What follows belongs to an exercise in optimizing a design on an open flow for small area, a short achievable clock period and few clock cycles; a production flow would make more cautious choices.
Where RTL was checked, it was by simulation tests only, not by an equivalence proof against the original.
The series may have gaps, and a smaller design here may also do less where the tests do not look.
Only the layout flow was run in runs 5 to 9 and 15 to 17; the RTL was not checked for function there.
In runs 17 to 21 the design's own scripts or RTL, not TritonCTS, make the clock network.
The flow treats the clock pin as an ideal source. Dropping or thinning the clock tree relies on that and would not hold on a real chip.

[design/flow/design.v]
`timescale 1ns / 1ps
module day3_part2_top( clk, rst, rom_addr, rom_data, sum, done );
    input clk;
    input rst;
    output [13:0] rom_addr;
    input [7:0] rom_data;
    output [31:0] sum;
    output done;
    reg [13:0] addr;
    wire [7:0] rom_out;
    reg [63:0] sub_group1;
    reg [63:0] sub_group2;
    reg [63:0] sub_group3;
    reg [63:0] comparator;
    reg [7:0] value;
    reg [31:0] sum_triples;
    localparam READ_1 = 3'b000, READ_2 = 3'b001, READ_3 = 3'b010, COMPARE = 3'b011, GET_VAL = 3'b100, CHECK = 3'b101, DONE = 3'b110;
    reg [2:0] state;
    reg int_done;
    assign sum = sum_triples;
    assign done = int_done;
    assign rom_addr = addr;
    assign rom_out = rom_data;
    always @ (posedge clk)
    begin
    if (rst)
    begin
        addr <= 14'b0;
        sub_group1 <= 64'b0;
        sub_group2 <= 64'b0;
        sub_group3 <= 64'b0;
        comparator <= 64'b0;
        value <= 8'b0;
        sum_triples <= 32'b0;
        state <= READ_1;
        int_done <= 1'b0;
    end
    else
    case (state)
    READ_1:
    begin
        addr <= addr + 1;
        if (rom_out == 8'b0)
            state <= READ_2;
        else
            sub_group1[rom_out] <= 1'b1;
    end
    READ_2:
    begin
        addr <= addr + 1;
        if (rom_out == 8'b0)
            state <= READ_3;
        else
            sub_group2[rom_out] <= 1'b1;
    end
    READ_3:
    begin
        addr <= addr + 1;
        if (rom_out == 8'b0)
            state <= COMPARE;
        else
            sub_group3[rom_out] <= 1'b1;
    end
    COMPARE:
    begin
        comparator <= sub_group1 & sub_group2 & sub_group3;
        if ((sub_group1 & sub_group2 & sub_group3) != 64'b0)
        begin
            value <= 8'b0;
            state <= GET_VAL;
        end
        else
        begin
            state <= CHECK;
        end
    end
    GET_VAL:
    begin
        comparator <= comparator >> 1;
        value <= value + 1;
        if (comparator == 1'b1)
        begin
            state <= CHECK;
            sum_triples <= sum_triples + value;
        end
    end
    CHECK:
    begin
        if (rom_out == 8'b0)
            state <= DONE;
        else
        begin
            state <= READ_1;
            sub_group1 <= 64'b0;
            sub_group2 <= 64'b0;
            sub_group3 <= 64'b0;
            comparator <= 64'b0;
        end
    end
    DONE:
    begin
        int_done <= 1'b1;
    end
    endcase
    end
endmodule
[design/flow/run.sh]
#!/bin/bash
# synth_recipe.tcl (not shown) runs the flow's synth.tcl, then flattens the netlist and writes it again
# the make line also repeats each setting of config.mk as NAME=value (left out here)
make -C /OpenROAD-flow-scripts/flow DESIGN_CONFIG=/design/flow/config.mk WORK_HOME=/design/flow/orfs CLKGATE_MAP_FILE= SYNTH_SCRIPT=/design/flow/synth_recipe.tcl finish
[design/flow/config.mk]
export PLATFORM = sky130hd
export DESIGN_NAME = day3_part2_top
export DESIGN_NICKNAME = day3_part2_top
export VERILOG_FILES = /design/flow/design.v
export SDC_FILE = /design/flow/constraint.sdc
export NUM_CORES = 4
export LEC_CHECK = 0
export CAP_MARGIN = 20
export CORE_MARGIN = 2
export CORE_UTILIZATION = 40
export SLEW_MARGIN = 20
[design/flow/constraint.sdc]
create_clock -name core_clock -period 4.0 [get_ports {clk}]
set_input_delay 0.8000 -clock core_clock [delete_from_list [all_inputs] [get_ports {clk}]]
set_output_delay 0.8000 -clock core_clock [all_outputs]
set_load 0.01 [all_outputs]
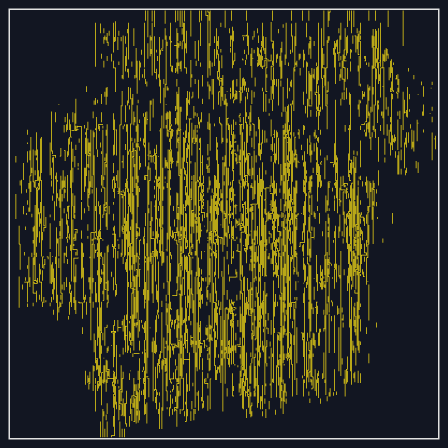
Figure 1: run 1, signal wires on met2.
nets with wire on the layer: 1265
main direction: vertical
wire length on this layer: 16300 µm
longest straight run: 98.4 µm
share of all routed wire: 45%
routed via count: 11300
met2 GRT Util: 0.331
Total Wirelength: 36.2 mm

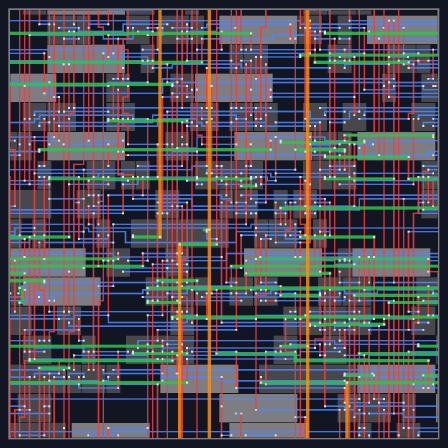
Figure 2: run 1, close-up of the layout.
Window x 72 to 112, y 72 to 112 µm. Cells in gray, sequential cells in the stronger gray; small squares are vias.
[orange] met4
[red] met2
[blue] met1
[green] met3
netlist names of flops here include: comparator (14), sub_group1 (2)
sequential cells in the window: 17
most frequent: nor2_1 (32), dfxtp_1 (17), a31oi_1 (15)
cells with their middle in the window: 111

==> notes.md, run 1 <==
status: no timing/DRC/antenna violations
hold path cells: 1
fin area: 15100 µm²
mean number of vias per cell: 5.78
CTS Hold Bufs: 0
Synth Instances: 1493
CTS Sinks: 314
register area share after synthesis: 0.488
min Tclk post-route: 3.32 ns
Synth area leaders: dfxtp_1 49%, nor2_1 8.5%, a22o_1 5.5%, a21oi_1 5.2%, a211oi_1 3.7%
nets@finish: 1548
final setup fails: 0
Crit Path Category: in -> reg
met1 usage in global routing: 0.311
FF-to-FF path depth: 7
ratio of cells with drive above 1 in the final layout: 0.0818
worst-path cell chain: clkdlybuf4s50_1 -> inv_1 -> ha_1 -> or3b_4 -> or3_1 -> a31o_4 -> nor2_1 -> a22o_1
Pre-antenna DRT Iters: 5
Ports: 57
global route overflow: 0
Peak Freq: 301 MHz
Core ar.: 31600 µm²
Crit path required time: 4.44 ns
# resized after CTS: 0
post-synthesis compound-gate area fraction: 0.209
Worst-Margin Slew: 0.836 ns
# rows: 65
Rel. slew slack: 0.443
setup ws final: 0.682 ns
Critical Path End: sub_group1[57]
H-tree depth: 2
Chip Width: 184 µm
DR WL met2: 16.3 mm
synth warn: 1
top sig layer: met4
Final Max Slew Viols: 0
Worst path depth: 8
placed insts: 1890
FF-to-FF End: sum_triples[25]
Worst Hold Class: reg -> reg
drt wl/cell: 18.5 µm
Antenna Nets Post-Route: 0
critical path's largest stage delay: 0.56 ns
Post-Synth Adder-Cell Area: 0.0122
setup TNS: 0 ns
# Max-Cap Violations: 0
Testbench counts for the RTL of run 1, summed over its fixed seeds: cycles 228,771.
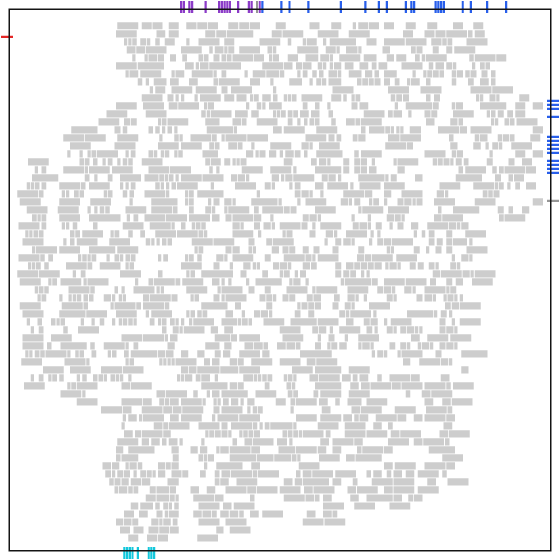
Figure 3: run 1, pin map.
Pins as bars across the die edge, other pins in gray.
[blue] sum | pins: 32 | direction: output | edge: 19 north, 13 east
[purple] rom_addr | pins: 14 | direction: output | edge: north
[cyan] rom_data | pins: 8 | direction: input | edge: south
[red] clk | pins: 1 | direction: input | edge: west
# port buffers: 56
Die Y: 184 µm

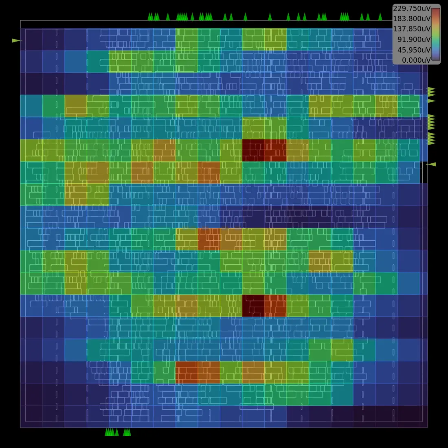
Figure 4: run 1, static IR drop.

run 1: registers in the layout (all words and copies together), names as in the netlist:
name / flops
addr: 14
state: 3
sub_group3: 64
comparator: 64
sub_group2: 64
sum_triples: 32
value: 8
int_done: 1
sub_group1: 64
run 1: worst reg2reg max path, cell delays in order (launching register included):
cell	delay, ns
dfxtp_1	0.66
nor3b_2	0.26
buf_4	0.18
nand3_1	0.13
nor3_1	0.29
nand4bb_1	0.50
or4_1	0.59
a21oi_1	0.15
run 1: final cells by class:
cell class | instances | area, µm²
fill | 2987 | 16500
timing repair buffer | 93 | 861
multi-input combinational | 1064 | 6170
inverter | 17 | 63.8
clock buffer | 48 | 1010
clock inverter | 17 | 210
tap | 402 | 503
antenna | 1 | 2.50
sequential | 314 | 6290
run 1: logic make-up (layout without fill, tap and decap cells):
group | after synthesis | in the layout
multiplexers | 10 | 10
XOR/XNOR | 25 | 25
other | 0 | 1
adder cells (fa/ha/maj) | 12 | 12
buffers and inverters | 115 | 175
AND/OR/NAND/NOR | 606 | 606
flip-flops | 314 | 314
AO/OA/AOI/OAI | 411 | 411
==> run 2: changes to the inputs <==
==> design/flow/design.v (replaced) <==
`timescale 1ns / 1ps
module day3_part2_top( clk, rst, rom_addr, rom_data, sum, done );
    input clk;
    input rst;
    output [13:0] rom_addr;
    input [7:0] rom_data;
    output [31:0] sum;
    output done;
    reg [13:0] addr;
    reg [5:0]  d;           
    reg        pz;          
    reg [1:0]  line;        
    reg [52:1] seen1;
    reg [52:1] seen2;
    reg [5:0]  badge;
    reg [5:0]  sum_lo;
    reg        carry;
    reg [11:0] sum_hi;
    reg        int_done;
    wire zero = (d == 6'd0);
    wire last = zero & (line == 2'd2);           
    wire [63:0] onehot = 64'd1 << d;
    wire found = |(seen1 & seen2 & onehot[52:1]);
    assign rom_addr = addr;
    assign sum = {14'd0, sum_hi, sum_lo};
    assign done = int_done;
    always @(posedge clk) begin
        addr <= rst ? 14'd0 : addr + 14'd1;
        d <= rst ? 6'd63 : rom_data[5:0];
        pz <= zero;
        if (rst)
            line <= 2'd0;
        else if (zero & ~pz)
            line <= last ? 2'd0 : line + 2'd1;
        if (rst | last) begin
            seen1 <= 52'd0;
            seen2 <= 52'd0;
        end else begin
            if (line == 2'd0) seen1 <= seen1 | onehot[52:1];
            if (line == 2'd1) seen2 <= seen2 | onehot[52:1];
        end
        if (line == 2'd2 && found)
            badge <= d;
        if (rst) begin
            sum_lo <= 6'd0;
            carry <= 1'b0;
            sum_hi <= 12'd0;
        end else begin
            if (last & ~int_done)
                {carry, sum_lo} <= {1'b0, sum_lo} + {1'b0, badge};
            else
                carry <= 1'b0;
            sum_hi <= sum_hi + {11'd0, carry};
        end
        int_done <= ~rst & (int_done | (zero & pz));
    end
endmodule
--- a/design/flow/config.mk
+++ b/design/flow/config.mk
@@ -7,2 +7,3 @@
 export LEC_CHECK = 0
+export ABC_CLOCK_PERIOD_IN_PS = 1500
 export CAP_MARGIN = 20
@@ -10,2 +11,3 @@
 export CORE_UTILIZATION = 40
+export SETUP_SLACK_MARGIN = 2.5
 export SLEW_MARGIN = 20
==> notes.md, run 2 <==
status: no timing/DRC/antenna violations
sequential cell area share: 0.333 (-0.0833)
Pre-antenna DRT Iters: 5 (unchanged)
Worst Hold Class: reg -> reg
mean number of vias per cell: 5.73 (-0.76%)
worst-path cell chain: buf_6 -> buf_6 -> and3b_1 -> o211ai_1 -> nand4_1 -> or4_4 -> o41a_1 -> buf_6
final setup fails: 0 (unchanged)
ratio of cells with drive above 1 in the final layout: 0.433 (+0.351)
Critical Path End: badge[3]
FF-to-FF End: badge[3]
Rel. slew slack: 0.640 (+0.197)
nonclk inv count: 12 (-5)
Final Max Slew Viols: 0 (unchanged)
setup ws final: 1.54 ns (+0.855 ns)
Synth Instances: 704 (-53%)
multi-input gates: 483 (-55%)
area of the multi-input gates: 3630 µm² (-41%)
CTS Sinks: 153 (-51%)
DR WL met2: 10.2 mm (-37%)
register area share after synthesis: 0.504 (+0.0160)
Core ar.: 15200 µm² (-52%)
hold path cells: 2 (+1)
fraction of cell area in non-clock buffers: 0.199 (+0.142)
Die Y: 129 µm (-30%)
Antenna Nets Post-Route: 0 (unchanged)
top sig layer: met4
placed insts: 889 (-53%)
FFs & Latches: 153 (-51%)
# rows: 45 (-31%)
nets@finish: 855 (-45%)
global route overflow: 0 (unchanged)
H-tree depth: 4 (+2)
CTS Hold Bufs: 0 (unchanged)
FF-to-FF path depth: 8 (+1)
FF/Latch Area: 3210 µm² (-49%)
CLK BUF: 20 (-58%)
multi-input gate share of total cell area: 0.377 (-0.0318)
Top class by area: multi-input gates
# Max-Cap Violations: 0 (unchanged)
Synth area leaders: dfxtp_1 47%, a21oi_1 9.4%, nor2_1 8.0%, edfxtp_1 2.9%, ha_1 2.4%
ANT cells: 0 (-1)
met1 usage in global routing: 0.283 (-0.0279)
num tapcells: 188 (-53%)
Worst path depth: 8 (unchanged)
Testbench counts for the RTL of run 2, summed over its fixed seeds: cycles 164,523.
## run 2: cell types whose count changed after synthesis, sizes merged, moves of 47 or more
| cell | delta |
|---|---|
| dfxtp | -167 |
| nor2 | -160 |
| a22o | -79 |
| a31oi | -67 |
| nand3 | -63 |
| a211oi | -62 |
| clkbuf | -47 |
## run 2: worst min-delay path, stage by stage, from the launching register on
cell and delay (ns):
dfxtp_1 0.32, a21oi_1 0.04, nor2_1 0.07
## run 2: timing repair
action,4_1_cts,5_1_grt
hold endpoints to repair,0,0
setup buffers,67,29
pin swaps,10,107
endpoints found under the setup margin,185,159
gates cloned,15,1
resized for setup,261,235
## run 2: cells by family (layout without fill, tap and decap cells)
group | Yosys count | count (layout) | synth area share
AND/OR/NAND/NOR | 273 | 273 | 0.232
flip-flops | 153 | 153 | 0.504
other | 1 | 14 | 0.000605
buffers and inverters | 81 | 209 | 0.0617
multiplexers | 2 | 2 | 0.00323
XOR/XNOR | 17 | 17 | 0.0240
adder cells (fa/ha/maj) | 13 | 13 | 0.0274
AO/OA/AOI/OAI | 164 | 164 | 0.147
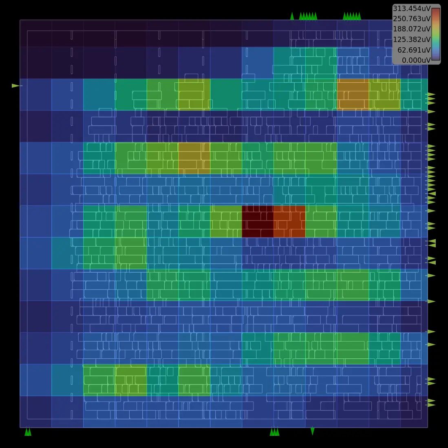
Figure 5: run 2, static IR drop.

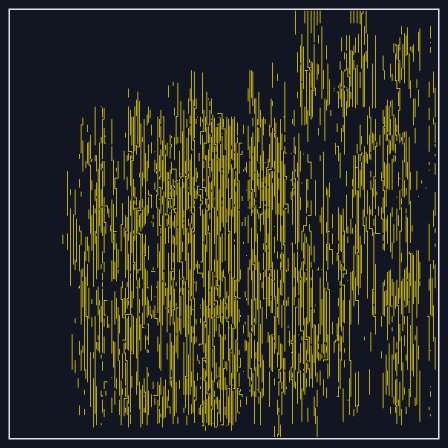
Figure 6: run 2, signal wires on met2.
share of all routed wire: 49%
wire length on this layer: 10200 µm
met2 GRT Util: 0.383
routed via count: 5922
Total Wirelength: 20.7 mm

==> run 3: changes to the inputs <==
--- a/design/flow/config.mk
+++ b/design/flow/config.mk
@@ -7,3 +7,2 @@
 export LEC_CHECK = 0
-export ABC_CLOCK_PERIOD_IN_PS = 1500
 export CAP_MARGIN = 20
@@ -11,3 +10,2 @@
 export CORE_UTILIZATION = 40
-export SETUP_SLACK_MARGIN = 2.5
 export SLEW_MARGIN = 20
==> notes.md, run 3 <==
status: no timing/DRC/antenna violations
Worst Hold Class: reg -> reg
H-tree depth: 4 (unchanged)
# Max-Cap Violations: 0 (unchanged)
nets@finish: 745 (-13%)
Total Wirelength: 14.1 mm (-32%)
FF-to-FF path depth: 6 (-2)
# resized after CTS: 0 (-100%)
Pre-antenna DRT Iters: 5 (unchanged)
Final Max Slew Viols: 0 (unchanged)
Die Y: 129 µm (unchanged)
Rel. slew slack: 0.352 (-0.288)
CTS Sinks: 153 (unchanged)
Worst path depth: 6 (-2)
Critical Path End: badge[5]
Antenna Nets Post-Route: 0 (unchanged)
worst-path cell chain: buf_4 -> and4b_1 -> o21ai_0 -> nand4_1 -> or4_1 -> o41a_1
largest family of logic cells by synthesized area: simple AND/OR/NAND/NOR gates
XOR/XNOR Fraction of Synth Area: 0.0240 (unchanged)
final setup fails: 0 (unchanged)
routed via count: 4910 (-17%)
ANT cells: 0 (unchanged)
post-synthesis compound-gate area fraction: 0.147 (unchanged)
hold path cells: 1 (-1)
run 3: worst register-to-register path: stages (launching register included):
cell and delay, ns:
dfxtp_1 0.95, buf_4 0.30, and4b_1 0.19, o21ai_0 0.16, nand4_1 0.13, or4_1 0.55
o41a_1 0.45
run 3: cell families after synthesis:
family	count (synthesis)
AND/OR/NAND/NOR	273
AO/OA/AOI/OAI	164
flip-flops	153
buffers and inverters	81
XOR/XNOR	17
adder cells (fa/ha/maj)	13
multiplexers	2
other	1
run 3: cell type report:
type                    instances  area, µm²
clock buffers                  21        472
clock inverters                11        111
fillers                      1402       7950
inverters                      12       45.0
multi-input cells             483       2750
flip-flops and latches        153       3120
well taps                     188        235
repair buffers                 55        526
run 3: per-stage QoR:
stage | setup WS [ns] | utilization | instance area, µm² | cells
finish | 0.976 | 0.477 | 7260 | 923
global route | 0.846 | 0.477 | 7260 | 923
CTS | 1.01 | 0.477 | 7260 | 923
detailed placement | 1.01 | 0.439 | 6670 | 891
global placement | 1.02 | 0.439 | 6670 | 891
floorplan | 1.69 | - | 6250 | 717
run 3: layer usage:
metal	global-route usage	wire length (µm)
met5	0	0
met4	0.0729	215
met3	0.0395	680
met2	0.292	6780
met1	0.230	6440
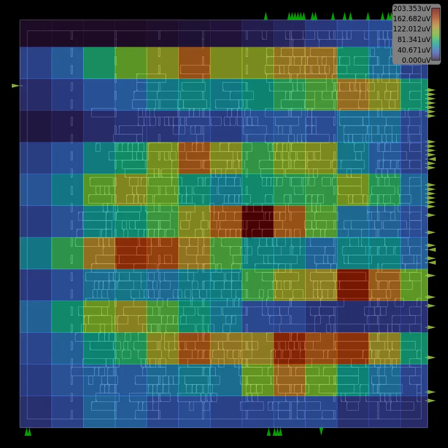
Figure 7: run 3, static IR drop.

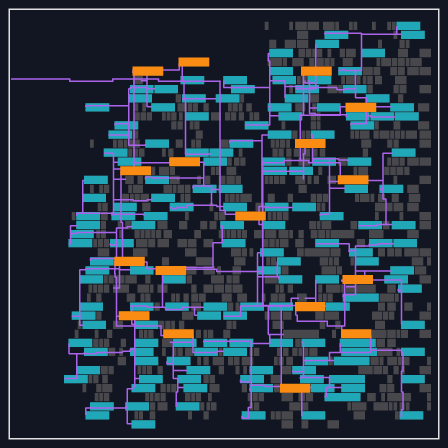
Figure 8: run 3, clock network drawn from the DEF.
[purple] clock wires | length: 1780 µm
[orange] cells driving clock nets | count: 17
[cyan] flip-flops | count: 153
routed clock nets: 18
Clock Latency Late Sink: 0.42 ns
clock skew: 0.00771 ns

==> run 4: changes to the inputs <==
--- a/design/flow/config.mk
+++ b/design/flow/config.mk
@@ -7,2 +7,3 @@
 export LEC_CHECK = 0
+export ABC_CLOCK_PERIOD_IN_PS = 2000
 export CAP_MARGIN = 20
@@ -10,2 +11,3 @@
 export CORE_UTILIZATION = 40
+export SETUP_SLACK_MARGIN = 2.0
 export SLEW_MARGIN = 20
==> notes.md, run 4 <==
multi-input gates: 483 (unchanged)
drt initial violations: 487
final setup fails: 0 (unchanged)
Final Max Slew Viols: 0 (unchanged)
Post-synth ARST share: 0
fill count: 1374 (-2.0%)
nets@finish: 776 (+4.2%)
worst-path cell chain: buf_4 -> and4b_2 -> nand2_1 -> nand4_1 -> or4_4 -> o41a_1
H-tree depth: 4 (unchanged)
Worst path depth: 6 (unchanged)
status: no timing/DRC/antenna violations
# Max-Cap Violations: 0 (unchanged)
fin area: 7660 µm² (+5.6%)
Top class by area: registers
DP Worst Slack: 0.951 ns (-0.0576 ns)
clock skew: 0.00620 ns (-0.00151 ns)
Final clock-cell share: 0.0771 (-0.00325)
hold path cells: 1 (unchanged)
FF-to-FF path depth: 6 (unchanged)
FF/Latch Area: 3150 µm² (+0.88%)
nonclk buf count: 86 (+56%)
sequential cell area share: 0.411 (-0.0190)
DP Area: 6650 µm² (-0.41%)
Final Core Density: 0.504 (+0.0265)
register area share after synthesis: 0.504
Die Y: 129 µm (unchanged)
met1 usage in global routing: 0.240 (+0.00965)
final std cells w/o fill: 954 (+3.4%)
ANT cells: 0 (unchanged)
met3 Use GR: 0.0470 (+0.00748)
Pre-antenna DRT Iters: 5 (unchanged)
CTS Sinks: 153 (unchanged)
Clock Latency Late Sink: 0.43 ns (about the same)
FFs & Latches: 153 (unchanged)
GRT Max-Usage Layer: met2
# resized after CTS: 63 (+63)
Yosys cell types: 55
Critical Path End: badge[0]
CLK BUF: 22 (+4.8%)
Crit Path Category: reg -> reg
Worst Hold Class: reg -> reg
Rel. slew slack: 0.559 (+0.206)
==> run 4: changes by cell type in the layout (fill, tap and decap cells not counted), moves of 6 or more <==
cell / delta
dfxtp_4: +6
buf_4: +17
dfxtp_1: -10
clkdlybuf4s50_1: -34
dlygate4sd2_1: +34
buf_6: +7
==> run 4: per-layer routing <==
metal	vias up	share of wire
met2	156	0.47
met1	2542	0.45
met5	-	0
met3	19	0.058
li1	2509	-
met4	0	0.016
==> run 4: cell families (layout without fill, tap and decap cells) <==
logic type / Yosys count / in the layout / synth area share
AOI/OAI and AO/OA: 164 / 164 / 0.147
buffers and inverters: 81 / 130 / 0.0617
muxes: 2 / 2 / 0.00323
adders and majority gates: 13 / 13 / 0.0274
and+or+nand+nor: 273 / 273 / 0.232
DFF: 153 / 153 / 0.504
xor gates and xnor gates: 17 / 17 / 0.0240
other: 1 / 14 / 0.000605
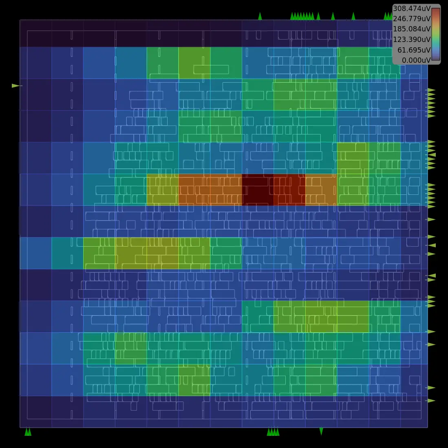
Figure 9: run 4, static IR drop.

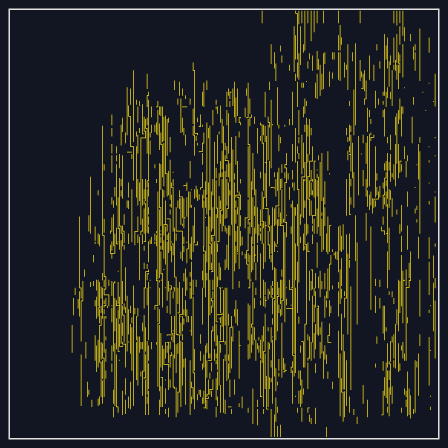
Figure 10: run 4, signal wires on met2.
Total Wirelength: 15.8 mm
routed via count: 5226
met2 GRT Util: 0.304

==> run 5: changes to the inputs <==
--- a/design/flow/design.v
+++ b/design/flow/design.v
@@ -14,3 +14,7 @@
     reg [52:1] seen2;
-    reg [5:0]  badge;
+    reg        keep1a;      
+    reg        keep1b;      
+    reg        keep2a;      
+    reg        keep2b;      
+    reg        got;         
     reg [5:0]  sum_lo;
@@ -20,5 +24,9 @@
     wire zero = (d == 6'd0);
-    wire last = zero & (line == 2'd2);           
+    wire eol = zero & ~pz;                        
+    wire last = eol & (line == 2'd2);             
     wire [63:0] onehot = 64'd1 << d;
-    wire found = |(seen1 & seen2 & onehot[52:1]);
+    wire [52:1] hit = onehot[52:1];
+    wire [52:1] keep1 = {{26{keep1b}}, {26{keep1a}}};
+    wire [52:1] keep2 = {{26{keep2b}}, {26{keep2a}}};
+    wire found = (line == 2'd2) & (|(hit & seen2)) & ~got & ~int_done;
     assign rom_addr = addr;
@@ -32,13 +40,11 @@
             line <= 2'd0;
-        else if (zero & ~pz)
+        else if (eol)
             line <= last ? 2'd0 : line + 2'd1;
-        if (rst | last) begin
-            seen1 <= 52'd0;
-            seen2 <= 52'd0;
-        end else begin
-            if (line == 2'd0) seen1 <= seen1 | onehot[52:1];
-            if (line == 2'd1) seen2 <= seen2 | onehot[52:1];
-        end
-        if (line == 2'd2 && found)
-            badge <= d;
+        keep1a <= ~rst & ~(eol & (line == 2'd1));
+        keep1b <= ~rst & ~(eol & line[0]);
+        keep2a <= ~rst & ~(eol & (line == 2'd0));
+        keep2b <= ~rst & ~(eol & ~line[0]);
+        seen1 <= (seen1 & keep1) | (hit & {52{line == 2'd0}});
+        seen2 <= (seen2 & keep2) | (hit & seen1 & {52{line == 2'd1}});
+        got <= ~rst & ~last & (got | found);
         if (rst) begin
@@ -48,4 +54,4 @@
         end else begin
-            if (last & ~int_done)
-                {carry, sum_lo} <= {1'b0, sum_lo} + {1'b0, badge};
+            if (found)
+                {carry, sum_lo} <= {1'b0, sum_lo} + {1'b0, d};
             else
--- a/design/flow/config.mk
+++ b/design/flow/config.mk
@@ -7,3 +7,3 @@
 export LEC_CHECK = 0
-export ABC_CLOCK_PERIOD_IN_PS = 2000
+export ABC_CLOCK_PERIOD_IN_PS = 1800
 export CAP_MARGIN = 20
@@ -11,3 +11,6 @@
 export CORE_UTILIZATION = 40
-export SETUP_SLACK_MARGIN = 2.0
+export CTS_BUF_LIST = sky130_fd_sc_hd__clkbuf_8
+export CTS_CLUSTER_DIAMETER = 60
+export CTS_CLUSTER_SIZE = 30
+export SETUP_SLACK_MARGIN = 2.2
 export SLEW_MARGIN = 20
==> notes.md, run 5 <==
GRT Max-Usage Layer: met2
clock skew: 0.0126 ns (+0.00636 ns)
# Max-Cap Violations: 0 (unchanged)
Clock Latency Late Sink: 0.46 ns (+0.03 ns)
drt initial violations: 371 (-24%)
Worst path depth: 9 (+3)
fin area: 8290 µm² (+8.3%)
routed via count: 5623 (+7.6%)
FF-to-FF path depth: 9 (+3)
H-tree depth: 4 (unchanged)
M1 WL: 8.47 mm (+18%)
status: no timing/DRC/antenna violations
Total Wirelength: 19.0 mm (+21%)
Pre-antenna DRT Iters: 5 (unchanged)
Post-synth ARST share: 0 (unchanged)
CTS Sinks: 152 (-0.65%)
FF/Latch Area: 3130 µm² (-0.60%)
top sig layer: met4
Critical Path End: sum_lo[1]
[run 5: changes by cell type in the layout (fill, tap and decap cells not counted), moves of 34 or more]
cell and delta:
a21oi_1 -106, a22o_1 +47, a32o_1 +52, buf_4 +39, dlygate4sd2_1 -34, nor2_1 -84
[run 5: kinds of logic (layout without fill, tap and decap cells)]
kind of cell | count (synthesis) | count (layout) | share of synthesized area
and+or+nand+nor | 225 | 225 | 0.197
buffers and inverters | 73 | 173 | 0.0656
AOI/OAI and AO/OA | 156 | 156 | 0.207
muxes | 9 | 9 | 0.0148
xor gates and xnor gates | 20 | 20 | 0.0269
adders and majority gates | 10 | 10 | 0.0204
other | 1 | 14 | 0.000576
DFF | 152 | 152 | 0.468
[run 5: layout make-up]
type,instances,share of cell area
Tap cell,216,0.0326
Multi-Input combinational cell,434,0.413
Clock buffer,19,0.0315
Inverter,11,0.00498
Timing Repair Buffer,130,0.127
Clock inverter,13,0.0128
Sequential cell,152,0.378
[run 5: repair_timing]
action                     4_1_cts  5_1_grt
pin swaps                       17        6
setup endpoints to repair      139       59
buffers inserted                81        0
resized for setup              238       16
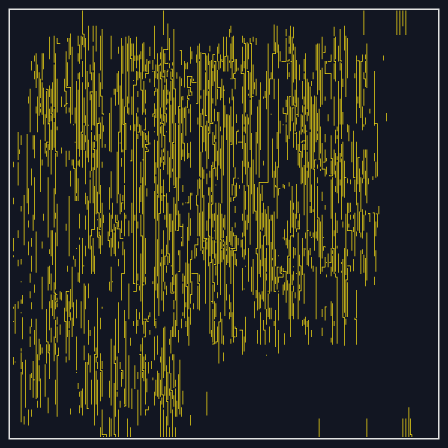
Figure 11: run 5, signal wires on met2.
longest straight run: 61.0 µm
nets with wire on the layer: 688
wire length on this layer: 9020 µm
share of all routed wire: 47%
main direction: vertical

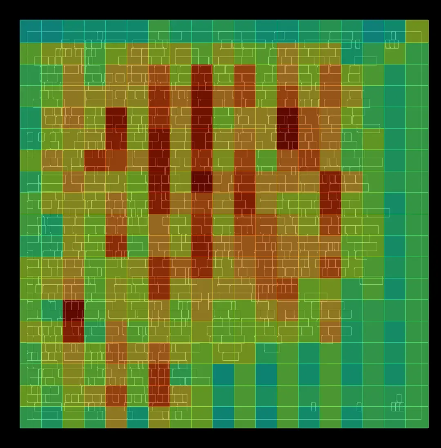
Figure 12: run 5, track usage over the die.
met1 usage in global routing: 0.286
Final Core Density: 0.522

==> run 6: changes to the inputs <==
--- a/design/flow/design.v
+++ b/design/flow/design.v
@@ -9,3 +9,2 @@
     reg [13:0] addr;
-    reg [5:0]  d;           
     reg        pz;          
@@ -18,2 +17,4 @@
     reg        keep2b;      
+    reg [5:0]  d;           
+    reg        found;       
     reg        got;         
@@ -23,6 +24,7 @@
     reg        int_done;
-    wire zero = (d == 6'd0);
+    wire [5:0] v = rom_data[5:0];
+    wire zero = (v == 6'd0);
     wire eol = zero & ~pz;                        
     wire last = eol & (line == 2'd2);             
-    wire [63:0] onehot = 64'd1 << d;
+    wire [63:0] onehot = 64'd1 << v;
     wire [52:1] hit = onehot[52:1];
@@ -30,3 +32,2 @@
     wire [52:1] keep2 = {{26{keep2b}}, {26{keep2a}}};
-    wire found = (line == 2'd2) & (|(hit & seen2)) & ~got & ~int_done;
     assign rom_addr = addr;
@@ -36,4 +37,4 @@
         addr <= rst ? 14'd0 : addr + 14'd1;
-        d <= rst ? 6'd63 : rom_data[5:0];
         pz <= zero;
+        d <= v;
         if (rst)
@@ -48,2 +49,3 @@
         seen2 <= (seen2 & keep2) | (hit & seen1 & {52{line == 2'd1}});
+        found <= ~rst & ~int_done & (line == 2'd2) & (|(hit & seen2));
         got <= ~rst & ~last & (got | found);
@@ -54,3 +56,3 @@
         end else begin
-            if (found)
+            if (found & ~got)
                 {carry, sum_lo} <= {1'b0, sum_lo} + {1'b0, d};
==> notes.md, run 6 <==
Post-CTS Setup Inserts: 36 (-56%)
fin area: 7670 µm² (-7.5%)
CTS Sinks: 153 (+0.66%)
met3 Use GR: 0.0424
CP arrival: 2.24 ns
largest net degree at the start of global routing: 27
Clock Latency Late Sink: 0.44 ns (-0.02 ns)
routed via count: 5131 (-8.7%)
Root Driver: clkbuf_8
Post-synth EDFFs: 0
GRT Max-Usage Layer: met2
GPL Wtd Cong: 0.823
synth warn: 1
Total Wirelength: 16.4 mm (-14%)
Final Core Density: 0.505 (-0.0172)
# Max-Cap Violations: 0 (unchanged)
Synth Instances: 599
Pre-antenna DRT Iters: 5 (unchanged)
commonest non-fill, non-tap cell in the layout: dfxtp_1
drt initial violations: 322 (-13%)
clock skew: 0.0102 ns (-0.00231 ns)
syn_area_per_cell: 10.4 µm²
first-pass GRT wire length: 26.0 mm
Antenna Nets Post-Route: 0
H-tree depth: 4 (unchanged)
Post-synth ARST share: 0 (unchanged)
# resized after CTS: 236 (-0.84%)
initial antenna violation count: 0
Crit path required time: 4.38 ns
met1 usage in global routing: 0.269 (-0.0168)
status: no timing/DRC/antenna violations
-- run 6: final timing paths --
check | slack (ns) | cells after the start | startpoint | endpoint
worst min-delay path | 0.46 | 2 | seen2[39] | seen2[39]
worst max-delay path | 2.13 | 7 | rom_data[1] | found
worst max register to register | 2.29 | 7 | sum_lo[2] | carry
worst min register to register | 0.46 | 2 | seen2[39] | seen2[39]
-- run 6: area by class of cell --
type                            instances  area, µm²
Clock buffer                           19        262
Clock inverter                         12        135
Fill cell                            1382       7530
Inverter                               11       41.3
Multi-Input combinational cell        391       2980
Sequential cell                       153       3120
Tap cell                              188        235
Timing Repair Buffer                  108        910
-- run 6: metal layers --
layer / wire length [µm] / vias up
met5: 0 / -
met4: 263 / 0
met3: 888 / 28
met2: 7740 / 162
met1: 7510 / 2558
li1: - / 2383
-- run 6: cells by family after synthesis --
kind of cell | share of synthesized area
adder cells (fa/ha/maj) | 0.0214
AND/OR/NAND/NOR | 0.161
buffers and inverters | 0.0587
multiplexers | 0.0286
flip-flops | 0.494
XOR/XNOR | 0.0254
AO/OA/AOI/OAI | 0.210
other | 0.000604
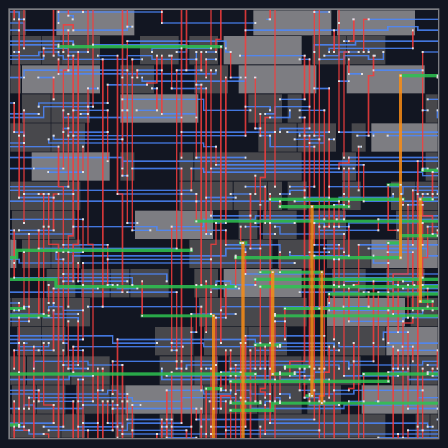
Figure 13: run 6, close-up of the layout.
Window x 44 to 84, y 44 to 84 µm. Cells in gray, sequential cells in the stronger gray; small squares are vias.
[orange] met4
[red] met2
[green] met3
[blue] met1
sequential cells in the window: 17
cells with their middle in the window: 107
most frequent: dfxtp_1 (17), nor2_1 (11), buf_4 (9)
netlist names of flops here include: seen2 (9), seen1 (7)

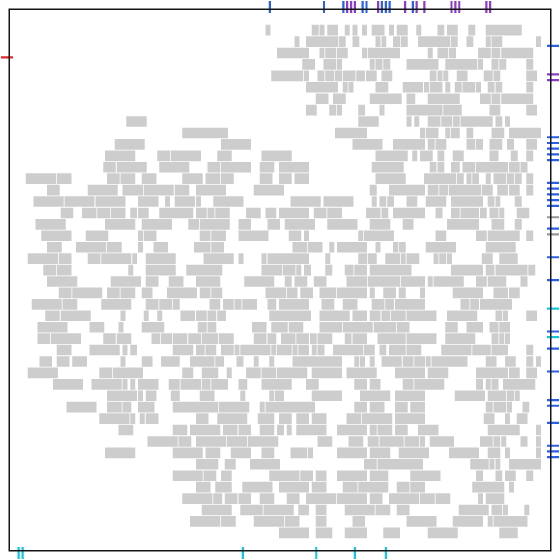
Figure 14: run 6, pin map.
Pins as bars across the die edge, other pins in gray.
# port buffers: 40
Chip Width: 129 µm
Die Y: 129 µm

==> run 7: changes to the inputs <==
--- a/design/flow/design.v
+++ b/design/flow/design.v
@@ -13,6 +13,3 @@
     reg [52:1] seen2;
-    reg        keep1a;      
-    reg        keep1b;      
-    reg        keep2a;      
-    reg        keep2b;      
+    reg        clr;         
     reg [5:0]  d;           
@@ -30,4 +27,2 @@
     wire [52:1] hit = onehot[52:1];
-    wire [52:1] keep1 = {{26{keep1b}}, {26{keep1a}}};
-    wire [52:1] keep2 = {{26{keep2b}}, {26{keep2a}}};
     assign rom_addr = addr;
@@ -43,10 +38,7 @@
             line <= last ? 2'd0 : line + 2'd1;
-        keep1a <= ~rst & ~(eol & (line == 2'd1));
-        keep1b <= ~rst & ~(eol & line[0]);
-        keep2a <= ~rst & ~(eol & (line == 2'd0));
-        keep2b <= ~rst & ~(eol & ~line[0]);
-        seen1 <= (seen1 & keep1) | (hit & {52{line == 2'd0}});
-        seen2 <= (seen2 & keep2) | (hit & seen1 & {52{line == 2'd1}});
+        clr <= rst | last;
+        seen1 <= (clr ? 52'd0 : seen1) | (hit & {52{line == 2'd0}});
+        seen2 <= (clr ? 52'd0 : seen2) | (hit & seen1 & {52{line == 2'd1}});
         found <= ~rst & ~int_done & (line == 2'd2) & (|(hit & seen2));
-        got <= ~rst & ~last & (got | found);
+        got <= ~rst & ~clr & (got | found);
         if (rst) begin
==> notes.md, run 7 <==
GPL Wtd Cong: 0.803 (-2.5%)
Top class by area: registers
crit path from: rom_data[4]
Total Wirelength: 15.7 mm (-4.2%)
first-pass GRT wire length: 25.4 mm (-2.2%)
fill count: 1329 (-3.8%)
hold path cells: 2 (unchanged)
area of the multi-input gates: 2800 µm² (-6.1%)
CP arrival: 2.38 ns (+0.14 ns)
num tapcells: 184 (-2.1%)
Antenna Nets Post-Route: 0 (unchanged)
commonest non-fill, non-tap cell in the layout: dfxtp_1
M1 WL: 7.13 mm (-5.1%)
sequential cell area share: 0.414 (+0.00834)
status: no timing/DRC/antenna violations
Post-synth ARST share: 0 (unchanged)
met1 usage in global routing: 0.256 (-0.0127)
GRT Max-Usage Layer: met2
Crit path required time: 4.40 ns (+0.02 ns)
CTS Sinks: 150 (-2.0%)
H-tree depth: 4 (unchanged)
Worst path depth: 7 (unchanged)
FFs & Latches: 150 (-2.0%)
drt initial violations: 256 (-20%)
Die Y: 127 µm (-1.6%)
Final Core Density: 0.507 (+0.00235)
FF/Latch Area: 3070 µm² (-1.6%)
# Max-Cap Violations: 0 (unchanged)
largest net degree at the start of global routing: 47 (+74%)
CLK BUF: 22 (+3)
Root Driver: clkbuf_8
Critical Path End: found
syn_area_per_cell: 9.64 µm² (-7.0%)
FF-to-FF path depth: 7 (unchanged)
Post-synth EDFFs: 0 (unchanged)
worst hold start: seen1[8]
nonclk buf count: 94 (-13%)
routed via count: 4995 (-2.7%)
Final clock-cell share: 0.0485 (-0.00315)
fraction of cell area in non-clock buffers: 0.109 (-0.00912)
r2r setup slk: 2.31 ns (+0.02 ns)
-- run 7: cell count changes after synthesis, moves of 8 or more --
cell       previous run  this run
a32o_1               53        18
nand3_1              19        32
o2bb2ai_1             1        64
o22ai_1               0         8
o21ai_0               9        22
nand2_1              26        41
inv_1                11        36
nor2_1               55        44
a22o_1               50         3
-- run 7: cell families (layout without fill, tap and decap cells) --
group | Yosys count | count (layout) | synth area share
compound gates | 163 | 163 | 0.214
xor+xnor | 20 | 20 | 0.0292
fa+ha+maj | 10 | 10 | 0.0221
buf+inv | 92 | 160 | 0.0708
flops | 150 | 150 | 0.500
mux | 10 | 10 | 0.0167
other cells | 1 | 14 | 0.000624
simple gates | 177 | 177 | 0.146
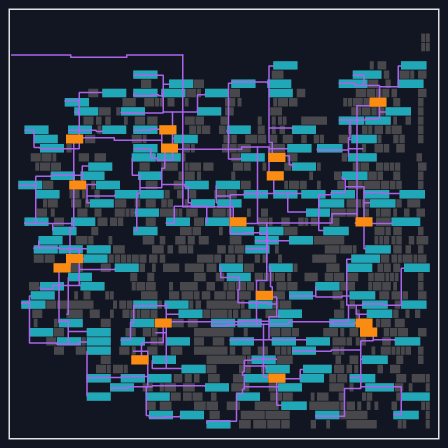
Figure 15: run 7, clock network drawn from the DEF.
[orange] cells driving clock nets | count: 17
[purple] clock wires | length: 1800 µm
[cyan] flip-flops | count: 150
flops lie: spread over the die
clock skew: 0.0114 ns
Clock Latency Late Sink: 0.46 ns

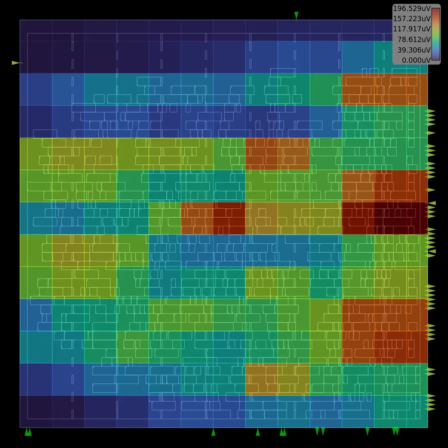
Figure 16: run 7, static IR drop.

==> run 8: changes to the inputs <==
--- a/design/flow/design.v
+++ b/design/flow/design.v
@@ -13,6 +13,4 @@
     reg [52:1] seen2;
-    reg        clr;         
-    reg [5:0]  d;           
-    reg        found;       
-    reg        got;         
+    reg [5:0]  badge;
+    reg        add;         
     reg [5:0]  sum_lo;
@@ -20,2 +18,3 @@
     reg [11:0] sum_hi;
+    reg        fin;         
     reg        int_done;
@@ -27,2 +26,9 @@
     wire [52:1] hit = onehot[52:1];
+    reg [5:0] enc;
+    integer i;
+    always @(*) begin
+        enc = 6'd0;
+        for (i = 1; i <= 52; i = i + 1)
+            if (seen1[i]) enc = enc | i[5:0];
+    end
     assign rom_addr = addr;
@@ -33,3 +39,2 @@
         pz <= zero;
-        d <= v;
         if (rst)
@@ -38,7 +43,14 @@
             line <= last ? 2'd0 : line + 2'd1;
-        clr <= rst | last;
-        seen1 <= (clr ? 52'd0 : seen1) | (hit & {52{line == 2'd0}});
-        seen2 <= (clr ? 52'd0 : seen2) | (hit & seen1 & {52{line == 2'd1}});
-        found <= ~rst & ~int_done & (line == 2'd2) & (|(hit & seen2));
-        got <= ~rst & ~clr & (got | found);
+        if (rst | (eol & line[1]) | (eol & line[0]))
+            seen1 <= 52'd0;
+        else if (line == 2'd0)
+            seen1 <= seen1 | hit;
+        else if (line == 2'd2)
+            seen1 <= seen1 | (hit & seen2);
+        if (rst | last)
+            seen2 <= 52'd0;
+        else if (line == 2'd1)
+            seen2 <= seen2 | (hit & seen1);
+        badge <= enc;
+        add <= ~rst & last & ~int_done;
         if (rst) begin
@@ -48,4 +60,4 @@
         end else begin
-            if (found & ~got)
-                {carry, sum_lo} <= {1'b0, sum_lo} + {1'b0, d};
+            if (add)
+                {carry, sum_lo} <= {1'b0, sum_lo} + {1'b0, badge};
             else
@@ -54,3 +66,4 @@
         end
-        int_done <= ~rst & (int_done | (zero & pz));
+        fin <= ~rst & zero & pz;
+        int_done <= ~rst & (int_done | fin);
     end
--- a/design/flow/config.mk
+++ b/design/flow/config.mk
@@ -11,5 +11,2 @@
 export CORE_UTILIZATION = 40
-export CTS_BUF_LIST = sky130_fd_sc_hd__clkbuf_8
-export CTS_CLUSTER_DIAMETER = 60
-export CTS_CLUSTER_SIZE = 30
 export SETUP_SLACK_MARGIN = 2.2
==> notes.md, run 8 <==
Clock Latency Late Sink: 0.43 ns (-0.03 ns)
Synth Instances: 694
drt wl/cell: 19.8 µm
Crit path required time: 4.35 ns (-0.05 ns)
Critical Path End: seen1[4]
r2r setup slk: 2.22 ns (-0.09 ns)
Post-synth ARST share: 0 (unchanged)
clk buf depth: 2
crit path from: rom_data[5]
met1 usage in global routing: 0.282 (+0.0252)
routed via count: 5765 (+15%)
final hold slack: 0.443 ns
# Max-Cap Violations: 0 (unchanged)
area of the multi-input gates: 3090 µm² (+10%)
M1 WL: 7.62 mm (+6.8%)
Antenna Nets Post-Route: 0 (unchanged)
H-tree depth: 4 (unchanged)
CP arrival: 2.19 ns (-0.19 ns)
FF-to-FF path depth: 3 (-4)
FF/Latch Area: 3040 µm² (-0.82%)
GRT Max-Usage Layer: met2
ANT cells: 0
GPL Wtd Cong: 0.870 (+8.4%)
commonest non-fill, non-tap cell in the layout: nor2_1
CTS Sinks: 149 (-0.67%)
status: no timing/DRC/antenna violations
largest net degree at the start of global routing: 43 (-8.5%)
Root Driver: clkbuf_16
nets@finish: 792
period utilisation layout: 0.459
fill count: 1334 (+0.38%)
Die Y: 128 µm (+1.2%)
ratio of cells with drive above 1 in the final layout: 0.270
drt initial violations: 568 (+120%)
clock skew: 0.00950 ns (-0.00185 ns)
GRT Util Overall: 0.225
Final Core Density: 0.535 (+0.0282)
first-pass GRT wire length: 28.5 mm (+12%)
Worst path depth: 7 (unchanged)
syn_area_per_cell: 8.87 µm² (-8.0%)
## run 8: layout make-up
type / count / share of cell area
multi-input combinational: 495 / 0.381
sequential: 149 / 0.375
timing repair buffer: 101 / 0.135
clock buffer: 22 / 0.0585
tap: 188 / 0.0290
clock inverter: 10 / 0.0179
inverter: 8 / 0.00370
## run 8: how the worst min path moves through the flow
| stage | startpoint | endpoint | slack, ns | cells past startpoint |
|---|---|---|---|---|
| final | addr[0] | addr[0] | 0.44 | 1 |
| after floorplan | fin | int_done | 0.42 | 2 |
| after detailed placement | fin | int_done | 0.43 | 2 |
| after global routing | fin | int_done | 0.45 | 2 |
| after CTS | fin | int_done | 0.44 | 2 |
| after global placement | fin | int_done | 0.43 | 2 |
## run 8: logic make-up (layout without fill, tap and decap cells)
| group | after synthesis | in the layout | synth area share |
|---|---|---|---|
| AO/OA/AOI/OAI | 129 | 129 | 0.132 |
| XOR/XNOR | 19 | 19 | 0.0270 |
| adder cells (fa/ha/maj) | 10 | 10 | 0.0215 |
| buffers and inverters | 63 | 141 | 0.0577 |
| flip-flops | 149 | 149 | 0.484 |
| multiplexers | 3 | 3 | 0.00488 |
| other | 1 | 14 | 0.000609 |
| AND/OR/NAND/NOR | 320 | 320 | 0.271 |
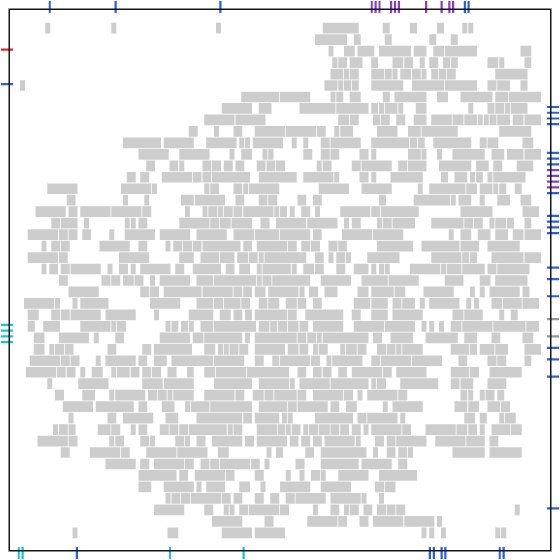
Figure 17: run 8, pin map.
Pins as bars across the die edge, other pins in gray.
[blue] sum | pins: 32 | direction: output | edge: 19 east, 7 south, 5 north, 1 west
[cyan] rom_data | pins: 8 | direction: input | edge: 4 west, 4 south
[red] clk | pins: 1 | direction: input | edge: west
[purple] rom_addr | pins: 14 | direction: output | edge: 10 north, 4 east

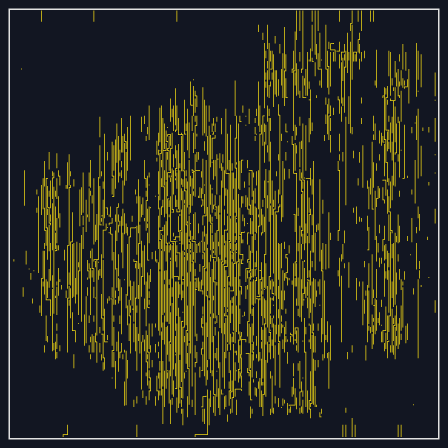
Figure 18: run 8, signal wires on met2.
nets with wire on the layer: 703
main direction: vertical
Total Wirelength: 19.3 mm
met2 GRT Util: 0.350

==> run 9: changes to the inputs <==
--- a/design/flow/config.mk
+++ b/design/flow/config.mk
@@ -7,3 +7,3 @@
 export LEC_CHECK = 0
-export ABC_CLOCK_PERIOD_IN_PS = 1800
+export ABC_CLOCK_PERIOD_IN_PS = 1600
 export CAP_MARGIN = 20
@@ -11,3 +11,3 @@
 export CORE_UTILIZATION = 40
-export SETUP_SLACK_MARGIN = 2.2
+export SETUP_SLACK_MARGIN = 2.4
 export SLEW_MARGIN = 20
==> notes.md, run 9 <==
Total Wirelength: 20.4 mm (+5.5%)
# Max-Cap Violations: 0 (unchanged)
clock skew: 0.00845 ns (-0.00105 ns)
largest net degree at the start of global routing: 36 (-16%)
status: no timing/DRC/antenna violations
FF-to-FF path depth: 3 (unchanged)
fill count: 1230 (-7.8%)
drt wl/cell: 20.5 µm (+3.1%)
commonest non-fill, non-tap cell in the layout: dfxtp_1
post-synthesis compound-gate area fraction: 0.132 (unchanged)
Critical Path End: seen1[27]
syn_area_per_cell: 8.87 µm² (unchanged)
H-tree depth: 4 (unchanged)
FF/Latch Area: 3040 µm² (+0.12%)
first-pass GRT wire length: 30.2 mm (+5.7%)
XOR/XNOR Fraction of Synth Area: 0.0270 (unchanged)
CTS Sinks: 149 (unchanged)
Post-synth ARST share: 0 (unchanged)
GRT Util Overall: 0.239 (+0.0145)
period utilisation layout: 0.434 (-0.0255)
Post-Synth Adder-Cell Area: 0.0215 (unchanged)
area of the multi-input gates: 3330 µm² (+7.8%)
crit path from: rom_data[5]
worst hold start: fin
hold path cells: 2 (+1)
ANT cells: 0 (unchanged)
-- run 9: cell counts after synthesis --
Identical to the previous run, type by type.
-- run 9: final cells by class --
cell class,count,share of cell area
clock buffers,22,0.0549
multi-input cells,495,0.377
inverters,8,0.00340
clock inverters,9,0.0142
well taps,188,0.0267
flip-flops and latches,149,0.345
repair buffers,125,0.178
-- run 9: through the flow --
step	setup WS (ns)	util	cells	hold slack [ns]
5_1_grt	2.25	0.582	996	0.486
3_5_place_dp	0.922	0.439	887	0.441
6_report	2.26	0.582	996	0.454
3_3_place_gp	0.971	0.439	887	0.433
4_1_cts	2.29	0.550	981	0.462
2_1_floorplan	2.23	-	707	0.416
-- run 9: layer usage --
metal  part of all wire  vias up  global-route usage
met2               0.47      329               0.399
met3              0.072       94              0.0501
met4              0.048        0               0.134
met1               0.41     2887               0.288
li1                   -     2659                   -
met5                  0        -                   0
-- run 9: critical path: cells and delay by family --
kind            cells  cell delay [ns]
simple gates        3             0.76
compound gates      1             0.15
buf+inv             3             0.37
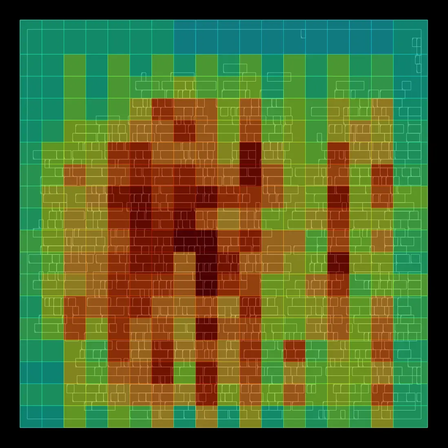
Figure 19: run 9, track usage over the die.
met2 GRT Util: 0.399
Final Core Density: 0.582
met1 usage in global routing: 0.288

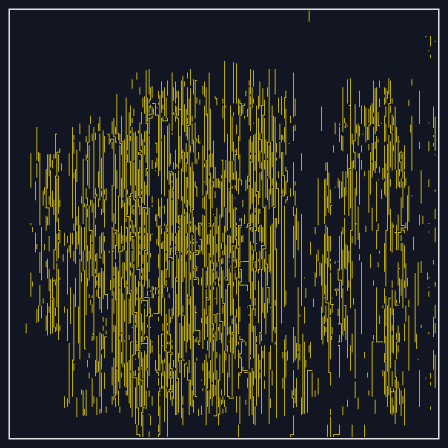
Figure 20: run 9, signal wires on met2.
longest straight run: 50.7 µm
share of all routed wire: 47%
wire length on this layer: 9640 µm
main direction: vertical
nets with wire on the layer: 734

==> run 10: changes to the inputs <==
--- a/design/flow/design.v
+++ b/design/flow/design.v
@@ -13,2 +13,4 @@
     reg [52:1] seen2;
+    reg        clr1;        
+    reg        clr2;        
     reg [5:0]  badge;
@@ -43,12 +45,7 @@
             line <= last ? 2'd0 : line + 2'd1;
-        if (rst | (eol & line[1]) | (eol & line[0]))
-            seen1 <= 52'd0;
-        else if (line == 2'd0)
-            seen1 <= seen1 | hit;
-        else if (line == 2'd2)
-            seen1 <= seen1 | (hit & seen2);
-        if (rst | last)
-            seen2 <= 52'd0;
-        else if (line == 2'd1)
-            seen2 <= seen2 | (hit & seen1);
+        clr1 <= rst | (eol & (line != 2'd0));
+        clr2 <= rst | last;
+        seen1 <= (clr1 ? 52'd0 : seen1)
+               | (hit & (line == 2'd0 ? {52{1'b1}} : line == 2'd2 ? seen2 : 52'd0));
+        seen2 <= (clr2 ? 52'd0 : seen2) | (hit & (line == 2'd1 ? seen1 : 52'd0));
         badge <= enc;
--- a/design/flow/config.mk
+++ b/design/flow/config.mk
@@ -7,3 +7,3 @@
 export LEC_CHECK = 0
-export ABC_CLOCK_PERIOD_IN_PS = 1600
+export ABC_CLOCK_PERIOD_IN_PS = 1800
 export CAP_MARGIN = 20
@@ -11,3 +11,3 @@
 export CORE_UTILIZATION = 40
-export SETUP_SLACK_MARGIN = 2.4
+export SETUP_SLACK_MARGIN = 2.2
 export SLEW_MARGIN = 20
==> notes.md, run 10 <==
status: no timing/DRC/antenna violations
initial antenna violation count: 0
GRT Max-Usage Layer: met2
fill count: 1418 (+15%)
post-synthesis compound-gate area fraction: 0.187 (+0.0550)
CP startpoint kind: primary input
Worst setup EP type: flop
min Tclk post-route: 1.77 ns
ANT cells: 0 (unchanged)
final std cells w/o fill: 935 (-6.1%)
DP Worst Slack: 1.16 ns (+0.234 ns)
worst hold start: int_done
Final Core Density: 0.483 (-0.0993)
# Max-Cap Violations: 0 (unchanged)
H-tree depth: 4 (unchanged)
first-pass GRT wire length: 27.2 mm (-9.8%)
CTS Sinks: 151 (+1.3%)
# port buffers: 40
XOR/XNOR Fraction of Synth Area: 0.0240 (-0.00302)
Total Wirelength: 16.9 mm (-17%)
crit path from: rom_data[5]
Yosys cell types: 51
area of the multi-input gates: 2740 µm² (-18%)
FF-to-FF path depth: 5 (+2)
Chip Width: 129 µm
setup ws final: 2.23 ns (-0.0385 ns)
Layout area overhead: 18.4%
top_reg_cell synth: dfxtp_1
largest net degree at the start of global routing: 53 (+47%)
Worst Hold Path EP: add
period utilisation layout: 0.444 (+0.00962)
Post-Synth Adder-Cell Area: 0.0214 (-0.000152)
Post-synth ARST share: 0 (unchanged)
synthesis-stage register bit count: 151
nets@finish: 755
commonest non-fill, non-tap cell in the layout: dfxtp_1
syn_area_per_cell: 9.03 µm² (+1.7%)
placed insts: 883 (-0.45%)
Critical Path End: seen2[41]
register area share after synthesis: 0.487
Testbench counts for the RTL of run 10, summed over its fixed seeds: cycles 164,523.
## run 10: worst max-delay path, delay by kind of cell
| kind | cells | cell delay [ns] |
|---|---|---|
| compound gates | 1 | 0.26 |
| buf+inv | 1 | 0.31 |
| simple gates | 3 | 0.71 |
## run 10: area by class of cell
type / instances / area share
clock buffers: 21 / 0.0641
flip-flops and latches: 151 / 0.420
clock inverters: 10 / 0.0133
multi-input cells: 422 / 0.373
well taps: 188 / 0.0320
repair buffers: 67 / 0.0588
inverters: 76 / 0.0392
## run 10: logic make-up after synthesis
logic type	Yosys count
other	1
XOR/XNOR	17
AO/OA/AOI/OAI	147
flip-flops	151
buffers and inverters	127
adder cells (fa/ha/maj)	10
AND/OR/NAND/NOR	229
multiplexers	5
## run 10: layer usage
layer / vias to the layer above / part of all wire
met3: 37 / 0.071
li1: 2540 / -
met4: 0 / 0.025
met1: 2598 / 0.45
met5: - / 0
met2: 194 / 0.46
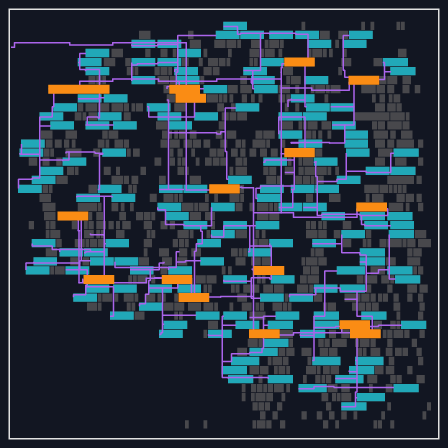
Figure 21: run 10, clock network drawn from the DEF.
[orange] cells driving clock nets | count: 17
[purple] clock wires | length: 1830 µm
[cyan] flip-flops | count: 151
routed clock nets: 18
clock skew: 0.00742 ns
Clock Latency Late Sink: 0.43 ns

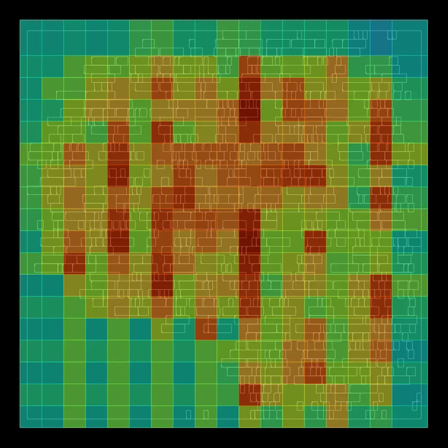
Figure 22: run 10, track usage over the die.
met1 usage in global routing: 0.275
drt wl/cell: 18.1 µm
met3 Use GR: 0.0603
GRT Util Overall: 0.212

==> run 11: changes to the inputs <==
--- a/design/flow/config.mk
+++ b/design/flow/config.mk
@@ -10,3 +10,4 @@
 export CORE_MARGIN = 2
-export CORE_UTILIZATION = 40
+export CORE_UTILIZATION = 65
+export CTS_BUF_LIST = sky130_fd_sc_hd__clkbuf_8
 export SETUP_SLACK_MARGIN = 2.2
==> notes.md, run 11 <==
status: no timing/DRC/antenna violations
synthesis-stage register bit count: 151 (unchanged)
Layout area overhead: 15.1%
syn_area_per_cell: 9.03 µm² (unchanged)
nets@finish: 766 (+1.5%)
DR WL met2: 7.69 mm (-0.62%)
Post-Synth Adder-Cell Area: 0.0214 (unchanged)
top sig layer: met4
min Tclk post-route: 1.77 ns (-0.000350 ns)
M1 WL: 6.55 mm (-14%)
XOR/XNOR Fraction of Synth Area: 0.0240 (unchanged)
CP delay by family, top: adder cells
Post-synth EDFFs: 0
Post-synth ARST share: 0 (unchanged)
CP startpoint kind: flop
largest net degree at the start of global routing: 53 (unchanged)
met1 usage in global routing: 0.398 (+0.123)
commonest non-fill, non-tap cell in the layout: dfxtp_1
ANT cells: 0 (unchanged)
first-pass GRT wire length: 25.8 mm (-5.3%)
# Max-Cap Violations: 0 (unchanged)
Yosys cell types: 51 (unchanged)
Final Core Density: 0.772 (+0.289)
setup ws final: 2.23 ns (+0.000350 ns)
Chip Width: 102 µm (-21%)
final std cells w/o fill: 888 (-5.0%)
period utilisation layout: 0.443 (about the same)
global route overflow: 0
DP Worst Slack: 1.03 ns (-0.130 ns)
Worst setup EP type: flop
Rel. slew slack: 0.607
worst-path fanout max: 2
# port buffers: 40 (unchanged)
DP Area: 6610 µm²
Crit path required time: 4.37 ns
Clock Latency Late Sink: 0.45 ns (+0.02 ns)
clk buf depth: 2
register area share after synthesis: 0.487 (unchanged)
Antenna Nets Post-Route: 0
H-tree depth: 4 (unchanged)
clock skew: 0.0158 ns (+0.00842 ns)
CP arrival: 2.14 ns
CTS Sinks: 151 (unchanged)
met3 wire length: 1.12 mm (-6.7%)
Crit Path Category: reg -> reg
GRT Max-Usage Layer: met2
placed insts: 823 (-6.8%)
top_reg_cell synth: dfxtp_1
post-synthesis compound-gate area fraction: 0.187 (unchanged)
# rows: 35
post-synth top area share: 0.487
## run 11: worst paths after layout
| path | slack, ns | from | endpoint | depth (start not counted) |
|---|---|---|---|---|
| hold / removal | 0.45 | fin | int_done | 2 |
| setup reg to reg | 2.23 | sum_lo[0] | carry | 8 |
| hold reg to reg | 0.45 | fin | int_done | 2 |
| setup / recovery | 2.23 | sum_lo[0] | carry | 8 |
## run 11: final cells by class
| cell class | instances | area, µm² |
|---|---|---|
| sequential | 151 | 3070 |
| multi-input combinational | 422 | 2730 |
| fill | 696 | 2100 |
| timing repair buffer | 78 | 499 |
| inverter | 76 | 285 |
| clock buffer | 18 | 248 |
| tap | 129 | 161 |
| clock inverter | 14 | 140 |
## run 11: logic make-up after synthesis
kind of cell | count (synthesis)
adders and majority gates | 10
buffers and inverters | 127
and+or+nand+nor | 229
xor gates and xnor gates | 17
AOI/OAI and AO/OA | 147
other | 1
muxes | 5
DFF | 151
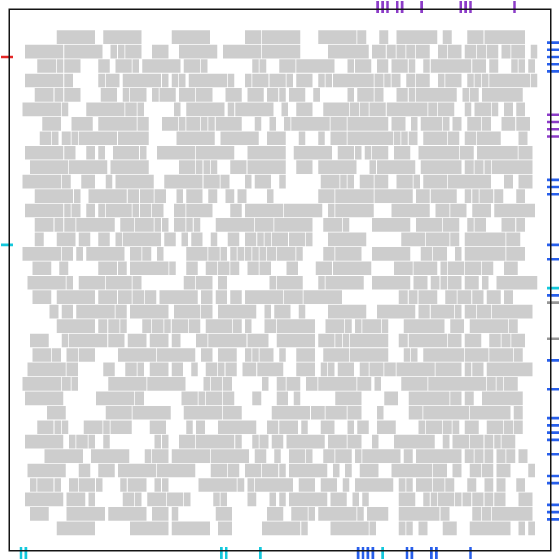
Figure 23: run 11, pin map.
Pins as bars across the die edge, other pins in gray.
[cyan] rom_data | pins: 8 | direction: input | edge: 6 south, 1 west, 1 east
[blue] sum | pins: 32 | direction: output | edge: 23 east, 9 south
[purple] rom_addr | pins: 14 | direction: output | edge: 10 north, 4 east
[red] clk | pins: 1 | direction: input | edge: west

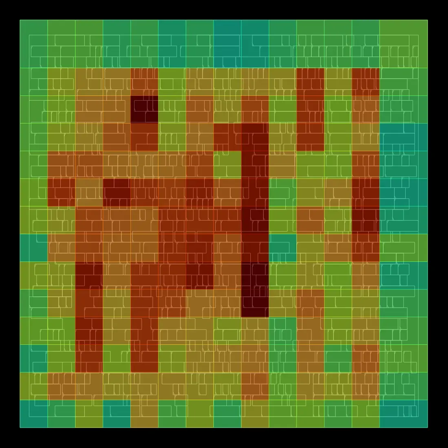
Figure 24: run 11, track usage over the die.
met3 Use GR: 0.0718
drt wl/cell: 18.0 µm
met2 GRT Util: 0.527
GRT Util Overall: 0.319

==> run 12: changes to the inputs <==
--- a/design/flow/config.mk
+++ b/design/flow/config.mk
@@ -7,8 +7,8 @@
 export LEC_CHECK = 0
-export ABC_CLOCK_PERIOD_IN_PS = 1800
+export ABC_CLOCK_PERIOD_IN_PS = 2000
 export CAP_MARGIN = 20
 export CORE_MARGIN = 2
-export CORE_UTILIZATION = 65
+export CORE_UTILIZATION = 40
 export CTS_BUF_LIST = sky130_fd_sc_hd__clkbuf_8
-export SETUP_SLACK_MARGIN = 2.2
+export SETUP_SLACK_MARGIN = 2.0
 export SLEW_MARGIN = 20
==> notes.md, run 12 <==
status: no timing/DRC/antenna violations
setup ws final: 2.01 ns (-0.219 ns)
fill count: 1472 (+110%)
CLK BUF: 18 (unchanged)
syn_area_per_cell: 9.03 µm² (unchanged)
H-tree depth: 4 (unchanged)
Top class by area: registers
FF-to-FF path depth: 3 (-5)
# port buffers: 40 (unchanged)
FF-to-FF End: seen2[32]
crit path from: rom_data[1]
# Max-Cap Violations: 0 (unchanged)
Final clock-cell share: 0.0636 (+0.00928)
Yosys cell types: 51 (unchanged)
CTS Sinks: 151 (unchanged)
area of the multi-input gates: 2720 µm² (-0.46%)
post-synth top area share: 0.487 (unchanged)
Crit Path Category: in -> reg
fraction of cell area in non-clock buffers: 0.0571 (-0.0128)
# rows: 45 (+29%)
period utilisation layout: 0.498 (+0.0546)
met3 Use GR: 0.0482 (-0.0235)
num tapcells: 188 (+46%)
drt wl/cell: 18.0 µm (-0.29%)
register area share after synthesis: 0.487 (unchanged)
## run 12: changes by cell type in the layout (fill, tap and decap cells not counted), sizes merged
cell	delta
clkbuf	+2
inv	-4
buf	-69
clkdlybuf4s15	+1
bufinv	+4
dlygate4sd2	+35
## run 12: per-stage QoR
stage,utilization,instances,instance area (µm²)
after floorplan,-,700,6250
after global placement,0.439,884,6680
after detailed placement,0.440,884,6680
after CTS,0.470,916,7140
after global routing,0.470,916,7140
final,0.470,916,7140
## run 12: per-layer routing
metal / up-vias / part of all wire
met5: - / 0
met4: 0 / 0.032
met3: 39 / 0.067
met2: 210 / 0.45
met1: 2525 / 0.45
li1: 2500 / -
## run 12: critical path, cell delays in order
cell,delay (ns)
dlygate4sd2_1,0.59
nor2b_1,0.34
nand2_1,0.27
o32ai_1,0.34
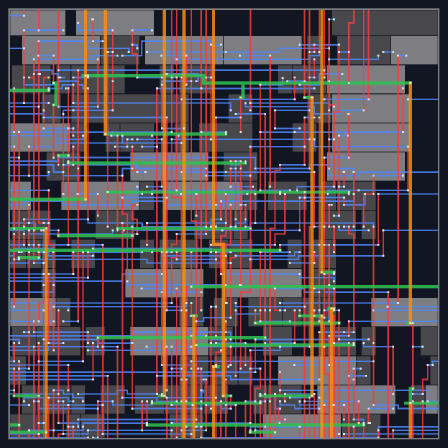
Figure 25: run 12, close-up of the layout.
Window x 44 to 84, y 44 to 84 µm. Cells in gray, sequential cells in the stronger gray; small squares are vias.
[blue] met1
[orange] met4
[green] met3
[red] met2
cells with their middle in the window: 102
most frequent: dfxtp_1 (22), nor2_1 (16)
sequential cells in the window: 22
netlist names of flops here include: seen1 (10), seen2 (9), badge (2)

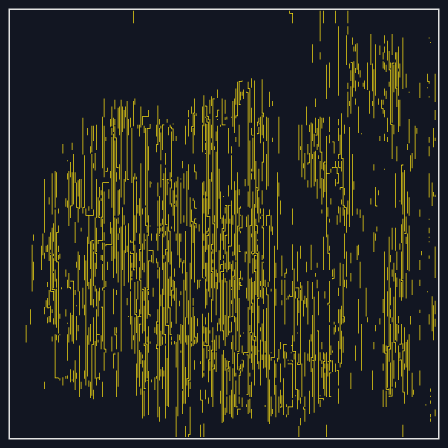
Figure 26: run 12, signal wires on met2.
routed via count: 5274
met2 GRT Util: 0.325
Total Wirelength: 16.5 mm

==> run 13: changes to the inputs <==
--- a/design/flow/config.mk
+++ b/design/flow/config.mk
@@ -7,3 +7,3 @@
 export LEC_CHECK = 0
-export ABC_CLOCK_PERIOD_IN_PS = 2000
+export ABC_CLOCK_PERIOD_IN_PS = 1650
 export CAP_MARGIN = 20
@@ -12,3 +12,3 @@
 export CTS_BUF_LIST = sky130_fd_sc_hd__clkbuf_8
-export SETUP_SLACK_MARGIN = 2.0
+export SETUP_SLACK_MARGIN = 2.35
 export SLEW_MARGIN = 20
==> notes.md, run 13 <==
Total Wirelength: 17.4 mm (+5.9%)
critical path's largest stage delay: 0.36 ns (-0.23 ns)
post-synth top area share: 0.487 (unchanged)
top sig layer: met4
r2r setup slk: 2.34 ns
FF-to-FF path depth: 8 (+5)
hold path cells: 2
# Max-Cap Violations: 0 (unchanged)
buffers plus inverters on the worst setup path: 1 (unchanged)
num tapcells: 188 (unchanged)
Post-synth ARST share: 0
multi-input gate share of total cell area: 0.375
area of the multi-input gates: 2880 µm² (+6.1%)
worst-path cell chain: buf_6
CLK BUF: 17 (-1)
register area share after synthesis: 0.487 (unchanged)
period utilisation layout: 0.433 (-0.0648)
slowest CP cell: dfxtp_4
CTS Sinks: 151 (unchanged)
first-pass GRT wire length: 27.9 mm
status: no timing/DRC/antenna violations
DP Area: 6770 µm² (+1.3%)
DP Wirelength: 11.2 mm
Clock Latency Late Sink: 0.46 ns
Yosys cell types: 51 (unchanged)
final std cells w/o fill: 955 (+4.3%)
worst-path fanout max: 2
fill count: 1366 (-7.2%)
commonest non-fill, non-tap cells in the layout: 117 x dfxtp_1, 80 x nor2_1, 74 x inv_1, 45 x buf_4, 37 x o32ai_1
fin area: 7690 µm² (+7.8%)
met3 wire length: 895 µm (-19%)
met2 GRT Util: 0.359 (+0.0344)
H-tree depth: 4 (unchanged)
# rows: 45 (unchanged)
crit path from: addr[4]
placed insts: 881 (-0.34%)
DR WL met2: 8.21 mm (+10%)
FF-to-FF End: carry
Layout area overhead: 24.1%
Worst path depth: 1 (-3)
vias in the first global route: 5437
syn_area_per_cell: 9.03 µm² (unchanged)
routed via count: 5463 (+3.6%)
CP delay by family, top: flip-flops
Final clock-cell share: 0.0501 (-0.0135)
## run 13: cell types whose count changed in the layout (fill, tap and decap cells not counted), sizes merged
cell and change:
buf +77, dlygate4sd2 -34, clkbuf -4, clkinvlp +4
inv +4, bufinv -3, clkinv -3, clkdlybuf4s15 -2
bufbuf +1, clkdlybuf4s50 -1
## run 13: metrics by stage
step / util / worst slack, ns / hold slack [ns]
CTS: 0.501 / 2.24 / 0.452
global placement: 0.445 / 1.02 / 0.412
global route: 0.506 / 2.23 / 0.483
floorplan: - / 2.17 / 0.411
finish: 0.506 / 2.27 / 0.450
detailed placement: 0.445 / 0.975 / 0.431
## run 13: logic make-up (layout without fill, tap and decap cells)
kind of cell	Yosys count	count (layout)	share of synthesized area
DFF	151	151	0.487
adders and majority gates	10	10	0.0214
xor gates and xnor gates	17	17	0.0240
muxes	5	5	0.00827
AOI/OAI and AO/OA	147	147	0.187
buffers and inverters	127	194	0.0876
and+or+nand+nor	229	229	0.183
other	1	14	0.000605
## run 13: repair_timing
item	in CTS	in global routing
buffers inserted	34	6
endpoints found under the setup margin	148	60
gates resized for setup	258	14
cloned	2	0
pin swaps	4	6
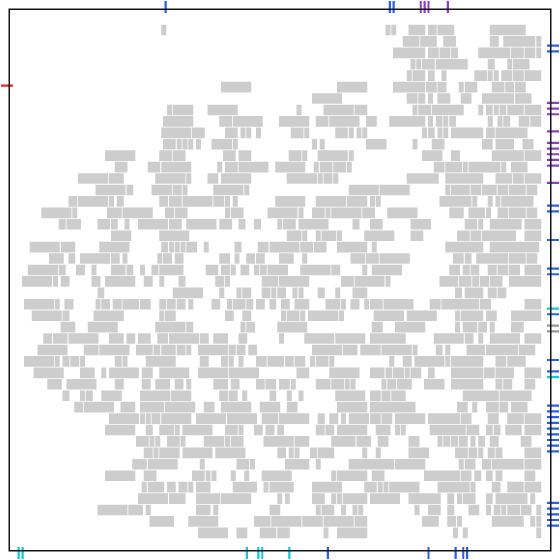
Figure 27: run 13, pin map.
Pins as bars across the die edge, other pins in gray.
[cyan] rom_data | pins: 8 | direction: input | edge: 6 south, 2 east
[red] clk | pins: 1 | direction: input | edge: west
[purple] rom_addr | pins: 14 | direction: output | edge: 10 east, 4 north
[blue] sum | pins: 32 | direction: output | edge: 24 east, 5 south, 3 north
all pins by edge: 38 east, 11 south, 7 north, 1 west

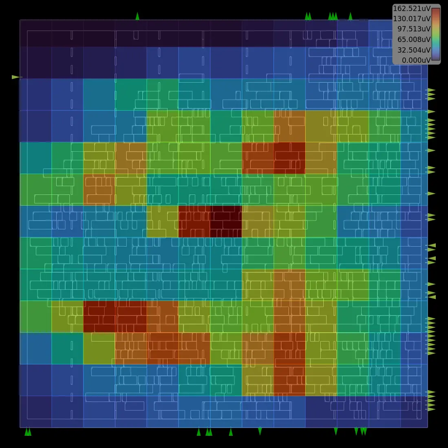
Figure 28: run 13, static IR drop.

==> run 14: changes to the inputs <==
--- a/design/flow/config.mk
+++ b/design/flow/config.mk
@@ -7,3 +7,3 @@
 export LEC_CHECK = 0
-export ABC_CLOCK_PERIOD_IN_PS = 1650
+export ABC_CLOCK_PERIOD_IN_PS = 1800
 export CAP_MARGIN = 20
@@ -12,3 +12,5 @@
 export CTS_BUF_LIST = sky130_fd_sc_hd__clkbuf_8
-export SETUP_SLACK_MARGIN = 2.35
+export CTS_CLUSTER_DIAMETER = 60
+export CTS_CLUSTER_SIZE = 30
+export SETUP_SLACK_MARGIN = 2.2
 export SLEW_MARGIN = 20
==> notes.md, run 14 <==
Clock Latency Late Sink: 0.45 ns (about the same)
# Max-Cap Violations: 0 (unchanged)
# resized after CTS: 196 (-24%)
multi-input gate share of total cell area: 0.380 (+0.00517)
Final clock-cell share: 0.0522 (+0.00212)
register area share after synthesis: 0.487 (unchanged)
commonest non-fill, non-tap cells in the layout: 117 x dfxtp_1, 82 x nor2_1, 75 x inv_1, 45 x o32ai_1
DR WL met2: 7.70 mm (-6.3%)
fill count: 1438 (+5.3%)
worst-path cell chain: clkdlybuf4s15_2 -> and3b_2 -> nor2b_1 -> and2_1 -> a32o_1
met3 wire length: 1.13 mm (+26%)
Yosys cell types: 51 (unchanged)
XOR/XNOR Fraction of Synth Area: 0.0240 (unchanged)
Worst path depth: 5 (+4)
Post-CTS Setup Inserts: 29 (-15%)
hold path cells: 2 (unchanged)
CTS Sinks: 151 (unchanged)
num tapcells: 188 (unchanged)
first-pass GRT wire length: 27.3 mm (-2.2%)
worst-path fanout max: 11 (+9)
vias in the first global route: 5270 (-3.1%)
post-synthesis compound-gate area fraction: 0.187 (unchanged)
Post-Synth Adder-Cell Area: 0.0214 (unchanged)
buffers plus inverters on the worst setup path: 1 (unchanged)
syn_area_per_cell: 9.03 µm² (unchanged)
# rows: 45 (unchanged)
setup TNS: 0 ns
H-tree depth: 4 (unchanged)
post-synth top area share: 0.487 (unchanged)
final std cells w/o fill: 945 (-1.0%)
DP Wirelength: 11.1 mm (-1.6%)
multiplexer share of the synthesized area: 0.00827 (unchanged)
CP delay by family, top: simple AND/OR/NAND/NOR gates
status: no timing/DRC/antenna violations
Layout area overhead: 16.3%
largest family of logic cells by synthesized area: compound AO/OA/AOI/OAI gates
Post-synth ARST share: 0 (unchanged)
slowest CP cell: and3b_2
placed insts: 883 (+0.23%)
CLK BUF: 20 (+3)
simple-gate share of the synthesized area: 0.183 (unchanged)
area of the multi-input gates: 2740 µm² (-4.9%)
top sig layer: met4
==> run 14: cell counts after synthesis <==
Identical to the previous run, type by type.
==> run 14: per-stage QoR <==
| stage | hold WS, ns | util | cell area, µm² | worst slack, ns |
|---|---|---|---|---|
| after floorplan | 0.411 | - | 6290 | 2.16 |
| after global placement | 0.415 | 0.440 | 6690 | 1.16 |
| after detailed placement | 0.427 | 0.440 | 6690 | 1.16 |
| after CTS | 0.447 | 0.473 | 7190 | 2.20 |
| after global routing | 0.456 | 0.474 | 7210 | 2.21 |
| final | 0.441 | 0.474 | 7210 | 2.24 |
==> run 14: worst paths after layout <==
check,from,endpoint,slack (ns)
setup / recovery,rom_data[5],seen2[41],2.24
hold / removal,fin,int_done,0.44
setup reg to reg,sum_lo[2],carry,2.31
hold reg to reg,fin,int_done,0.44
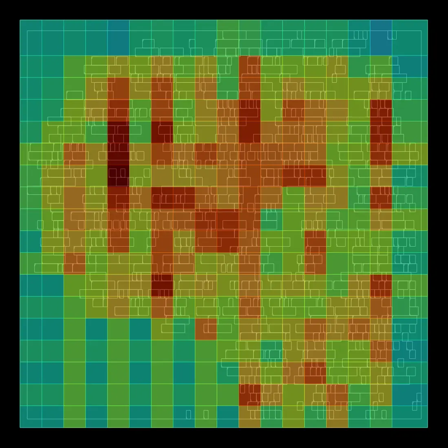
Figure 29: run 14, track usage over the die.
met2 GRT Util: 0.329
GRT Util Overall: 0.211
Final Core Density: 0.474
met1 usage in global routing: 0.282

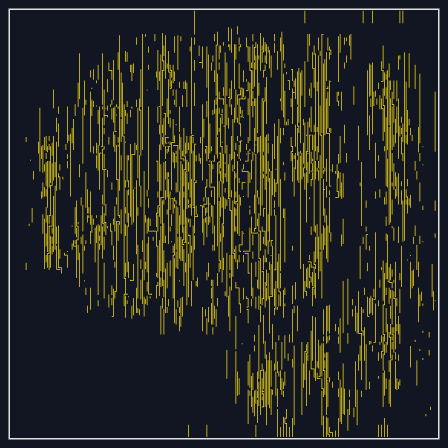
Figure 30: run 14, signal wires on met2.
routed via count: 5407
Total Wirelength: 16.9 mm

==> run 15: changes to the inputs <==
--- a/design/flow/design.v
+++ b/design/flow/design.v
@@ -13,4 +13,6 @@
     reg [52:1] seen2;
-    reg        clr1;        
-    reg        clr2;        
+    reg        keep1a;      
+    reg        keep1b;      
+    reg        keep2a;      
+    reg        keep2b;      
     reg [5:0]  badge;
@@ -28,2 +30,4 @@
     wire [52:1] hit = onehot[52:1];
+    wire [52:1] keep1 = {{26{keep1b}}, {26{keep1a}}};
+    wire [52:1] keep2 = {{26{keep2b}}, {26{keep2a}}};
     reg [5:0] enc;
@@ -45,7 +49,9 @@
             line <= last ? 2'd0 : line + 2'd1;
-        clr1 <= rst | (eol & (line != 2'd0));
-        clr2 <= rst | last;
-        seen1 <= (clr1 ? 52'd0 : seen1)
+        keep1a <= ~rst & ~(eol & (line != 2'd0));
+        keep1b <= ~rst & ~(eol & line[0]) & ~last;
+        keep2a <= ~rst & ~last;
+        keep2b <= ~rst & ~(eol & ~line[0]);
+        seen1 <= (seen1 & keep1)
                | (hit & (line == 2'd0 ? {52{1'b1}} : line == 2'd2 ? seen2 : 52'd0));
-        seen2 <= (clr2 ? 52'd0 : seen2) | (hit & (line == 2'd1 ? seen1 : 52'd0));
+        seen2 <= (seen2 & keep2) | (hit & (line == 2'd1 ? seen1 : 52'd0));
         badge <= enc;
==> notes.md, run 15 <==
XOR/XNOR Fraction of Synth Area: 0.0254 (+0.00143)
post-synth top area share: 0.494 (+0.00686)
status: no timing/DRC/antenna violations
commonest non-fill, non-tap cells in the layout: 114 x dfxtp_1, 104 x a32o_1, 56 x nand2b_1, 44 x nor2_1, 37 x buf_4
register area share after synthesis: 0.494 (+0.00686)
Worst Hold Path EP: seen2[13]
Total Wirelength: 16.9 mm (-0.42%)
Post-CTS Setup Inserts: 31 (+6.9%)
Chip Width: 128 µm
worst-path cell chain: clkdlybuf4s15_2 -> nor3b_2 -> and2_1 -> a32o_1
setup ws final: 2.24 ns (-0.00501 ns)
r2r setup slk: 2.30 ns (about the same)
Yosys cell types: 48 (-5.9%)
worst hold start: seen2[13]
hold path cells: 1 (-1)
Worst R2R Start: line[1]
DP Worst Slack: 1.15 ns (-0.00499 ns)
buffers plus inverters on the worst setup path: 1 (unchanged)
# rows: 45 (unchanged)
worst-path fanout max: 13 (+2)
Clock Latency Late Sink: 0.46 ns (about the same)
# Max-Cap Violations: 0 (unchanged)
setup TNS: 0 ns (unchanged)
# resized after CTS: 204 (+4.1%)
vias in the first global route: 5081 (-3.6%)
post-synthesis compound-gate area fraction: 0.196 (+0.00924)
routed via count: 5139 (-5.0%)
H-tree depth: 4 (unchanged)
Final Core Density: 0.483 (+0.00878)
syn_area_per_cell: 10.3 µm² (+14%)
Post-Synth Adder-Cell Area: 0.0214 (about the same)
DP Wirelength: 10.9 mm (-1.6%)
multiplexer share of the synthesized area: 0.00646 (-0.00181)
run 15: how the worst max path moves through the flow:
stage | from | depth (start not counted) | end | slack (ns)
floorplan | rom_data[1] | 4 | line[0] | 2.08
detailed placement | rom_data[4] | 4 | seen1[25] | 1.15
CTS | rom_data[4] | 4 | seen1[25] | 2.21
finish | rom_data[4] | 4 | seen1[43] | 2.24
global placement | rom_data[4] | 4 | seen1[27] | 1.19
global route | int_done | 1 | done | 2.20
run 15: layer usage:
layer,track usage,share of wire
met1,0.260,0.43
met4,0.0892,0.020
met3,0.0449,0.055
met5,0,0
met2,0.359,0.49
run 15: through the flow:
stage          hold slack, ns  cell area (µm²)  std cells
2_1_floorplan           0.411             6280        613
3_5_place_dp            0.444             6690        794
3_3_place_gp            0.422             6690        794
6_report                0.457             7320        858
5_1_grt                 0.471             7320        858
4_1_cts                 0.460             7280        856
run 15: area by class of cell:
cell class | instances | area, µm² | share of cell area
multi-input cells | 401 | 2960 | 0.404
clock inverters | 13 | 203 | 0.0277
inverters | 7 | 26.3 | 0.00359
well taps | 188 | 235 | 0.0321
flip-flops and latches | 153 | 3130 | 0.428
clock buffers | 18 | 248 | 0.0338
repair buffers | 78 | 513 | 0.0701
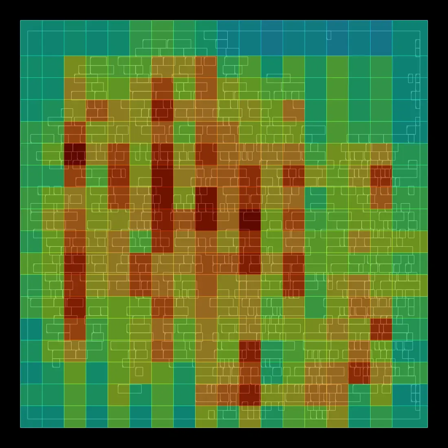
Figure 31: run 15, track usage over the die.
met3 Use GR: 0.0449
met2 GRT Util: 0.359
GRT Max-Usage Layer: met2
met1 usage in global routing: 0.260

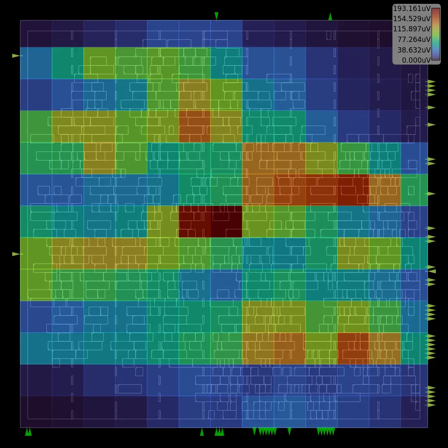
Figure 32: run 15, static IR drop.

==> run 16: changes to the inputs <==
--- a/design/flow/design.v
+++ b/design/flow/design.v
@@ -9,2 +9,3 @@
     reg [13:0] addr;
+    reg [5:0]  d;           
     reg        pz;          
@@ -24,7 +25,6 @@
     reg        int_done;
-    wire [5:0] v = rom_data[5:0];
-    wire zero = (v == 6'd0);
+    wire zero = (d == 6'd0);
     wire eol = zero & ~pz;                        
     wire last = eol & (line == 2'd2);             
-    wire [63:0] onehot = 64'd1 << v;
+    wire [63:0] onehot = 64'd1 << d;
     wire [52:1] hit = onehot[52:1];
@@ -44,2 +44,3 @@
         addr <= rst ? 14'd0 : addr + 14'd1;
+        d <= rst ? 6'd63 : rom_data[5:0];
         pz <= zero;
==> notes.md, run 16 <==
final std cells w/o fill: 902 (+5.1%)
# resized after CTS: 176 (-14%)
Yosys cell types: 52 (+8.3%)
Post-CTS Setup Inserts: 33 (+6.5%)
# Max-Cap Violations: 0 (unchanged)
Total Wirelength: 17.0 mm (+0.64%)
status: no timing/DRC/antenna violations
register area share after synthesis: 0.497 (+0.00292)
Worst path depth: 4 (unchanged)
routed via count: 5150 (+0.21%)
setup TNS: 0 ns (unchanged)
final hold slack: 0.449 ns (-0.00870 ns)
# rows: 46 (+2.2%)
met3 wire length: 1.08 mm (+16%)
buffers plus inverters on the worst setup path: 1 (unchanged)
FF/Latch Area: 3260 µm² (+3.9%)
setup ws final: 2.15 ns (-0.0934 ns)
DP Area: 6860 µm² (+2.6%)
placed insts: 836 (+5.3%)
worst-path fanout max: 8 (-5)
DP Worst Slack: 1.62 ns (+0.470 ns)
H-tree depth: 4 (unchanged)
area of the multi-input gates: 2980 µm² (+0.59%)
M1 WL: 7.46 mm (+1.8%)
commonest non-fill, non-tap cells in the layout: 118 x dfxtp_1, 104 x a32o_1, 57 x nand2b_1, 52 x nor2_1, 34 x buf_4
Worst R2R Start: d[5]
GRT Max-Usage Layer: met2
vias in the first global route: 5037 (-0.87%)
Final Core Density: 0.481 (-0.00192)
hold path cells: 2 (+1)
DR WL met2: 8.13 mm (-1.7%)
-- run 16: how the worst max path moves through the flow --
stage | start | endpoint | slack, ns
4_1_cts | addr[2] | rom_addr[2] | 2.14
5_1_grt | d[5] | seen1[47] | 2.07
2_1_floorplan | sum_lo[0] | sum_lo[4] | 2.43
3_3_place_gp | rst | sum_lo[3] | 1.66
3_5_place_dp | rst | sum_lo[3] | 1.62
6_report | d[5] | seen1[47] | 2.15
-- run 16: cell families (layout without fill, tap and decap cells) --
family	after synthesis	in the layout	share of synthesized area
simple gates	234	234	0.212
fa+ha+maj	10	10	0.0207
buf+inv	61	118	0.0485
flops	159	159	0.497
other cells	1	14	0.000586
xor+xnor	20	20	0.0274
mux	4	4	0.00626
compound gates	127	127	0.187
-- run 16: final cells by class --
cell class,count,area share
Inverter,10,0.00544
Clock buffer,19,0.0344
Timing Repair Buffer,76,0.0692
Multi-Input combinational cell,409,0.392
Tap cell,216,0.0356
Clock inverter,13,0.0340
Sequential cell,159,0.429
-- run 16: tightest hold or removal path: cells and delay by family (launching register included) --
family / cells / cell delay [ns]
flip-flops: 1 / 0.32
AND/OR/NAND/NOR: 2 / 0.09
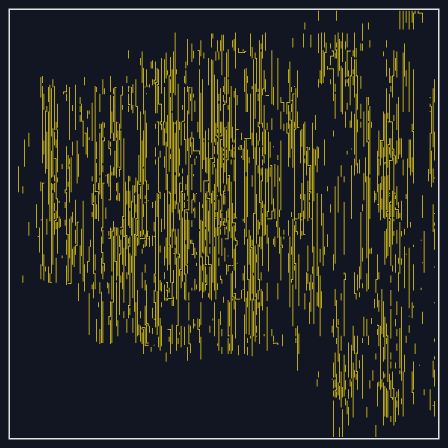
Figure 33: run 16, signal wires on met2.
main direction: vertical
wire length on this layer: 8130 µm

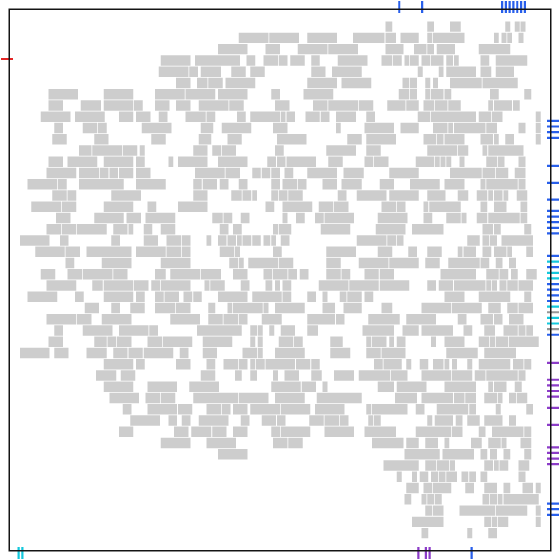
Figure 34: run 16, pin map.
Pins as bars across the die edge, other pins in gray.
Chip Width: 131 µm
Die Y: 131 µm

## Run 17: files that changed since run 16, shown whole
removed: design/flow/run.sh
==> design/flow/flow/run.sh <==
#!/bin/bash
# The standard layout, except that the clock tree is built by
# flow/mycts.tcl (run as ORFS's PRE_CTS_TCL hook, which then skips
# clock_tree_synthesis): the clock port drives one root clkbuf per column of
# leaf clkbufs, each leaf drives one equal-count grid cluster of flip-flops.
set -euo pipefail
export PRE_CTS_TCL=$PWD/flow/mycts.tcl
export MYCTS_COLS=4
export MYCTS_ROWS=2
export MYCTS_ROOT=sky130_fd_sc_hd__clkbuf_16
export MYCTS_LEAF=sky130_fd_sc_hd__clkbuf_16
bash standard.sh > standard.log 2>&1
==> design/flow/flow/mycts.tcl <==
# Clock tree: the clock port drives one root clkbuf, which drives NLEAF leaf
# clkbufs; each leaf drives the clock pins of one cluster of flip-flops. The
# clusters split the flip-flops into a grid of equal-count regions, so every
# flip-flop sees the same two buffer levels. Replaces clock_tree_synthesis.
set nleaf_cols [expr {[info exists ::env(MYCTS_COLS)] ? $::env(MYCTS_COLS) : 2}]
set nleaf_rows [expr {[info exists ::env(MYCTS_ROWS)] ? $::env(MYCTS_ROWS) : 4}]
set root_master_name [expr {[info exists ::env(MYCTS_ROOT)] ? $::env(MYCTS_ROOT) : "sky130_fd_sc_hd__clkbuf_16"}]
set leaf_master_name [expr {[info exists ::env(MYCTS_LEAF)] ? $::env(MYCTS_LEAF) : "sky130_fd_sc_hd__clkbuf_16"}]

set db [ord::get_db]
set block [ord::get_db_block]
set clk_net [$block findNet clk]
set leaf_master [$db findMaster $leaf_master_name]

# flip-flop clock pins on the clock net
set sinks {}
foreach it [$clk_net getITerms] {
  set inst [$it getInst]
  set loc [$inst getLocation]
  set m [$inst getMaster]
  set x [expr {[lindex $loc 0] + [$m getWidth] / 2}]
  set y [expr {[lindex $loc 1] + [$m getHeight] / 2}]
  lappend sinks [list $x $y $it]
}
set n [llength $sinks]
puts "mycts: $n clock sinks, $nleaf_cols x $nleaf_rows leaves"

# grid partition with equal counts: columns by x, then rows by y
set sinks [lsort -integer -index 0 $sinks]
set clusters {}
for {set c 0} {$c < $nleaf_cols} {incr c} {
  set lo [expr {($c * $n) / $nleaf_cols}]
  set hi [expr {(($c + 1) * $n) / $nleaf_cols - 1}]
  set col [lsort -integer -index 1 [lrange $sinks $lo $hi]]
  set m [llength $col]
  for {set r 0} {$r < $nleaf_rows} {incr r} {
    set lo2 [expr {($r * $m) / $nleaf_rows}]
    set hi2 [expr {(($r + 1) * $m) / $nleaf_rows - 1}]
    lappend clusters [lrange $col $lo2 $hi2]
  }
}

proc centroid {pts} {
  set sx 0; set sy 0
  foreach p $pts { set sx [expr {$sx + [lindex $p 0]}]; set sy [expr {$sy + [lindex $p 1]}] }
  set k [llength $pts]
  return [list [expr {$sx / $k}] [expr {$sy / $k}]]
}

proc place_at {inst x y} {
  set m [$inst getMaster]
  set x0 [expr {$x - [$m getWidth] / 2}]
  set y0 [expr {$y - [$m getHeight] / 2}]
  $inst setLocation [expr {int($x0)}] [expr {int($y0)}]
  $inst setPlacementStatus PLACED
}

set leaf_pos {}
foreach cl $clusters { lappend leaf_pos [centroid $cl] }
set root_nets {}
for {set c 0} {$c < $nleaf_cols} {incr c} {
  if {$root_master_name eq "none"} {
    lappend root_nets $clk_net
    continue
  }
  set rp [centroid [lrange $leaf_pos [expr {$c * $nleaf_rows}] [expr {($c + 1) * $nleaf_rows - 1}]]]
  set root [odb::dbInst_create $block [$db findMaster $root_master_name] "mycts_root_$c"]
  place_at $root [lindex $rp 0] [lindex $rp 1]
  set rnet [odb::dbNet_create $block "mycts_root_net_$c"]
  $rnet setSigType CLOCK
  [$root findITerm A] connect $clk_net
  [$root findITerm X] connect $rnet
  lappend root_nets $rnet
}

set i 0
foreach cl $clusters pos $leaf_pos {
  set leaf [odb::dbInst_create $block $leaf_master "mycts_leaf_$i"]
  place_at $leaf [lindex $pos 0] [lindex $pos 1]
  set net [odb::dbNet_create $block "mycts_net_$i"]
  $net setSigType CLOCK
  [$leaf findITerm A] connect [lindex $root_nets [expr {$i / $nleaf_rows}]]
  [$leaf findITerm X] connect $net
  foreach p $cl {
    set it [lindex $p 2]
    $it disconnect
    $it connect $net
  }
  puts "mycts: leaf $i at $pos drives [llength $cl] sinks"
  incr i
}
$clk_net setSigType CLOCK

set_propagated_clock [all_clocks]

# the tree is built: make the flow's CTS call a no-op
rename clock_tree_synthesis orig_clock_tree_synthesis
proc clock_tree_synthesis {args} { puts "mycts: clock_tree_synthesis skipped" }
==> design/flow/standard.sh <==
#!/bin/bash
# synth_recipe.tcl (not shown) runs the flow's synth.tcl, then flattens the netlist and writes it again
# the make line also repeats each setting of config.mk as NAME=value (left out here)
make -C /OpenROAD-flow-scripts/flow DESIGN_CONFIG=/design/flow/config.mk WORK_HOME=/design/flow/orfs CLKGATE_MAP_FILE= SYNTH_SCRIPT=/design/flow/synth_recipe.tcl "${@:-finish}"
==> design/flow/config.mk <==
export PLATFORM = sky130hd
export DESIGN_NAME = day3_part2_top
export DESIGN_NICKNAME = day3_part2_top
export VERILOG_FILES = /design/flow/design.v
export SDC_FILE = /design/flow/constraint.sdc
export NUM_CORES = 4
export LEC_CHECK = 0
export ABC_CLOCK_PERIOD_IN_PS = 1650
export CAP_MARGIN = 20
export CORE_MARGIN = 2
export CORE_UTILIZATION = 40
export SETUP_SLACK_MARGIN = 2.35
export SLEW_MARGIN = 20
==> notes.md, run 17 <==
DP Wirelength: 11.0 mm
Final Core Density: 0.477 (-0.00428)
# resized after CTS: 171 (-2.8%)
status: no timing/DRC/antenna violations
largest net degree at the start of global routing: 27
Antenna Nets Post-Route: 0
top flop regs: seen1 (52), seen2 (52), addr (14)
post-synthesis compound-gate area fraction: 0.187 (unchanged)
register area share after synthesis: 0.497 (unchanged)
buffers plus inverters on the worst setup path: 1 (unchanged)
final setup fails: 0
Post-CTS Setup Inserts: 27 (-18%)
drt initial violations: 335
# Max-Cap Violations: 0 (unchanged)
Die Y: 131 µm (unchanged)
placed insts: 836 (unchanged)
Yosys cell types: 52 (unchanged)
Post-synth ARST share: 0
Post-Synth Adder-Cell Area: 0.0207 (unchanged)
setup ws final: 2.36 ns (+0.213 ns)
Worst R2R Start: line[1]
DP Worst Slack: 1.62 ns (unchanged)
first-pass GRT wire length: 26.8 mm
simple-gate share of the synthesized area: 0.212 (unchanged)
slowest CP cell: dfxtp_2
hold path cells: 2 (unchanged)
largest family of logic cells by synthesized area: simple AND/OR/NAND/NOR gates
synthesis-stage register bit count: 159
DP Area: 6860 µm² (unchanged)
final std cells w/o fill: 882 (-2.2%)
final hold slack: 0.442 ns (-0.00689 ns)
setup TNS: 0 ns (unchanged)
fin area: 7520 µm²
vias in the first global route: 5043 (+0.12%)
# rows: 46 (unchanged)
Pre-antenna DRT Iters: 5
Chip Width: 131 µm (unchanged)
worst-path fanout max: 2 (-6)
## run 17: final cells by class
| type | instances | area (µm²) |
|---|---|---|
| Buffer | 12 | 300 |
| Fill cell | 1499 | 8250 |
| Inverter | 10 | 41.3 |
| Multi-Input combinational cell | 409 | 3040 |
| Sequential cell | 159 | 3270 |
| Tap cell | 216 | 270 |
| Timing Repair Buffer | 76 | 599 |
## run 17: worst max path at each step
stage / startpoint / end / slack, ns / depth (start not counted)
after global routing: sum_hi[7] / sum[13] / 2.33 / 1
after global placement: rst / sum_lo[3] / 1.66 / 5
after detailed placement: rst / sum_lo[3] / 1.62 / 5
after CTS: addr[2] / rom_addr[2] / 2.24 / 1
final: sum_hi[7] / sum[13] / 2.36 / 1
after floorplan: sum_lo[0] / sum_lo[4] / 2.43 / 7
## run 17: tightest hold or removal path: cells and delay by family (launching register included)
kind / cells / cell delay (ns)
flip-flops: 1 / 0.31
AND/OR/NAND/NOR: 2 / 0.09
## run 17: layer usage
layer,share of wire,track usage
met1,0.44,0.257
met2,0.48,0.342
met3,0.058,0.0167
met4,0.026,0.0576
met5,0,0
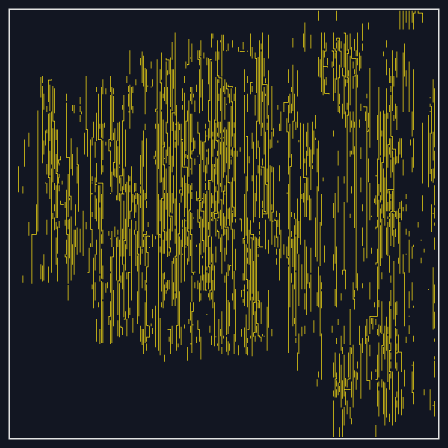
Figure 35: run 17, signal wires on met2.
nets with wire on the layer: 629
share of all routed wire: 48%
wire length on this layer: 8130 µm
longest straight run: 70.0 µm
routed via count: 5138
Total Wirelength: 17.1 mm
met2 GRT Util: 0.342

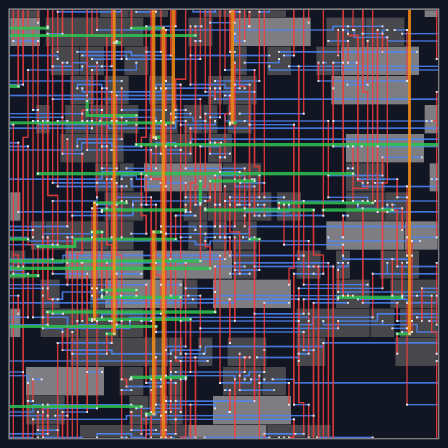
Figure 36: run 17, close-up of the layout.
Window x 45 to 85, y 45 to 85 µm. Cells in gray, sequential cells in the stronger gray; small squares are vias.

==> run 18: changes to the inputs <==
--- a/design/flow/design.v
+++ b/design/flow/design.v
@@ -9,2 +9,3 @@
     reg [13:0] addr;
+    reg        rst_q;       
     reg [5:0]  d;           
@@ -43,6 +44,9 @@
     always @(posedge clk) begin
-        addr <= rst ? 14'd0 : addr + 14'd1;
-        d <= rst ? 6'd63 : rom_data[5:0];
+        rst_q <= rst;
+        addr <= rst_q ? 14'd0 : addr + 14'd1;
+        d <= rom_data[5:0];
         pz <= zero;
-        if (rst)
+        if (rst_q)
+            line <= 2'd3;
+        else if (line == 2'd3)
             line <= 2'd0;
@@ -50,6 +54,6 @@
             line <= last ? 2'd0 : line + 2'd1;
-        keep1a <= ~rst & ~(eol & (line != 2'd0));
-        keep1b <= ~rst & ~(eol & line[0]) & ~last;
-        keep2a <= ~rst & ~last;
-        keep2b <= ~rst & ~(eol & ~line[0]);
+        keep1a <= ~rst_q & ~(eol & (line != 2'd0));
+        keep1b <= ~rst_q & ~(eol & line[0]) & ~last;
+        keep2a <= ~rst_q & ~last;
+        keep2b <= ~rst_q & ~(eol & ~line[0]);
         seen1 <= (seen1 & keep1)
@@ -58,4 +62,4 @@
         badge <= enc;
-        add <= ~rst & last & ~int_done;
-        if (rst) begin
+        add <= ~rst_q & last & ~int_done;
+        if (rst_q) begin
             sum_lo <= 6'd0;
@@ -70,4 +74,4 @@
         end
-        fin <= ~rst & zero & pz;
-        int_done <= ~rst & (int_done | fin);
+        fin <= ~rst_q & zero & pz & (line == 2'd0);
+        int_done <= ~rst & ~rst_q & (int_done | fin);
     end
==> notes.md, run 18 <==
Total Wirelength: 16.1 mm (-5.9%)
Worst R2R Start: sum_lo[3]
Die Y: 130 µm (-0.53%)
Worst path depth: 2 (+1)
DP Area: 6820 µm² (-0.60%)
FF/Latch Area: 3290 µm² (+0.61%)
DP Wirelength: 10.9 mm (-0.96%)
status: no timing/DRC/antenna violations
routed via count: 4998 (-2.7%)
Pre-antenna DRT Iters: 5 (unchanged)
drt initial violations: 400 (+19%)
DP Worst Slack: 2.06 ns (+0.435 ns)
vias in the first global route: 4840 (-4.0%)
# Max-Cap Violations: 0 (unchanged)
final setup fails: 0 (unchanged)
placed insts: 829 (-0.84%)
sequential cell area share: 0.441 (+0.00633)
Critical Path End: sum[0]
worst-path fanout max: 3 (+1)
multi-input gate share of total cell area: 0.401 (-0.00382)
first-pass GRT wire length: 25.8 mm (-3.6%)
synthesis-stage register bit count: 160 (+0.63%)
nonclk inv count: 12 (+2)
FFs & Latches: 160 (+0.63%)
Antenna Nets Post-Route: 0 (unchanged)
multi-input gates: 404 (-1.2%)
Post-synth ARST share: 0 (unchanged)
fin area: 7460 µm² (-0.83%)
final std cells w/o fill: 874 (-0.91%)
# rows: 45 (-2.2%)
register area share after synthesis: 0.506 (+0.00867)
setup TNS: 0 ns (unchanged)
Testbench counts for the RTL of run 18, summed over its fixed seeds: cycles 164,571.
[run 18: changes by cell type in the layout (fill, tap and decap cells not counted), sizes merged, moves of 4 or more]
cell / change
and3: -5
or2: -6
nor4: +6
clkdlybuf4s15: +4
nand2: +4
xor2: -8
nand4: -4
and2: -4
xnor2: +7
[run 18: layer usage]
metal | share of wire | track usage
met1 | 0.45 | 0.265
met5 | 0 | 0
met3 | 0.045 | 0.0115
met2 | 0.47 | 0.311
met4 | 0.026 | 0.0512
[run 18: repair_timing]
| action | CTS | global route |
|---|---|---|
| endpoints found under the setup margin | 121 | 76 |
| resized for setup | 159 | 42 |
| gates cloned | 0 | 0 |
| buffers inserted | 20 | 13 |
| pin swaps | 2 | 8 |
| endpoints found under the hold margin | 0 | 0 |
[run 18: kinds of logic (layout without fill, tap and decap cells)]
| group | count (synthesis) | count (layout) | share of synthesized area |
|---|---|---|---|
| compound gates | 132 | 132 | 0.194 |
| xor+xnor | 19 | 19 | 0.0263 |
| fa+ha+maj | 10 | 10 | 0.0209 |
| buf+inv | 58 | 99 | 0.0447 |
| flops | 160 | 160 | 0.506 |
| mux | 2 | 2 | 0.00316 |
| other cells | 1 | 14 | 0.000592 |
| simple gates | 227 | 227 | 0.205 |
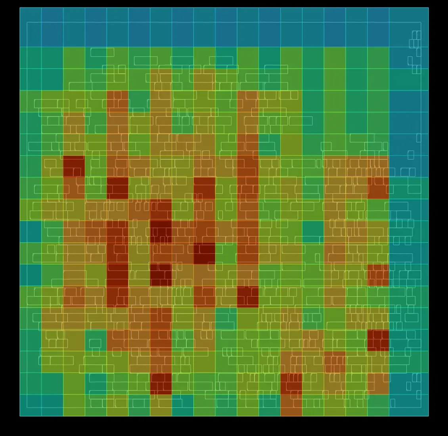
Figure 37: run 18, track usage over the die.
GRT Util Overall: 0.187
met2 GRT Util: 0.311
drt wl/cell: 18.4 µm
met1 usage in global routing: 0.265
Final Core Density: 0.487

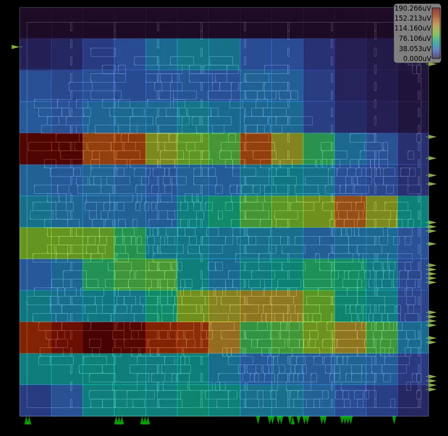
Figure 38: run 18, static IR drop.

==> run 19: changes to the inputs <==
--- a/design/flow/flow/run.sh
+++ b/design/flow/flow/run.sh
@@ -11,2 +11,4 @@
 export MYCTS_LEAF=sky130_fd_sc_hd__clkbuf_16
+export MYCTS_OUTBUF=sky130_fd_sc_hd__buf_2
+export SETUP_MOVE_SEQUENCE=unbuffer,sizeup,swap
 bash standard.sh > standard.log 2>&1
--- a/design/flow/flow/mycts.tcl
+++ b/design/flow/flow/mycts.tcl
@@ -98 +98,15 @@
 proc clock_tree_synthesis {args} { puts "mycts: clock_tree_synthesis skipped" }
+
+# Output ports: the flow's port buffers are slow delay cells; use buf_2.
+if {[info exists ::env(MYCTS_OUTBUF)] && $::env(MYCTS_OUTBUF) ne ""} {
+  foreach port [all_outputs] {
+    set net [get_nets [get_full_name $port]]
+    foreach pin [get_pins -of_objects $net -filter "direction == output"] {
+      set inst [get_cells -of_objects $pin]
+      set cell [get_property $inst ref_name]
+      if {[string match "sky130_fd_sc_hd__*buf*" $cell] || [string match "sky130_fd_sc_hd__dly*" $cell]} {
+        replace_cell [get_property $inst full_name] $::env(MYCTS_OUTBUF)
+      }
+    }
+  }
+}
==> notes.md, run 19 <==
Crit path required time: 4.17 ns
drt initial violations: 457 (+14%)
first-pass GRT wire length: 25.4 mm (-1.4%)
Antenna Nets Post-Route: 0 (unchanged)
most frequent cells after synthesis: 160 x dfxtp_1, 104 x a32o_1, 59 x nand2b_1
final setup fails: 0 (unchanged)
largest family of logic cells by synthesized area: simple AND/OR/NAND/NOR gates
worst-path fanout max: 11 (+8)
GRT Util Overall: 0.184 (-0.00285)
GRT Max-Usage Layer: met2
DP Wirelength: 10.9 mm (unchanged)
Worst R2R Start: d[0]
post-synthesis compound-gate area fraction: 0.194 (unchanged)
Core ar.: 15300 µm²
Post-Synth Adder-Cell Area: 0.0209 (unchanged)
# rows: 45 (unchanged)
routed via count: 4867 (-2.6%)
top sig layer: met4
register area share after synthesis: 0.506 (unchanged)
met3 wire length: 713 µm (-1.1%)
status: no timing/DRC/antenna violations
clock skew: 0.0146 ns
vias in the first global route: 4761 (-1.6%)
multiplexer share of the synthesized area: 0.00316 (unchanged)
# resized after CTS: 30 (-81%)
Total Wirelength: 15.6 mm (-3.2%)
Pre-antenna DRT Iters: 5 (unchanged)
M1 WL: 7.21 mm (-1.2%)
# Max-Cap Violations: 0 (unchanged)
synthesis-stage register bit count: 160 (unchanged)
setup TNS: 0 ns (unchanged)
DP Worst Slack: 2.06 ns (unchanged)
FF-to-FF End: line[1]
simple-gate share of the synthesized area: 0.205 (unchanged)
Post-synth ARST share: 0 (unchanged)
mean number of vias per cell: 5.79
XOR/XNOR Fraction of Synth Area: 0.0263 (unchanged)
Post-CTS Setup Inserts: 0 (-100%)
Yosys cell types: 52
DR WL met2: 7.19 mm (-5.8%)
## run 19: worst reg2reg max path, stage by stage (launching register included)
cell     delay, ns
dfxtp_4       0.39
or4_4         0.59
nor3_4        0.23
nor3b_1       0.09
a211o_1       0.27
## run 19: per-stage QoR
step | area, µm² | utilization | std cells
after global placement | 6820 | 0.446 | 829
final | 7100 | 0.463 | 841
after CTS | 7030 | 0.459 | 841
after global routing | 7100 | 0.463 | 841
after detailed placement | 6820 | 0.446 | 829
after floorplan | 6380 | - | 622
## run 19: cell type report
type / instances / area (µm²)
fill: 1459 / 8220
sequential: 160 / 3250
multi-input combinational: 404 / 2990
buffer: 12 / 300
tap: 211 / 264
timing repair buffer: 42 / 250
inverter: 12 / 45.0
## run 19: worst max-delay path by stage
stage | start | cells after the start | endpoint
final | d[0] | 4 | line[1]
after global routing | d[0] | 4 | line[1]
after CTS | line[0] | 4 | seen2[29]
after detailed placement | line[0] | 3 | seen2[15]
after global placement | line[0] | 3 | seen2[11]
after floorplan | sum_lo[0] | 7 | carry
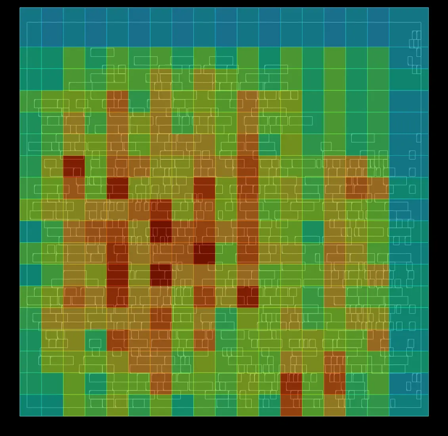
Figure 39: run 19, track usage over the die.
drt wl/cell: 18.5 µm
Final Core Density: 0.463
met1 usage in global routing: 0.264
met3 Use GR: 0.0107
met2 GRT Util: 0.300

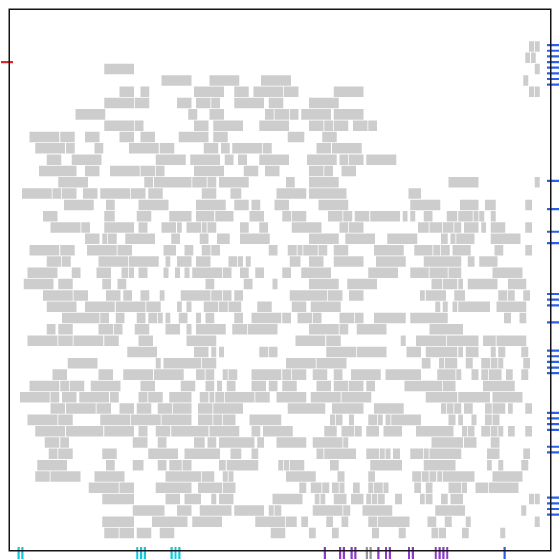
Figure 40: run 19, pin map.
Pins as bars across the die edge, other pins in gray.
[blue] sum | pins: 32 | direction: output | edge: 31 east, 1 south
[purple] rom_addr | pins: 14 | direction: output | edge: south
[cyan] rom_data | pins: 8 | direction: input | edge: south
[red] clk | pins: 1 | direction: input | edge: west
Chip Width: 130 µm
Die Y: 130 µm

==> run 20: changes to the inputs <==
--- a/design/flow/flow/run.sh
+++ b/design/flow/flow/run.sh
@@ -12,3 +12,2 @@
 export MYCTS_OUTBUF=sky130_fd_sc_hd__buf_2
-export SETUP_MOVE_SEQUENCE=unbuffer,sizeup,swap
 bash standard.sh > standard.log 2>&1
==> notes.md, run 20 <==
status: no timing/DRC/antenna violations
# rows: 45 (unchanged)
register area share after synthesis: 0.506 (unchanged)
worst-path fanout max: 3 (-8)
DP Worst Slack: 2.06 ns (unchanged)
Crit path required time: 3.20 ns (-0.97 ns)
clock skew: 0.0151 ns (+0.000546 ns)
multi-input gates: 404 (unchanged)
met1 usage in global routing: 0.262 (-0.00237)
drt wl/cell: 18.6 µm (+0.42%)
FF-to-FF path depth: 7
fill count: 1446 (-0.89%)
vias in the first global route: 4750 (-0.23%)
Core ar.: 15300 µm² (unchanged)
met3 wire length: 713 µm (unchanged)
drt initial violations: 404 (-12%)
# Max-Cap Violations: 0 (unchanged)
FF-to-FF End: sum_lo[4]
syn_area_per_cell: 10.4 µm²
GRT Max-Usage Layer: met2
M1 WL: 7.30 mm (+1.2%)
Die Y: 130 µm (unchanged)
critical path's largest stage delay: 0.36 ns
met2 GRT Util: 0.303 (+0.00308)
multi-input gate share of total cell area: 0.416 (-0.00465)
DP Wirelength: 10.9 mm (unchanged)
area of the multi-input gates: 2990 µm² (about the same)
FFs & Latches: 160 (unchanged)
placed insts: 829 (unchanged)
setup TNS: 0 ns (unchanged)
mean number of vias per cell: 5.77 (-0.30%)
DR WL met2: 7.32 mm (+1.8%)
Antenna Nets Post-Route: 0 (unchanged)
sequential cell area share: 0.453 (-0.00487)
final setup fails: 0 (unchanged)
ratio of cells with drive above 1 in the final layout: 0.173
num tapcells: 211 (unchanged)
# resized after CTS: 31 (+3.3%)
Total Wirelength: 15.7 mm (+1.3%)
Top class by area: registers
FF/Latch Area: 3250 µm² (unchanged)
Pre-antenna DRT Iters: 5 (unchanged)
most frequent cells after synthesis: 160 x dfxtp_1, 104 x a32o_1, 59 x nand2b_1
fin area: 7170 µm² (+1.1%)
nonclk inv count: 12 (unchanged)
Chip Width: 130 µm (unchanged)
first-pass GRT wire length: 25.4 mm (about the same)
Post-synth ARST share: 0 (unchanged)
Yosys cell types: 52 (unchanged)
final std cells w/o fill: 848 (+0.83%)
synthesis-stage register bit count: 160 (unchanged)
Post-CTS Setup Inserts: 4 (+4)
-- run 20: cell counts after synthesis --
No cell type changed its count.
-- run 20: worst reg2reg max path, cell delays in order (launching register included) --
cell,delay [ns]
dfxtp_4,0.37
ha_4,0.13
inv_2,0.04
fa_2,0.38
nor2b_4,0.13
o31a_1,0.19
a211oi_2,0.05
o21ba_2,0.21
-- run 20: worst max path at each step --
stage,start,endpoint,slack [ns],cells past startpoint
final,sum_lo[0],sum[0],2.30,2
after detailed placement,line[0],seen2[15],2.06,3
after floorplan,sum_lo[0],carry,2.39,7
after global placement,line[0],seen2[11],2.16,3
after global routing,sum_lo[0],carry,2.27,7
after CTS,line[0],seen2[29],2.34,4
-- run 20: cells by family (layout without fill, tap and decap cells) --
family,count (synthesis),after routing,synth area share
xor gates and xnor gates,19,19,0.0263
other,1,14,0.000592
AOI/OAI and AO/OA,132,132,0.194
buffers and inverters,58,73,0.0447
DFF,160,160,0.506
and+or+nand+nor,227,227,0.205
muxes,2,2,0.00316
adders and majority gates,10,10,0.0209
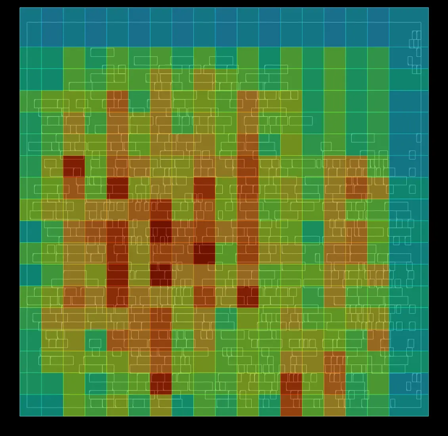
Figure 41: run 20, track usage over the die.
Final Core Density: 0.468
GRT Util Overall: 0.184

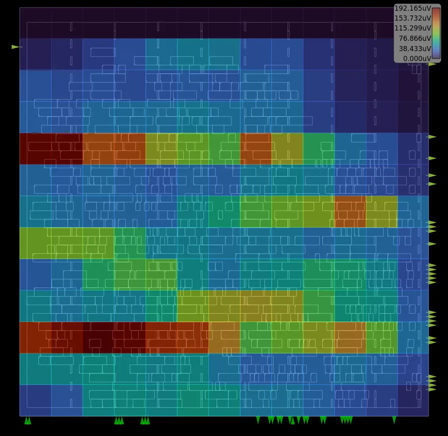
Figure 42: run 20, static IR drop.

==> run 21: changes to the inputs <==
==> design/flow/design.v (replaced) <==
`timescale 1ns / 1ps
module day3_part2_top( clk, rst, rom_addr, rom_data, sum, done );
    input clk;
    input rst;
    output [13:0] rom_addr;
    input [7:0] rom_data;
    output [31:0] sum;
    output done;
    reg        rst_q;       
    reg [13:0] addr;
    reg [6:0]  hi;          
    reg [7:0]  lo;          
    reg        pz;          
    reg        l1, l2, l3;  
    reg [52:1] seen1;
    reg [52:1] seen2;
    reg        keep1a;      
    reg        keep1b;      
    reg        keep2a;      
    reg        keep2b;      
    reg [5:0]  badge;
    reg        add;         
    reg        add2;        
    reg        c3;
    reg [5:0]  sum_lo;
    reg        carry;
    reg [11:0] sum_hi;
    reg        fin;         
    reg        fin2;
    reg        int_done;
    wire zero = hi[0] & lo[0];
    wire eol = zero & ~pz;                        
    wire last = eol & l3;                         
    wire [52:1] keep1 = {{26{keep1b}}, {26{keep1a}}};
    wire [52:1] keep2 = {{26{keep2b}}, {26{keep2a}}};
    reg [52:1] hit;
    integer i;
    always @(*)
        for (i = 1; i <= 52; i = i + 1)
            hit[i] = hi[i / 8] & lo[i % 8];
    reg [5:0] enc;
    always @(*) begin
        enc = 6'd0;
        for (i = 1; i <= 52; i = i + 1)
            if (seen1[i]) enc = enc | i[5:0];
    end
    assign rom_addr = addr;
    assign sum = {14'd0, sum_hi, sum_lo};
    assign done = int_done;
    always @(posedge clk) begin
        rst_q <= rst;
        addr <= rst_q ? 14'd0 : addr + 14'd1;
        for (i = 0; i < 7; i = i + 1)
            hi[i] <= (rom_data[5:3] == i);
        for (i = 0; i < 8; i = i + 1)
            lo[i] <= (rom_data[2:0] == i);
        pz <= zero;
        l1 <= ~rst_q & ((~l1 & ~l2 & ~l3) | (l1 & ~eol) | last);
        l2 <= ~rst_q & ((l2 & ~eol) | (l1 & eol));
        l3 <= ~rst_q & ((l3 & ~eol) | (l2 & eol));
        keep1a <= ~rst_q & ~(eol & (l2 | l3));
        keep1b <= ~rst_q & ~(eol & l2) & ~last;
        keep2a <= ~rst_q & ~last;
        keep2b <= ~rst_q & ~(eol & (l1 | l3));
        seen1 <= (seen1 & keep1) | (hit & ({52{l1}} | ({52{l3}} & seen2)));
        seen2 <= (seen2 & keep2) | (hit & {52{l2}} & seen1);
        badge <= enc;
        add <= ~rst_q & last & ~int_done;
        add2 <= ~rst_q & add;
        if (rst_q) begin
            sum_lo <= 6'd0;
            c3 <= 1'b0;
            carry <= 1'b0;
            sum_hi <= 12'd0;
        end else begin
            if (add)
                {c3, sum_lo[2:0]} <= {1'b0, sum_lo[2:0]} + {1'b0, badge[2:0]};
            if (add2)
                {carry, sum_lo[5:3]} <= {1'b0, sum_lo[5:3]} + {1'b0, badge[5:3]} + {3'd0, c3};
            else
                carry <= 1'b0;
            sum_hi <= sum_hi + {11'd0, carry};
        end
        fin <= ~rst_q & zero & pz & l1;
        fin2 <= ~rst_q & fin;
        int_done <= ~rst & ~rst_q & (int_done | fin2);
    end
endmodule
--- a/design/flow/flow/run.sh
+++ b/design/flow/flow/run.sh
@@ -12,2 +12,3 @@
 export MYCTS_OUTBUF=sky130_fd_sc_hd__buf_2
+export SETUP_MOVE_SEQUENCE=unbuffer,sizeup,swap
 bash standard.sh > standard.log 2>&1
--- a/design/flow/config.mk
+++ b/design/flow/config.mk
@@ -7,3 +7,3 @@
 export LEC_CHECK = 0
-export ABC_CLOCK_PERIOD_IN_PS = 1650
+export ABC_CLOCK_PERIOD_IN_PS = 1550
 export CAP_MARGIN = 20
@@ -11,3 +11,3 @@
 export CORE_UTILIZATION = 40
-export SETUP_SLACK_MARGIN = 2.35
+export SETUP_SLACK_MARGIN = 2.45
 export SLEW_MARGIN = 20
==> notes.md, run 21 <==
clock skew: 0.0123 ns (-0.00286 ns)
simple-gate share of the synthesized area: 0.163 (-0.0416)
Yosys cell types: 40 (-23%)
largest family of logic cells by synthesized area: compound AO/OA/AOI/OAI gates
Post-synth ARST share: 0 (unchanged)
status: no timing/DRC/antenna violations
GRT Max-Usage Layer: met2
Post-Synth Adder-Cell Area: 0.0251 (+0.00412)
# rows: 46 (+2.2%)
multiplexer share of the synthesized area: 0.0131 (+0.00996)
met1 usage in global routing: 0.240 (-0.0221)
vias in the first global route: 4572 (-3.7%)
Core ar.: 15800 µm² (+3.0%)
critical path's largest stage delay: 0.41 ns (+0.05 ns)
Worst path depth: 1 (-1)
post-synthesis compound-gate area fraction: 0.198 (+0.00417)
DR WL met2: 7.11 mm (-2.8%)
FF-to-FF path depth: 5 (-2)
mean number of vias per cell: 5.64 (-2.2%)
met3 wire length: 767 µm (+7.6%)
Chip Width: 130 µm (+0.43%)
drt wl/cell: 17.1 µm (-7.9%)
register area share after synthesis: 0.542 (+0.0363)
DP Worst Slack: 2.11 ns (+0.0556 ns)
final setup fails: 0 (unchanged)
# Max-Cap Violations: 0 (unchanged)
first-pass GRT wire length: 24.1 mm (-5.1%)
Die Y: 130 µm (+0.43%)
DP Wirelength: 9.99 mm (-8.5%)
Pre-antenna DRT Iters: 5 (unchanged)
FF-to-FF End: sum_hi[10]
XOR/XNOR Fraction of Synth Area: 0.0110 (-0.0153)
drt initial violations: 406 (+0.50%)
Testbench counts for the RTL of run 21, summed over its fixed seeds: cycles 164,595.
## run 21: area by class of cell
cell class              instances  area [µm²]
well taps                     216         270
repair buffers                 43         477
inverters                      11        41.3
plain buffers                  12         300
flip-flops and latches        173        3570
multi-input cells             432        2760
fillers                      1473        8350
## run 21: worst register-to-register path, cell delays in order (launching register included)
cell and delay [ns]:
dfxtp_2 0.36, ha_4 0.17, ha_4 0.16, nand3_2 0.11
or4_4 0.49, a21oi_2 0.16
## run 21: per-stage QoR
step / hold slack, ns / cells
floorplan: 0.414 / 671
global placement: 0.439 / 875
detailed placement: 0.438 / 875
CTS: 0.455 / 887
global route: 0.469 / 887
finish: 0.450 / 887
## run 21: repair_timing
item / in CTS / in global routing
setup endpoints to repair: 93 / 88
resized for setup: 95 / 18
pin swaps: 2 / 4
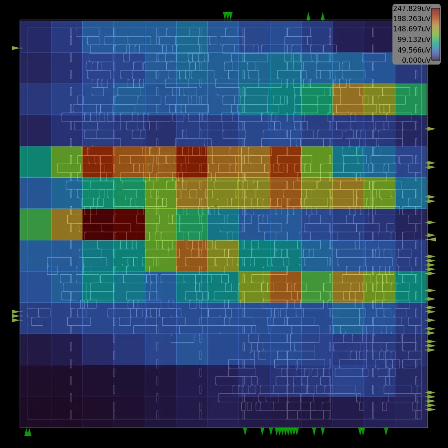
Figure 43: run 21, static IR drop.

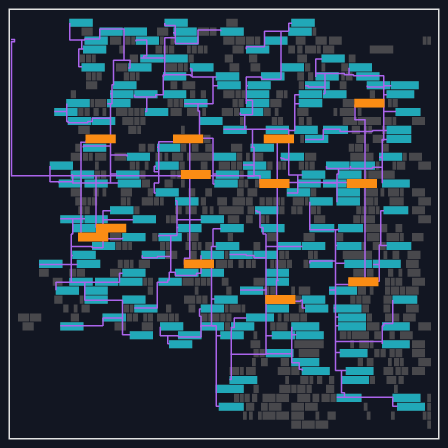
Figure 44: run 21, clock network drawn from the DEF.
Clock Latency Late Sink: 0.28 ns

==> static timing again, ports no longer ideal <==
How much do the figures lean on ideal ports? The routed layouts below were timed once more, with nothing changed but the port constraints. Step 1, drivers: a clkbuf_16 drives clk and a buf_2 each remaining input, both assumed. Step 2 adds t to the input delays and takes it off the output delays; t is the mean of the earliest and latest rising clock arrival at the registers after step 1. Input paths then give back, and output paths get back, about the clock's delay inside the block. Three values: ideal, step 1, step 2; two values: the first two.
| run | t (ns) | slack for setup (ns) | hold WS [ns] | worst setup path at the end | latest minus earliest clock arrival (ns) |
|---|---|---|---|---|---|
| run 1 | 0.565 | 0.682 / 0.714 / 0.149 | 0.458 / 0.458 / 0.458 | input to register | 0.037 / 0.037 |
| run 2 | 0.472 | 1.538 / 1.538 / 1.538 | 0.463 / 0.463 / 0.463 | register to register | 0.012 / 0.013 |
| run 3 | 0.459 | 0.976 / 0.976 / 0.976 | 0.459 / 0.459 / 0.459 | register to register | 0.008 / 0.008 |
| run 4 | 0.465 | 1.573 / 1.573 / 1.573 | 0.456 / 0.456 / 0.456 | register to register | 0.008 / 0.007 |
| run 5 | 0.493 | 1.795 / 1.795 / 1.795 | 0.450 / 0.450 / 0.450 | register to register | 0.014 / 0.014 |
| run 6 | 0.472 | 2.132 / 2.115 / 1.644 | 0.464 / 0.464 / 0.464 | input to register | 0.010 / 0.011 |
| run 7 | 0.486 | 2.025 / 2.019 / 1.532 | 0.448 / 0.448 / 0.448 | input to register | 0.013 / 0.013 |
| run 8 | 0.465 | 2.162 / 2.171 / 1.707 | 0.443 / 0.443 / 0.443 | input to register | 0.010 / 0.011 |
| run 9 | 0.460 | 2.264 / 2.258 / 1.798 | 0.454 / 0.454 / 0.454 | input to register | 0.009 / 0.009 |
| run 10 | 0.464 | 2.226 / 2.195 / 1.765 | 0.428 / 0.428 / 0.428 | input to register | 0.009 / 0.009 |
| run 11 | 0.484 | 2.226 / 2.226 / 1.743 | 0.455 / 0.455 / 0.455 | input to register | 0.016 / 0.016 |
| run 12 | 0.485 | 2.007 / 2.023 / 1.537 | 0.441 / 0.441 / 0.441 | input to register | 0.018 / 0.017 |
| run 13 | 0.491 | 2.267 / 2.230 / 1.893 | 0.450 / 0.450 / 0.450 | input to register | 0.019 / 0.018 |
| run 14 | 0.486 | 2.244 / 2.219 / 1.762 | 0.441 / 0.441 / 0.441 | input to register | 0.015 / 0.014 |
| run 15 | 0.491 | 2.239 / 2.219 / 1.747 | 0.457 / 0.457 / 0.457 | input to register | 0.010 / 0.009 |
| run 16 | 0.491 | 2.145 / 2.145 / 1.804 | 0.449 / 0.449 / 0.449 | input to register | 0.014 / 0.014 |
| run 17 | 0.356 | 2.358 / 2.279 / 2.130 | 0.442 / 0.442 / 0.442 | input to register | 0.014 / 0.014 |
| run 18 | 0.363 | 2.304 / 2.221 / 2.382 | 0.448 / 0.448 / 0.448 | register to register | 0.017 / 0.017 |
| run 19 | 0.364 | 2.318 / 2.306 / 2.318 | 0.459 / 0.459 / 0.459 | register to register | 0.017 / 0.016 |
| run 20 | 0.364 | 2.304 / 2.221 / 2.405 | 0.458 / 0.458 / 0.458 | register to register | 0.018 / 0.018 |
| run 21 | 0.351 | 2.394 / 2.320 / 2.268 | 0.450 / 0.450 / 0.450 | input to register | 0.014 / 0.015 |
After both steps every run listed still meets setup and hold. The setup slack of run 1, which loses most, moves by +0.032 ns with the drivers and by -0.533 ns with both steps.
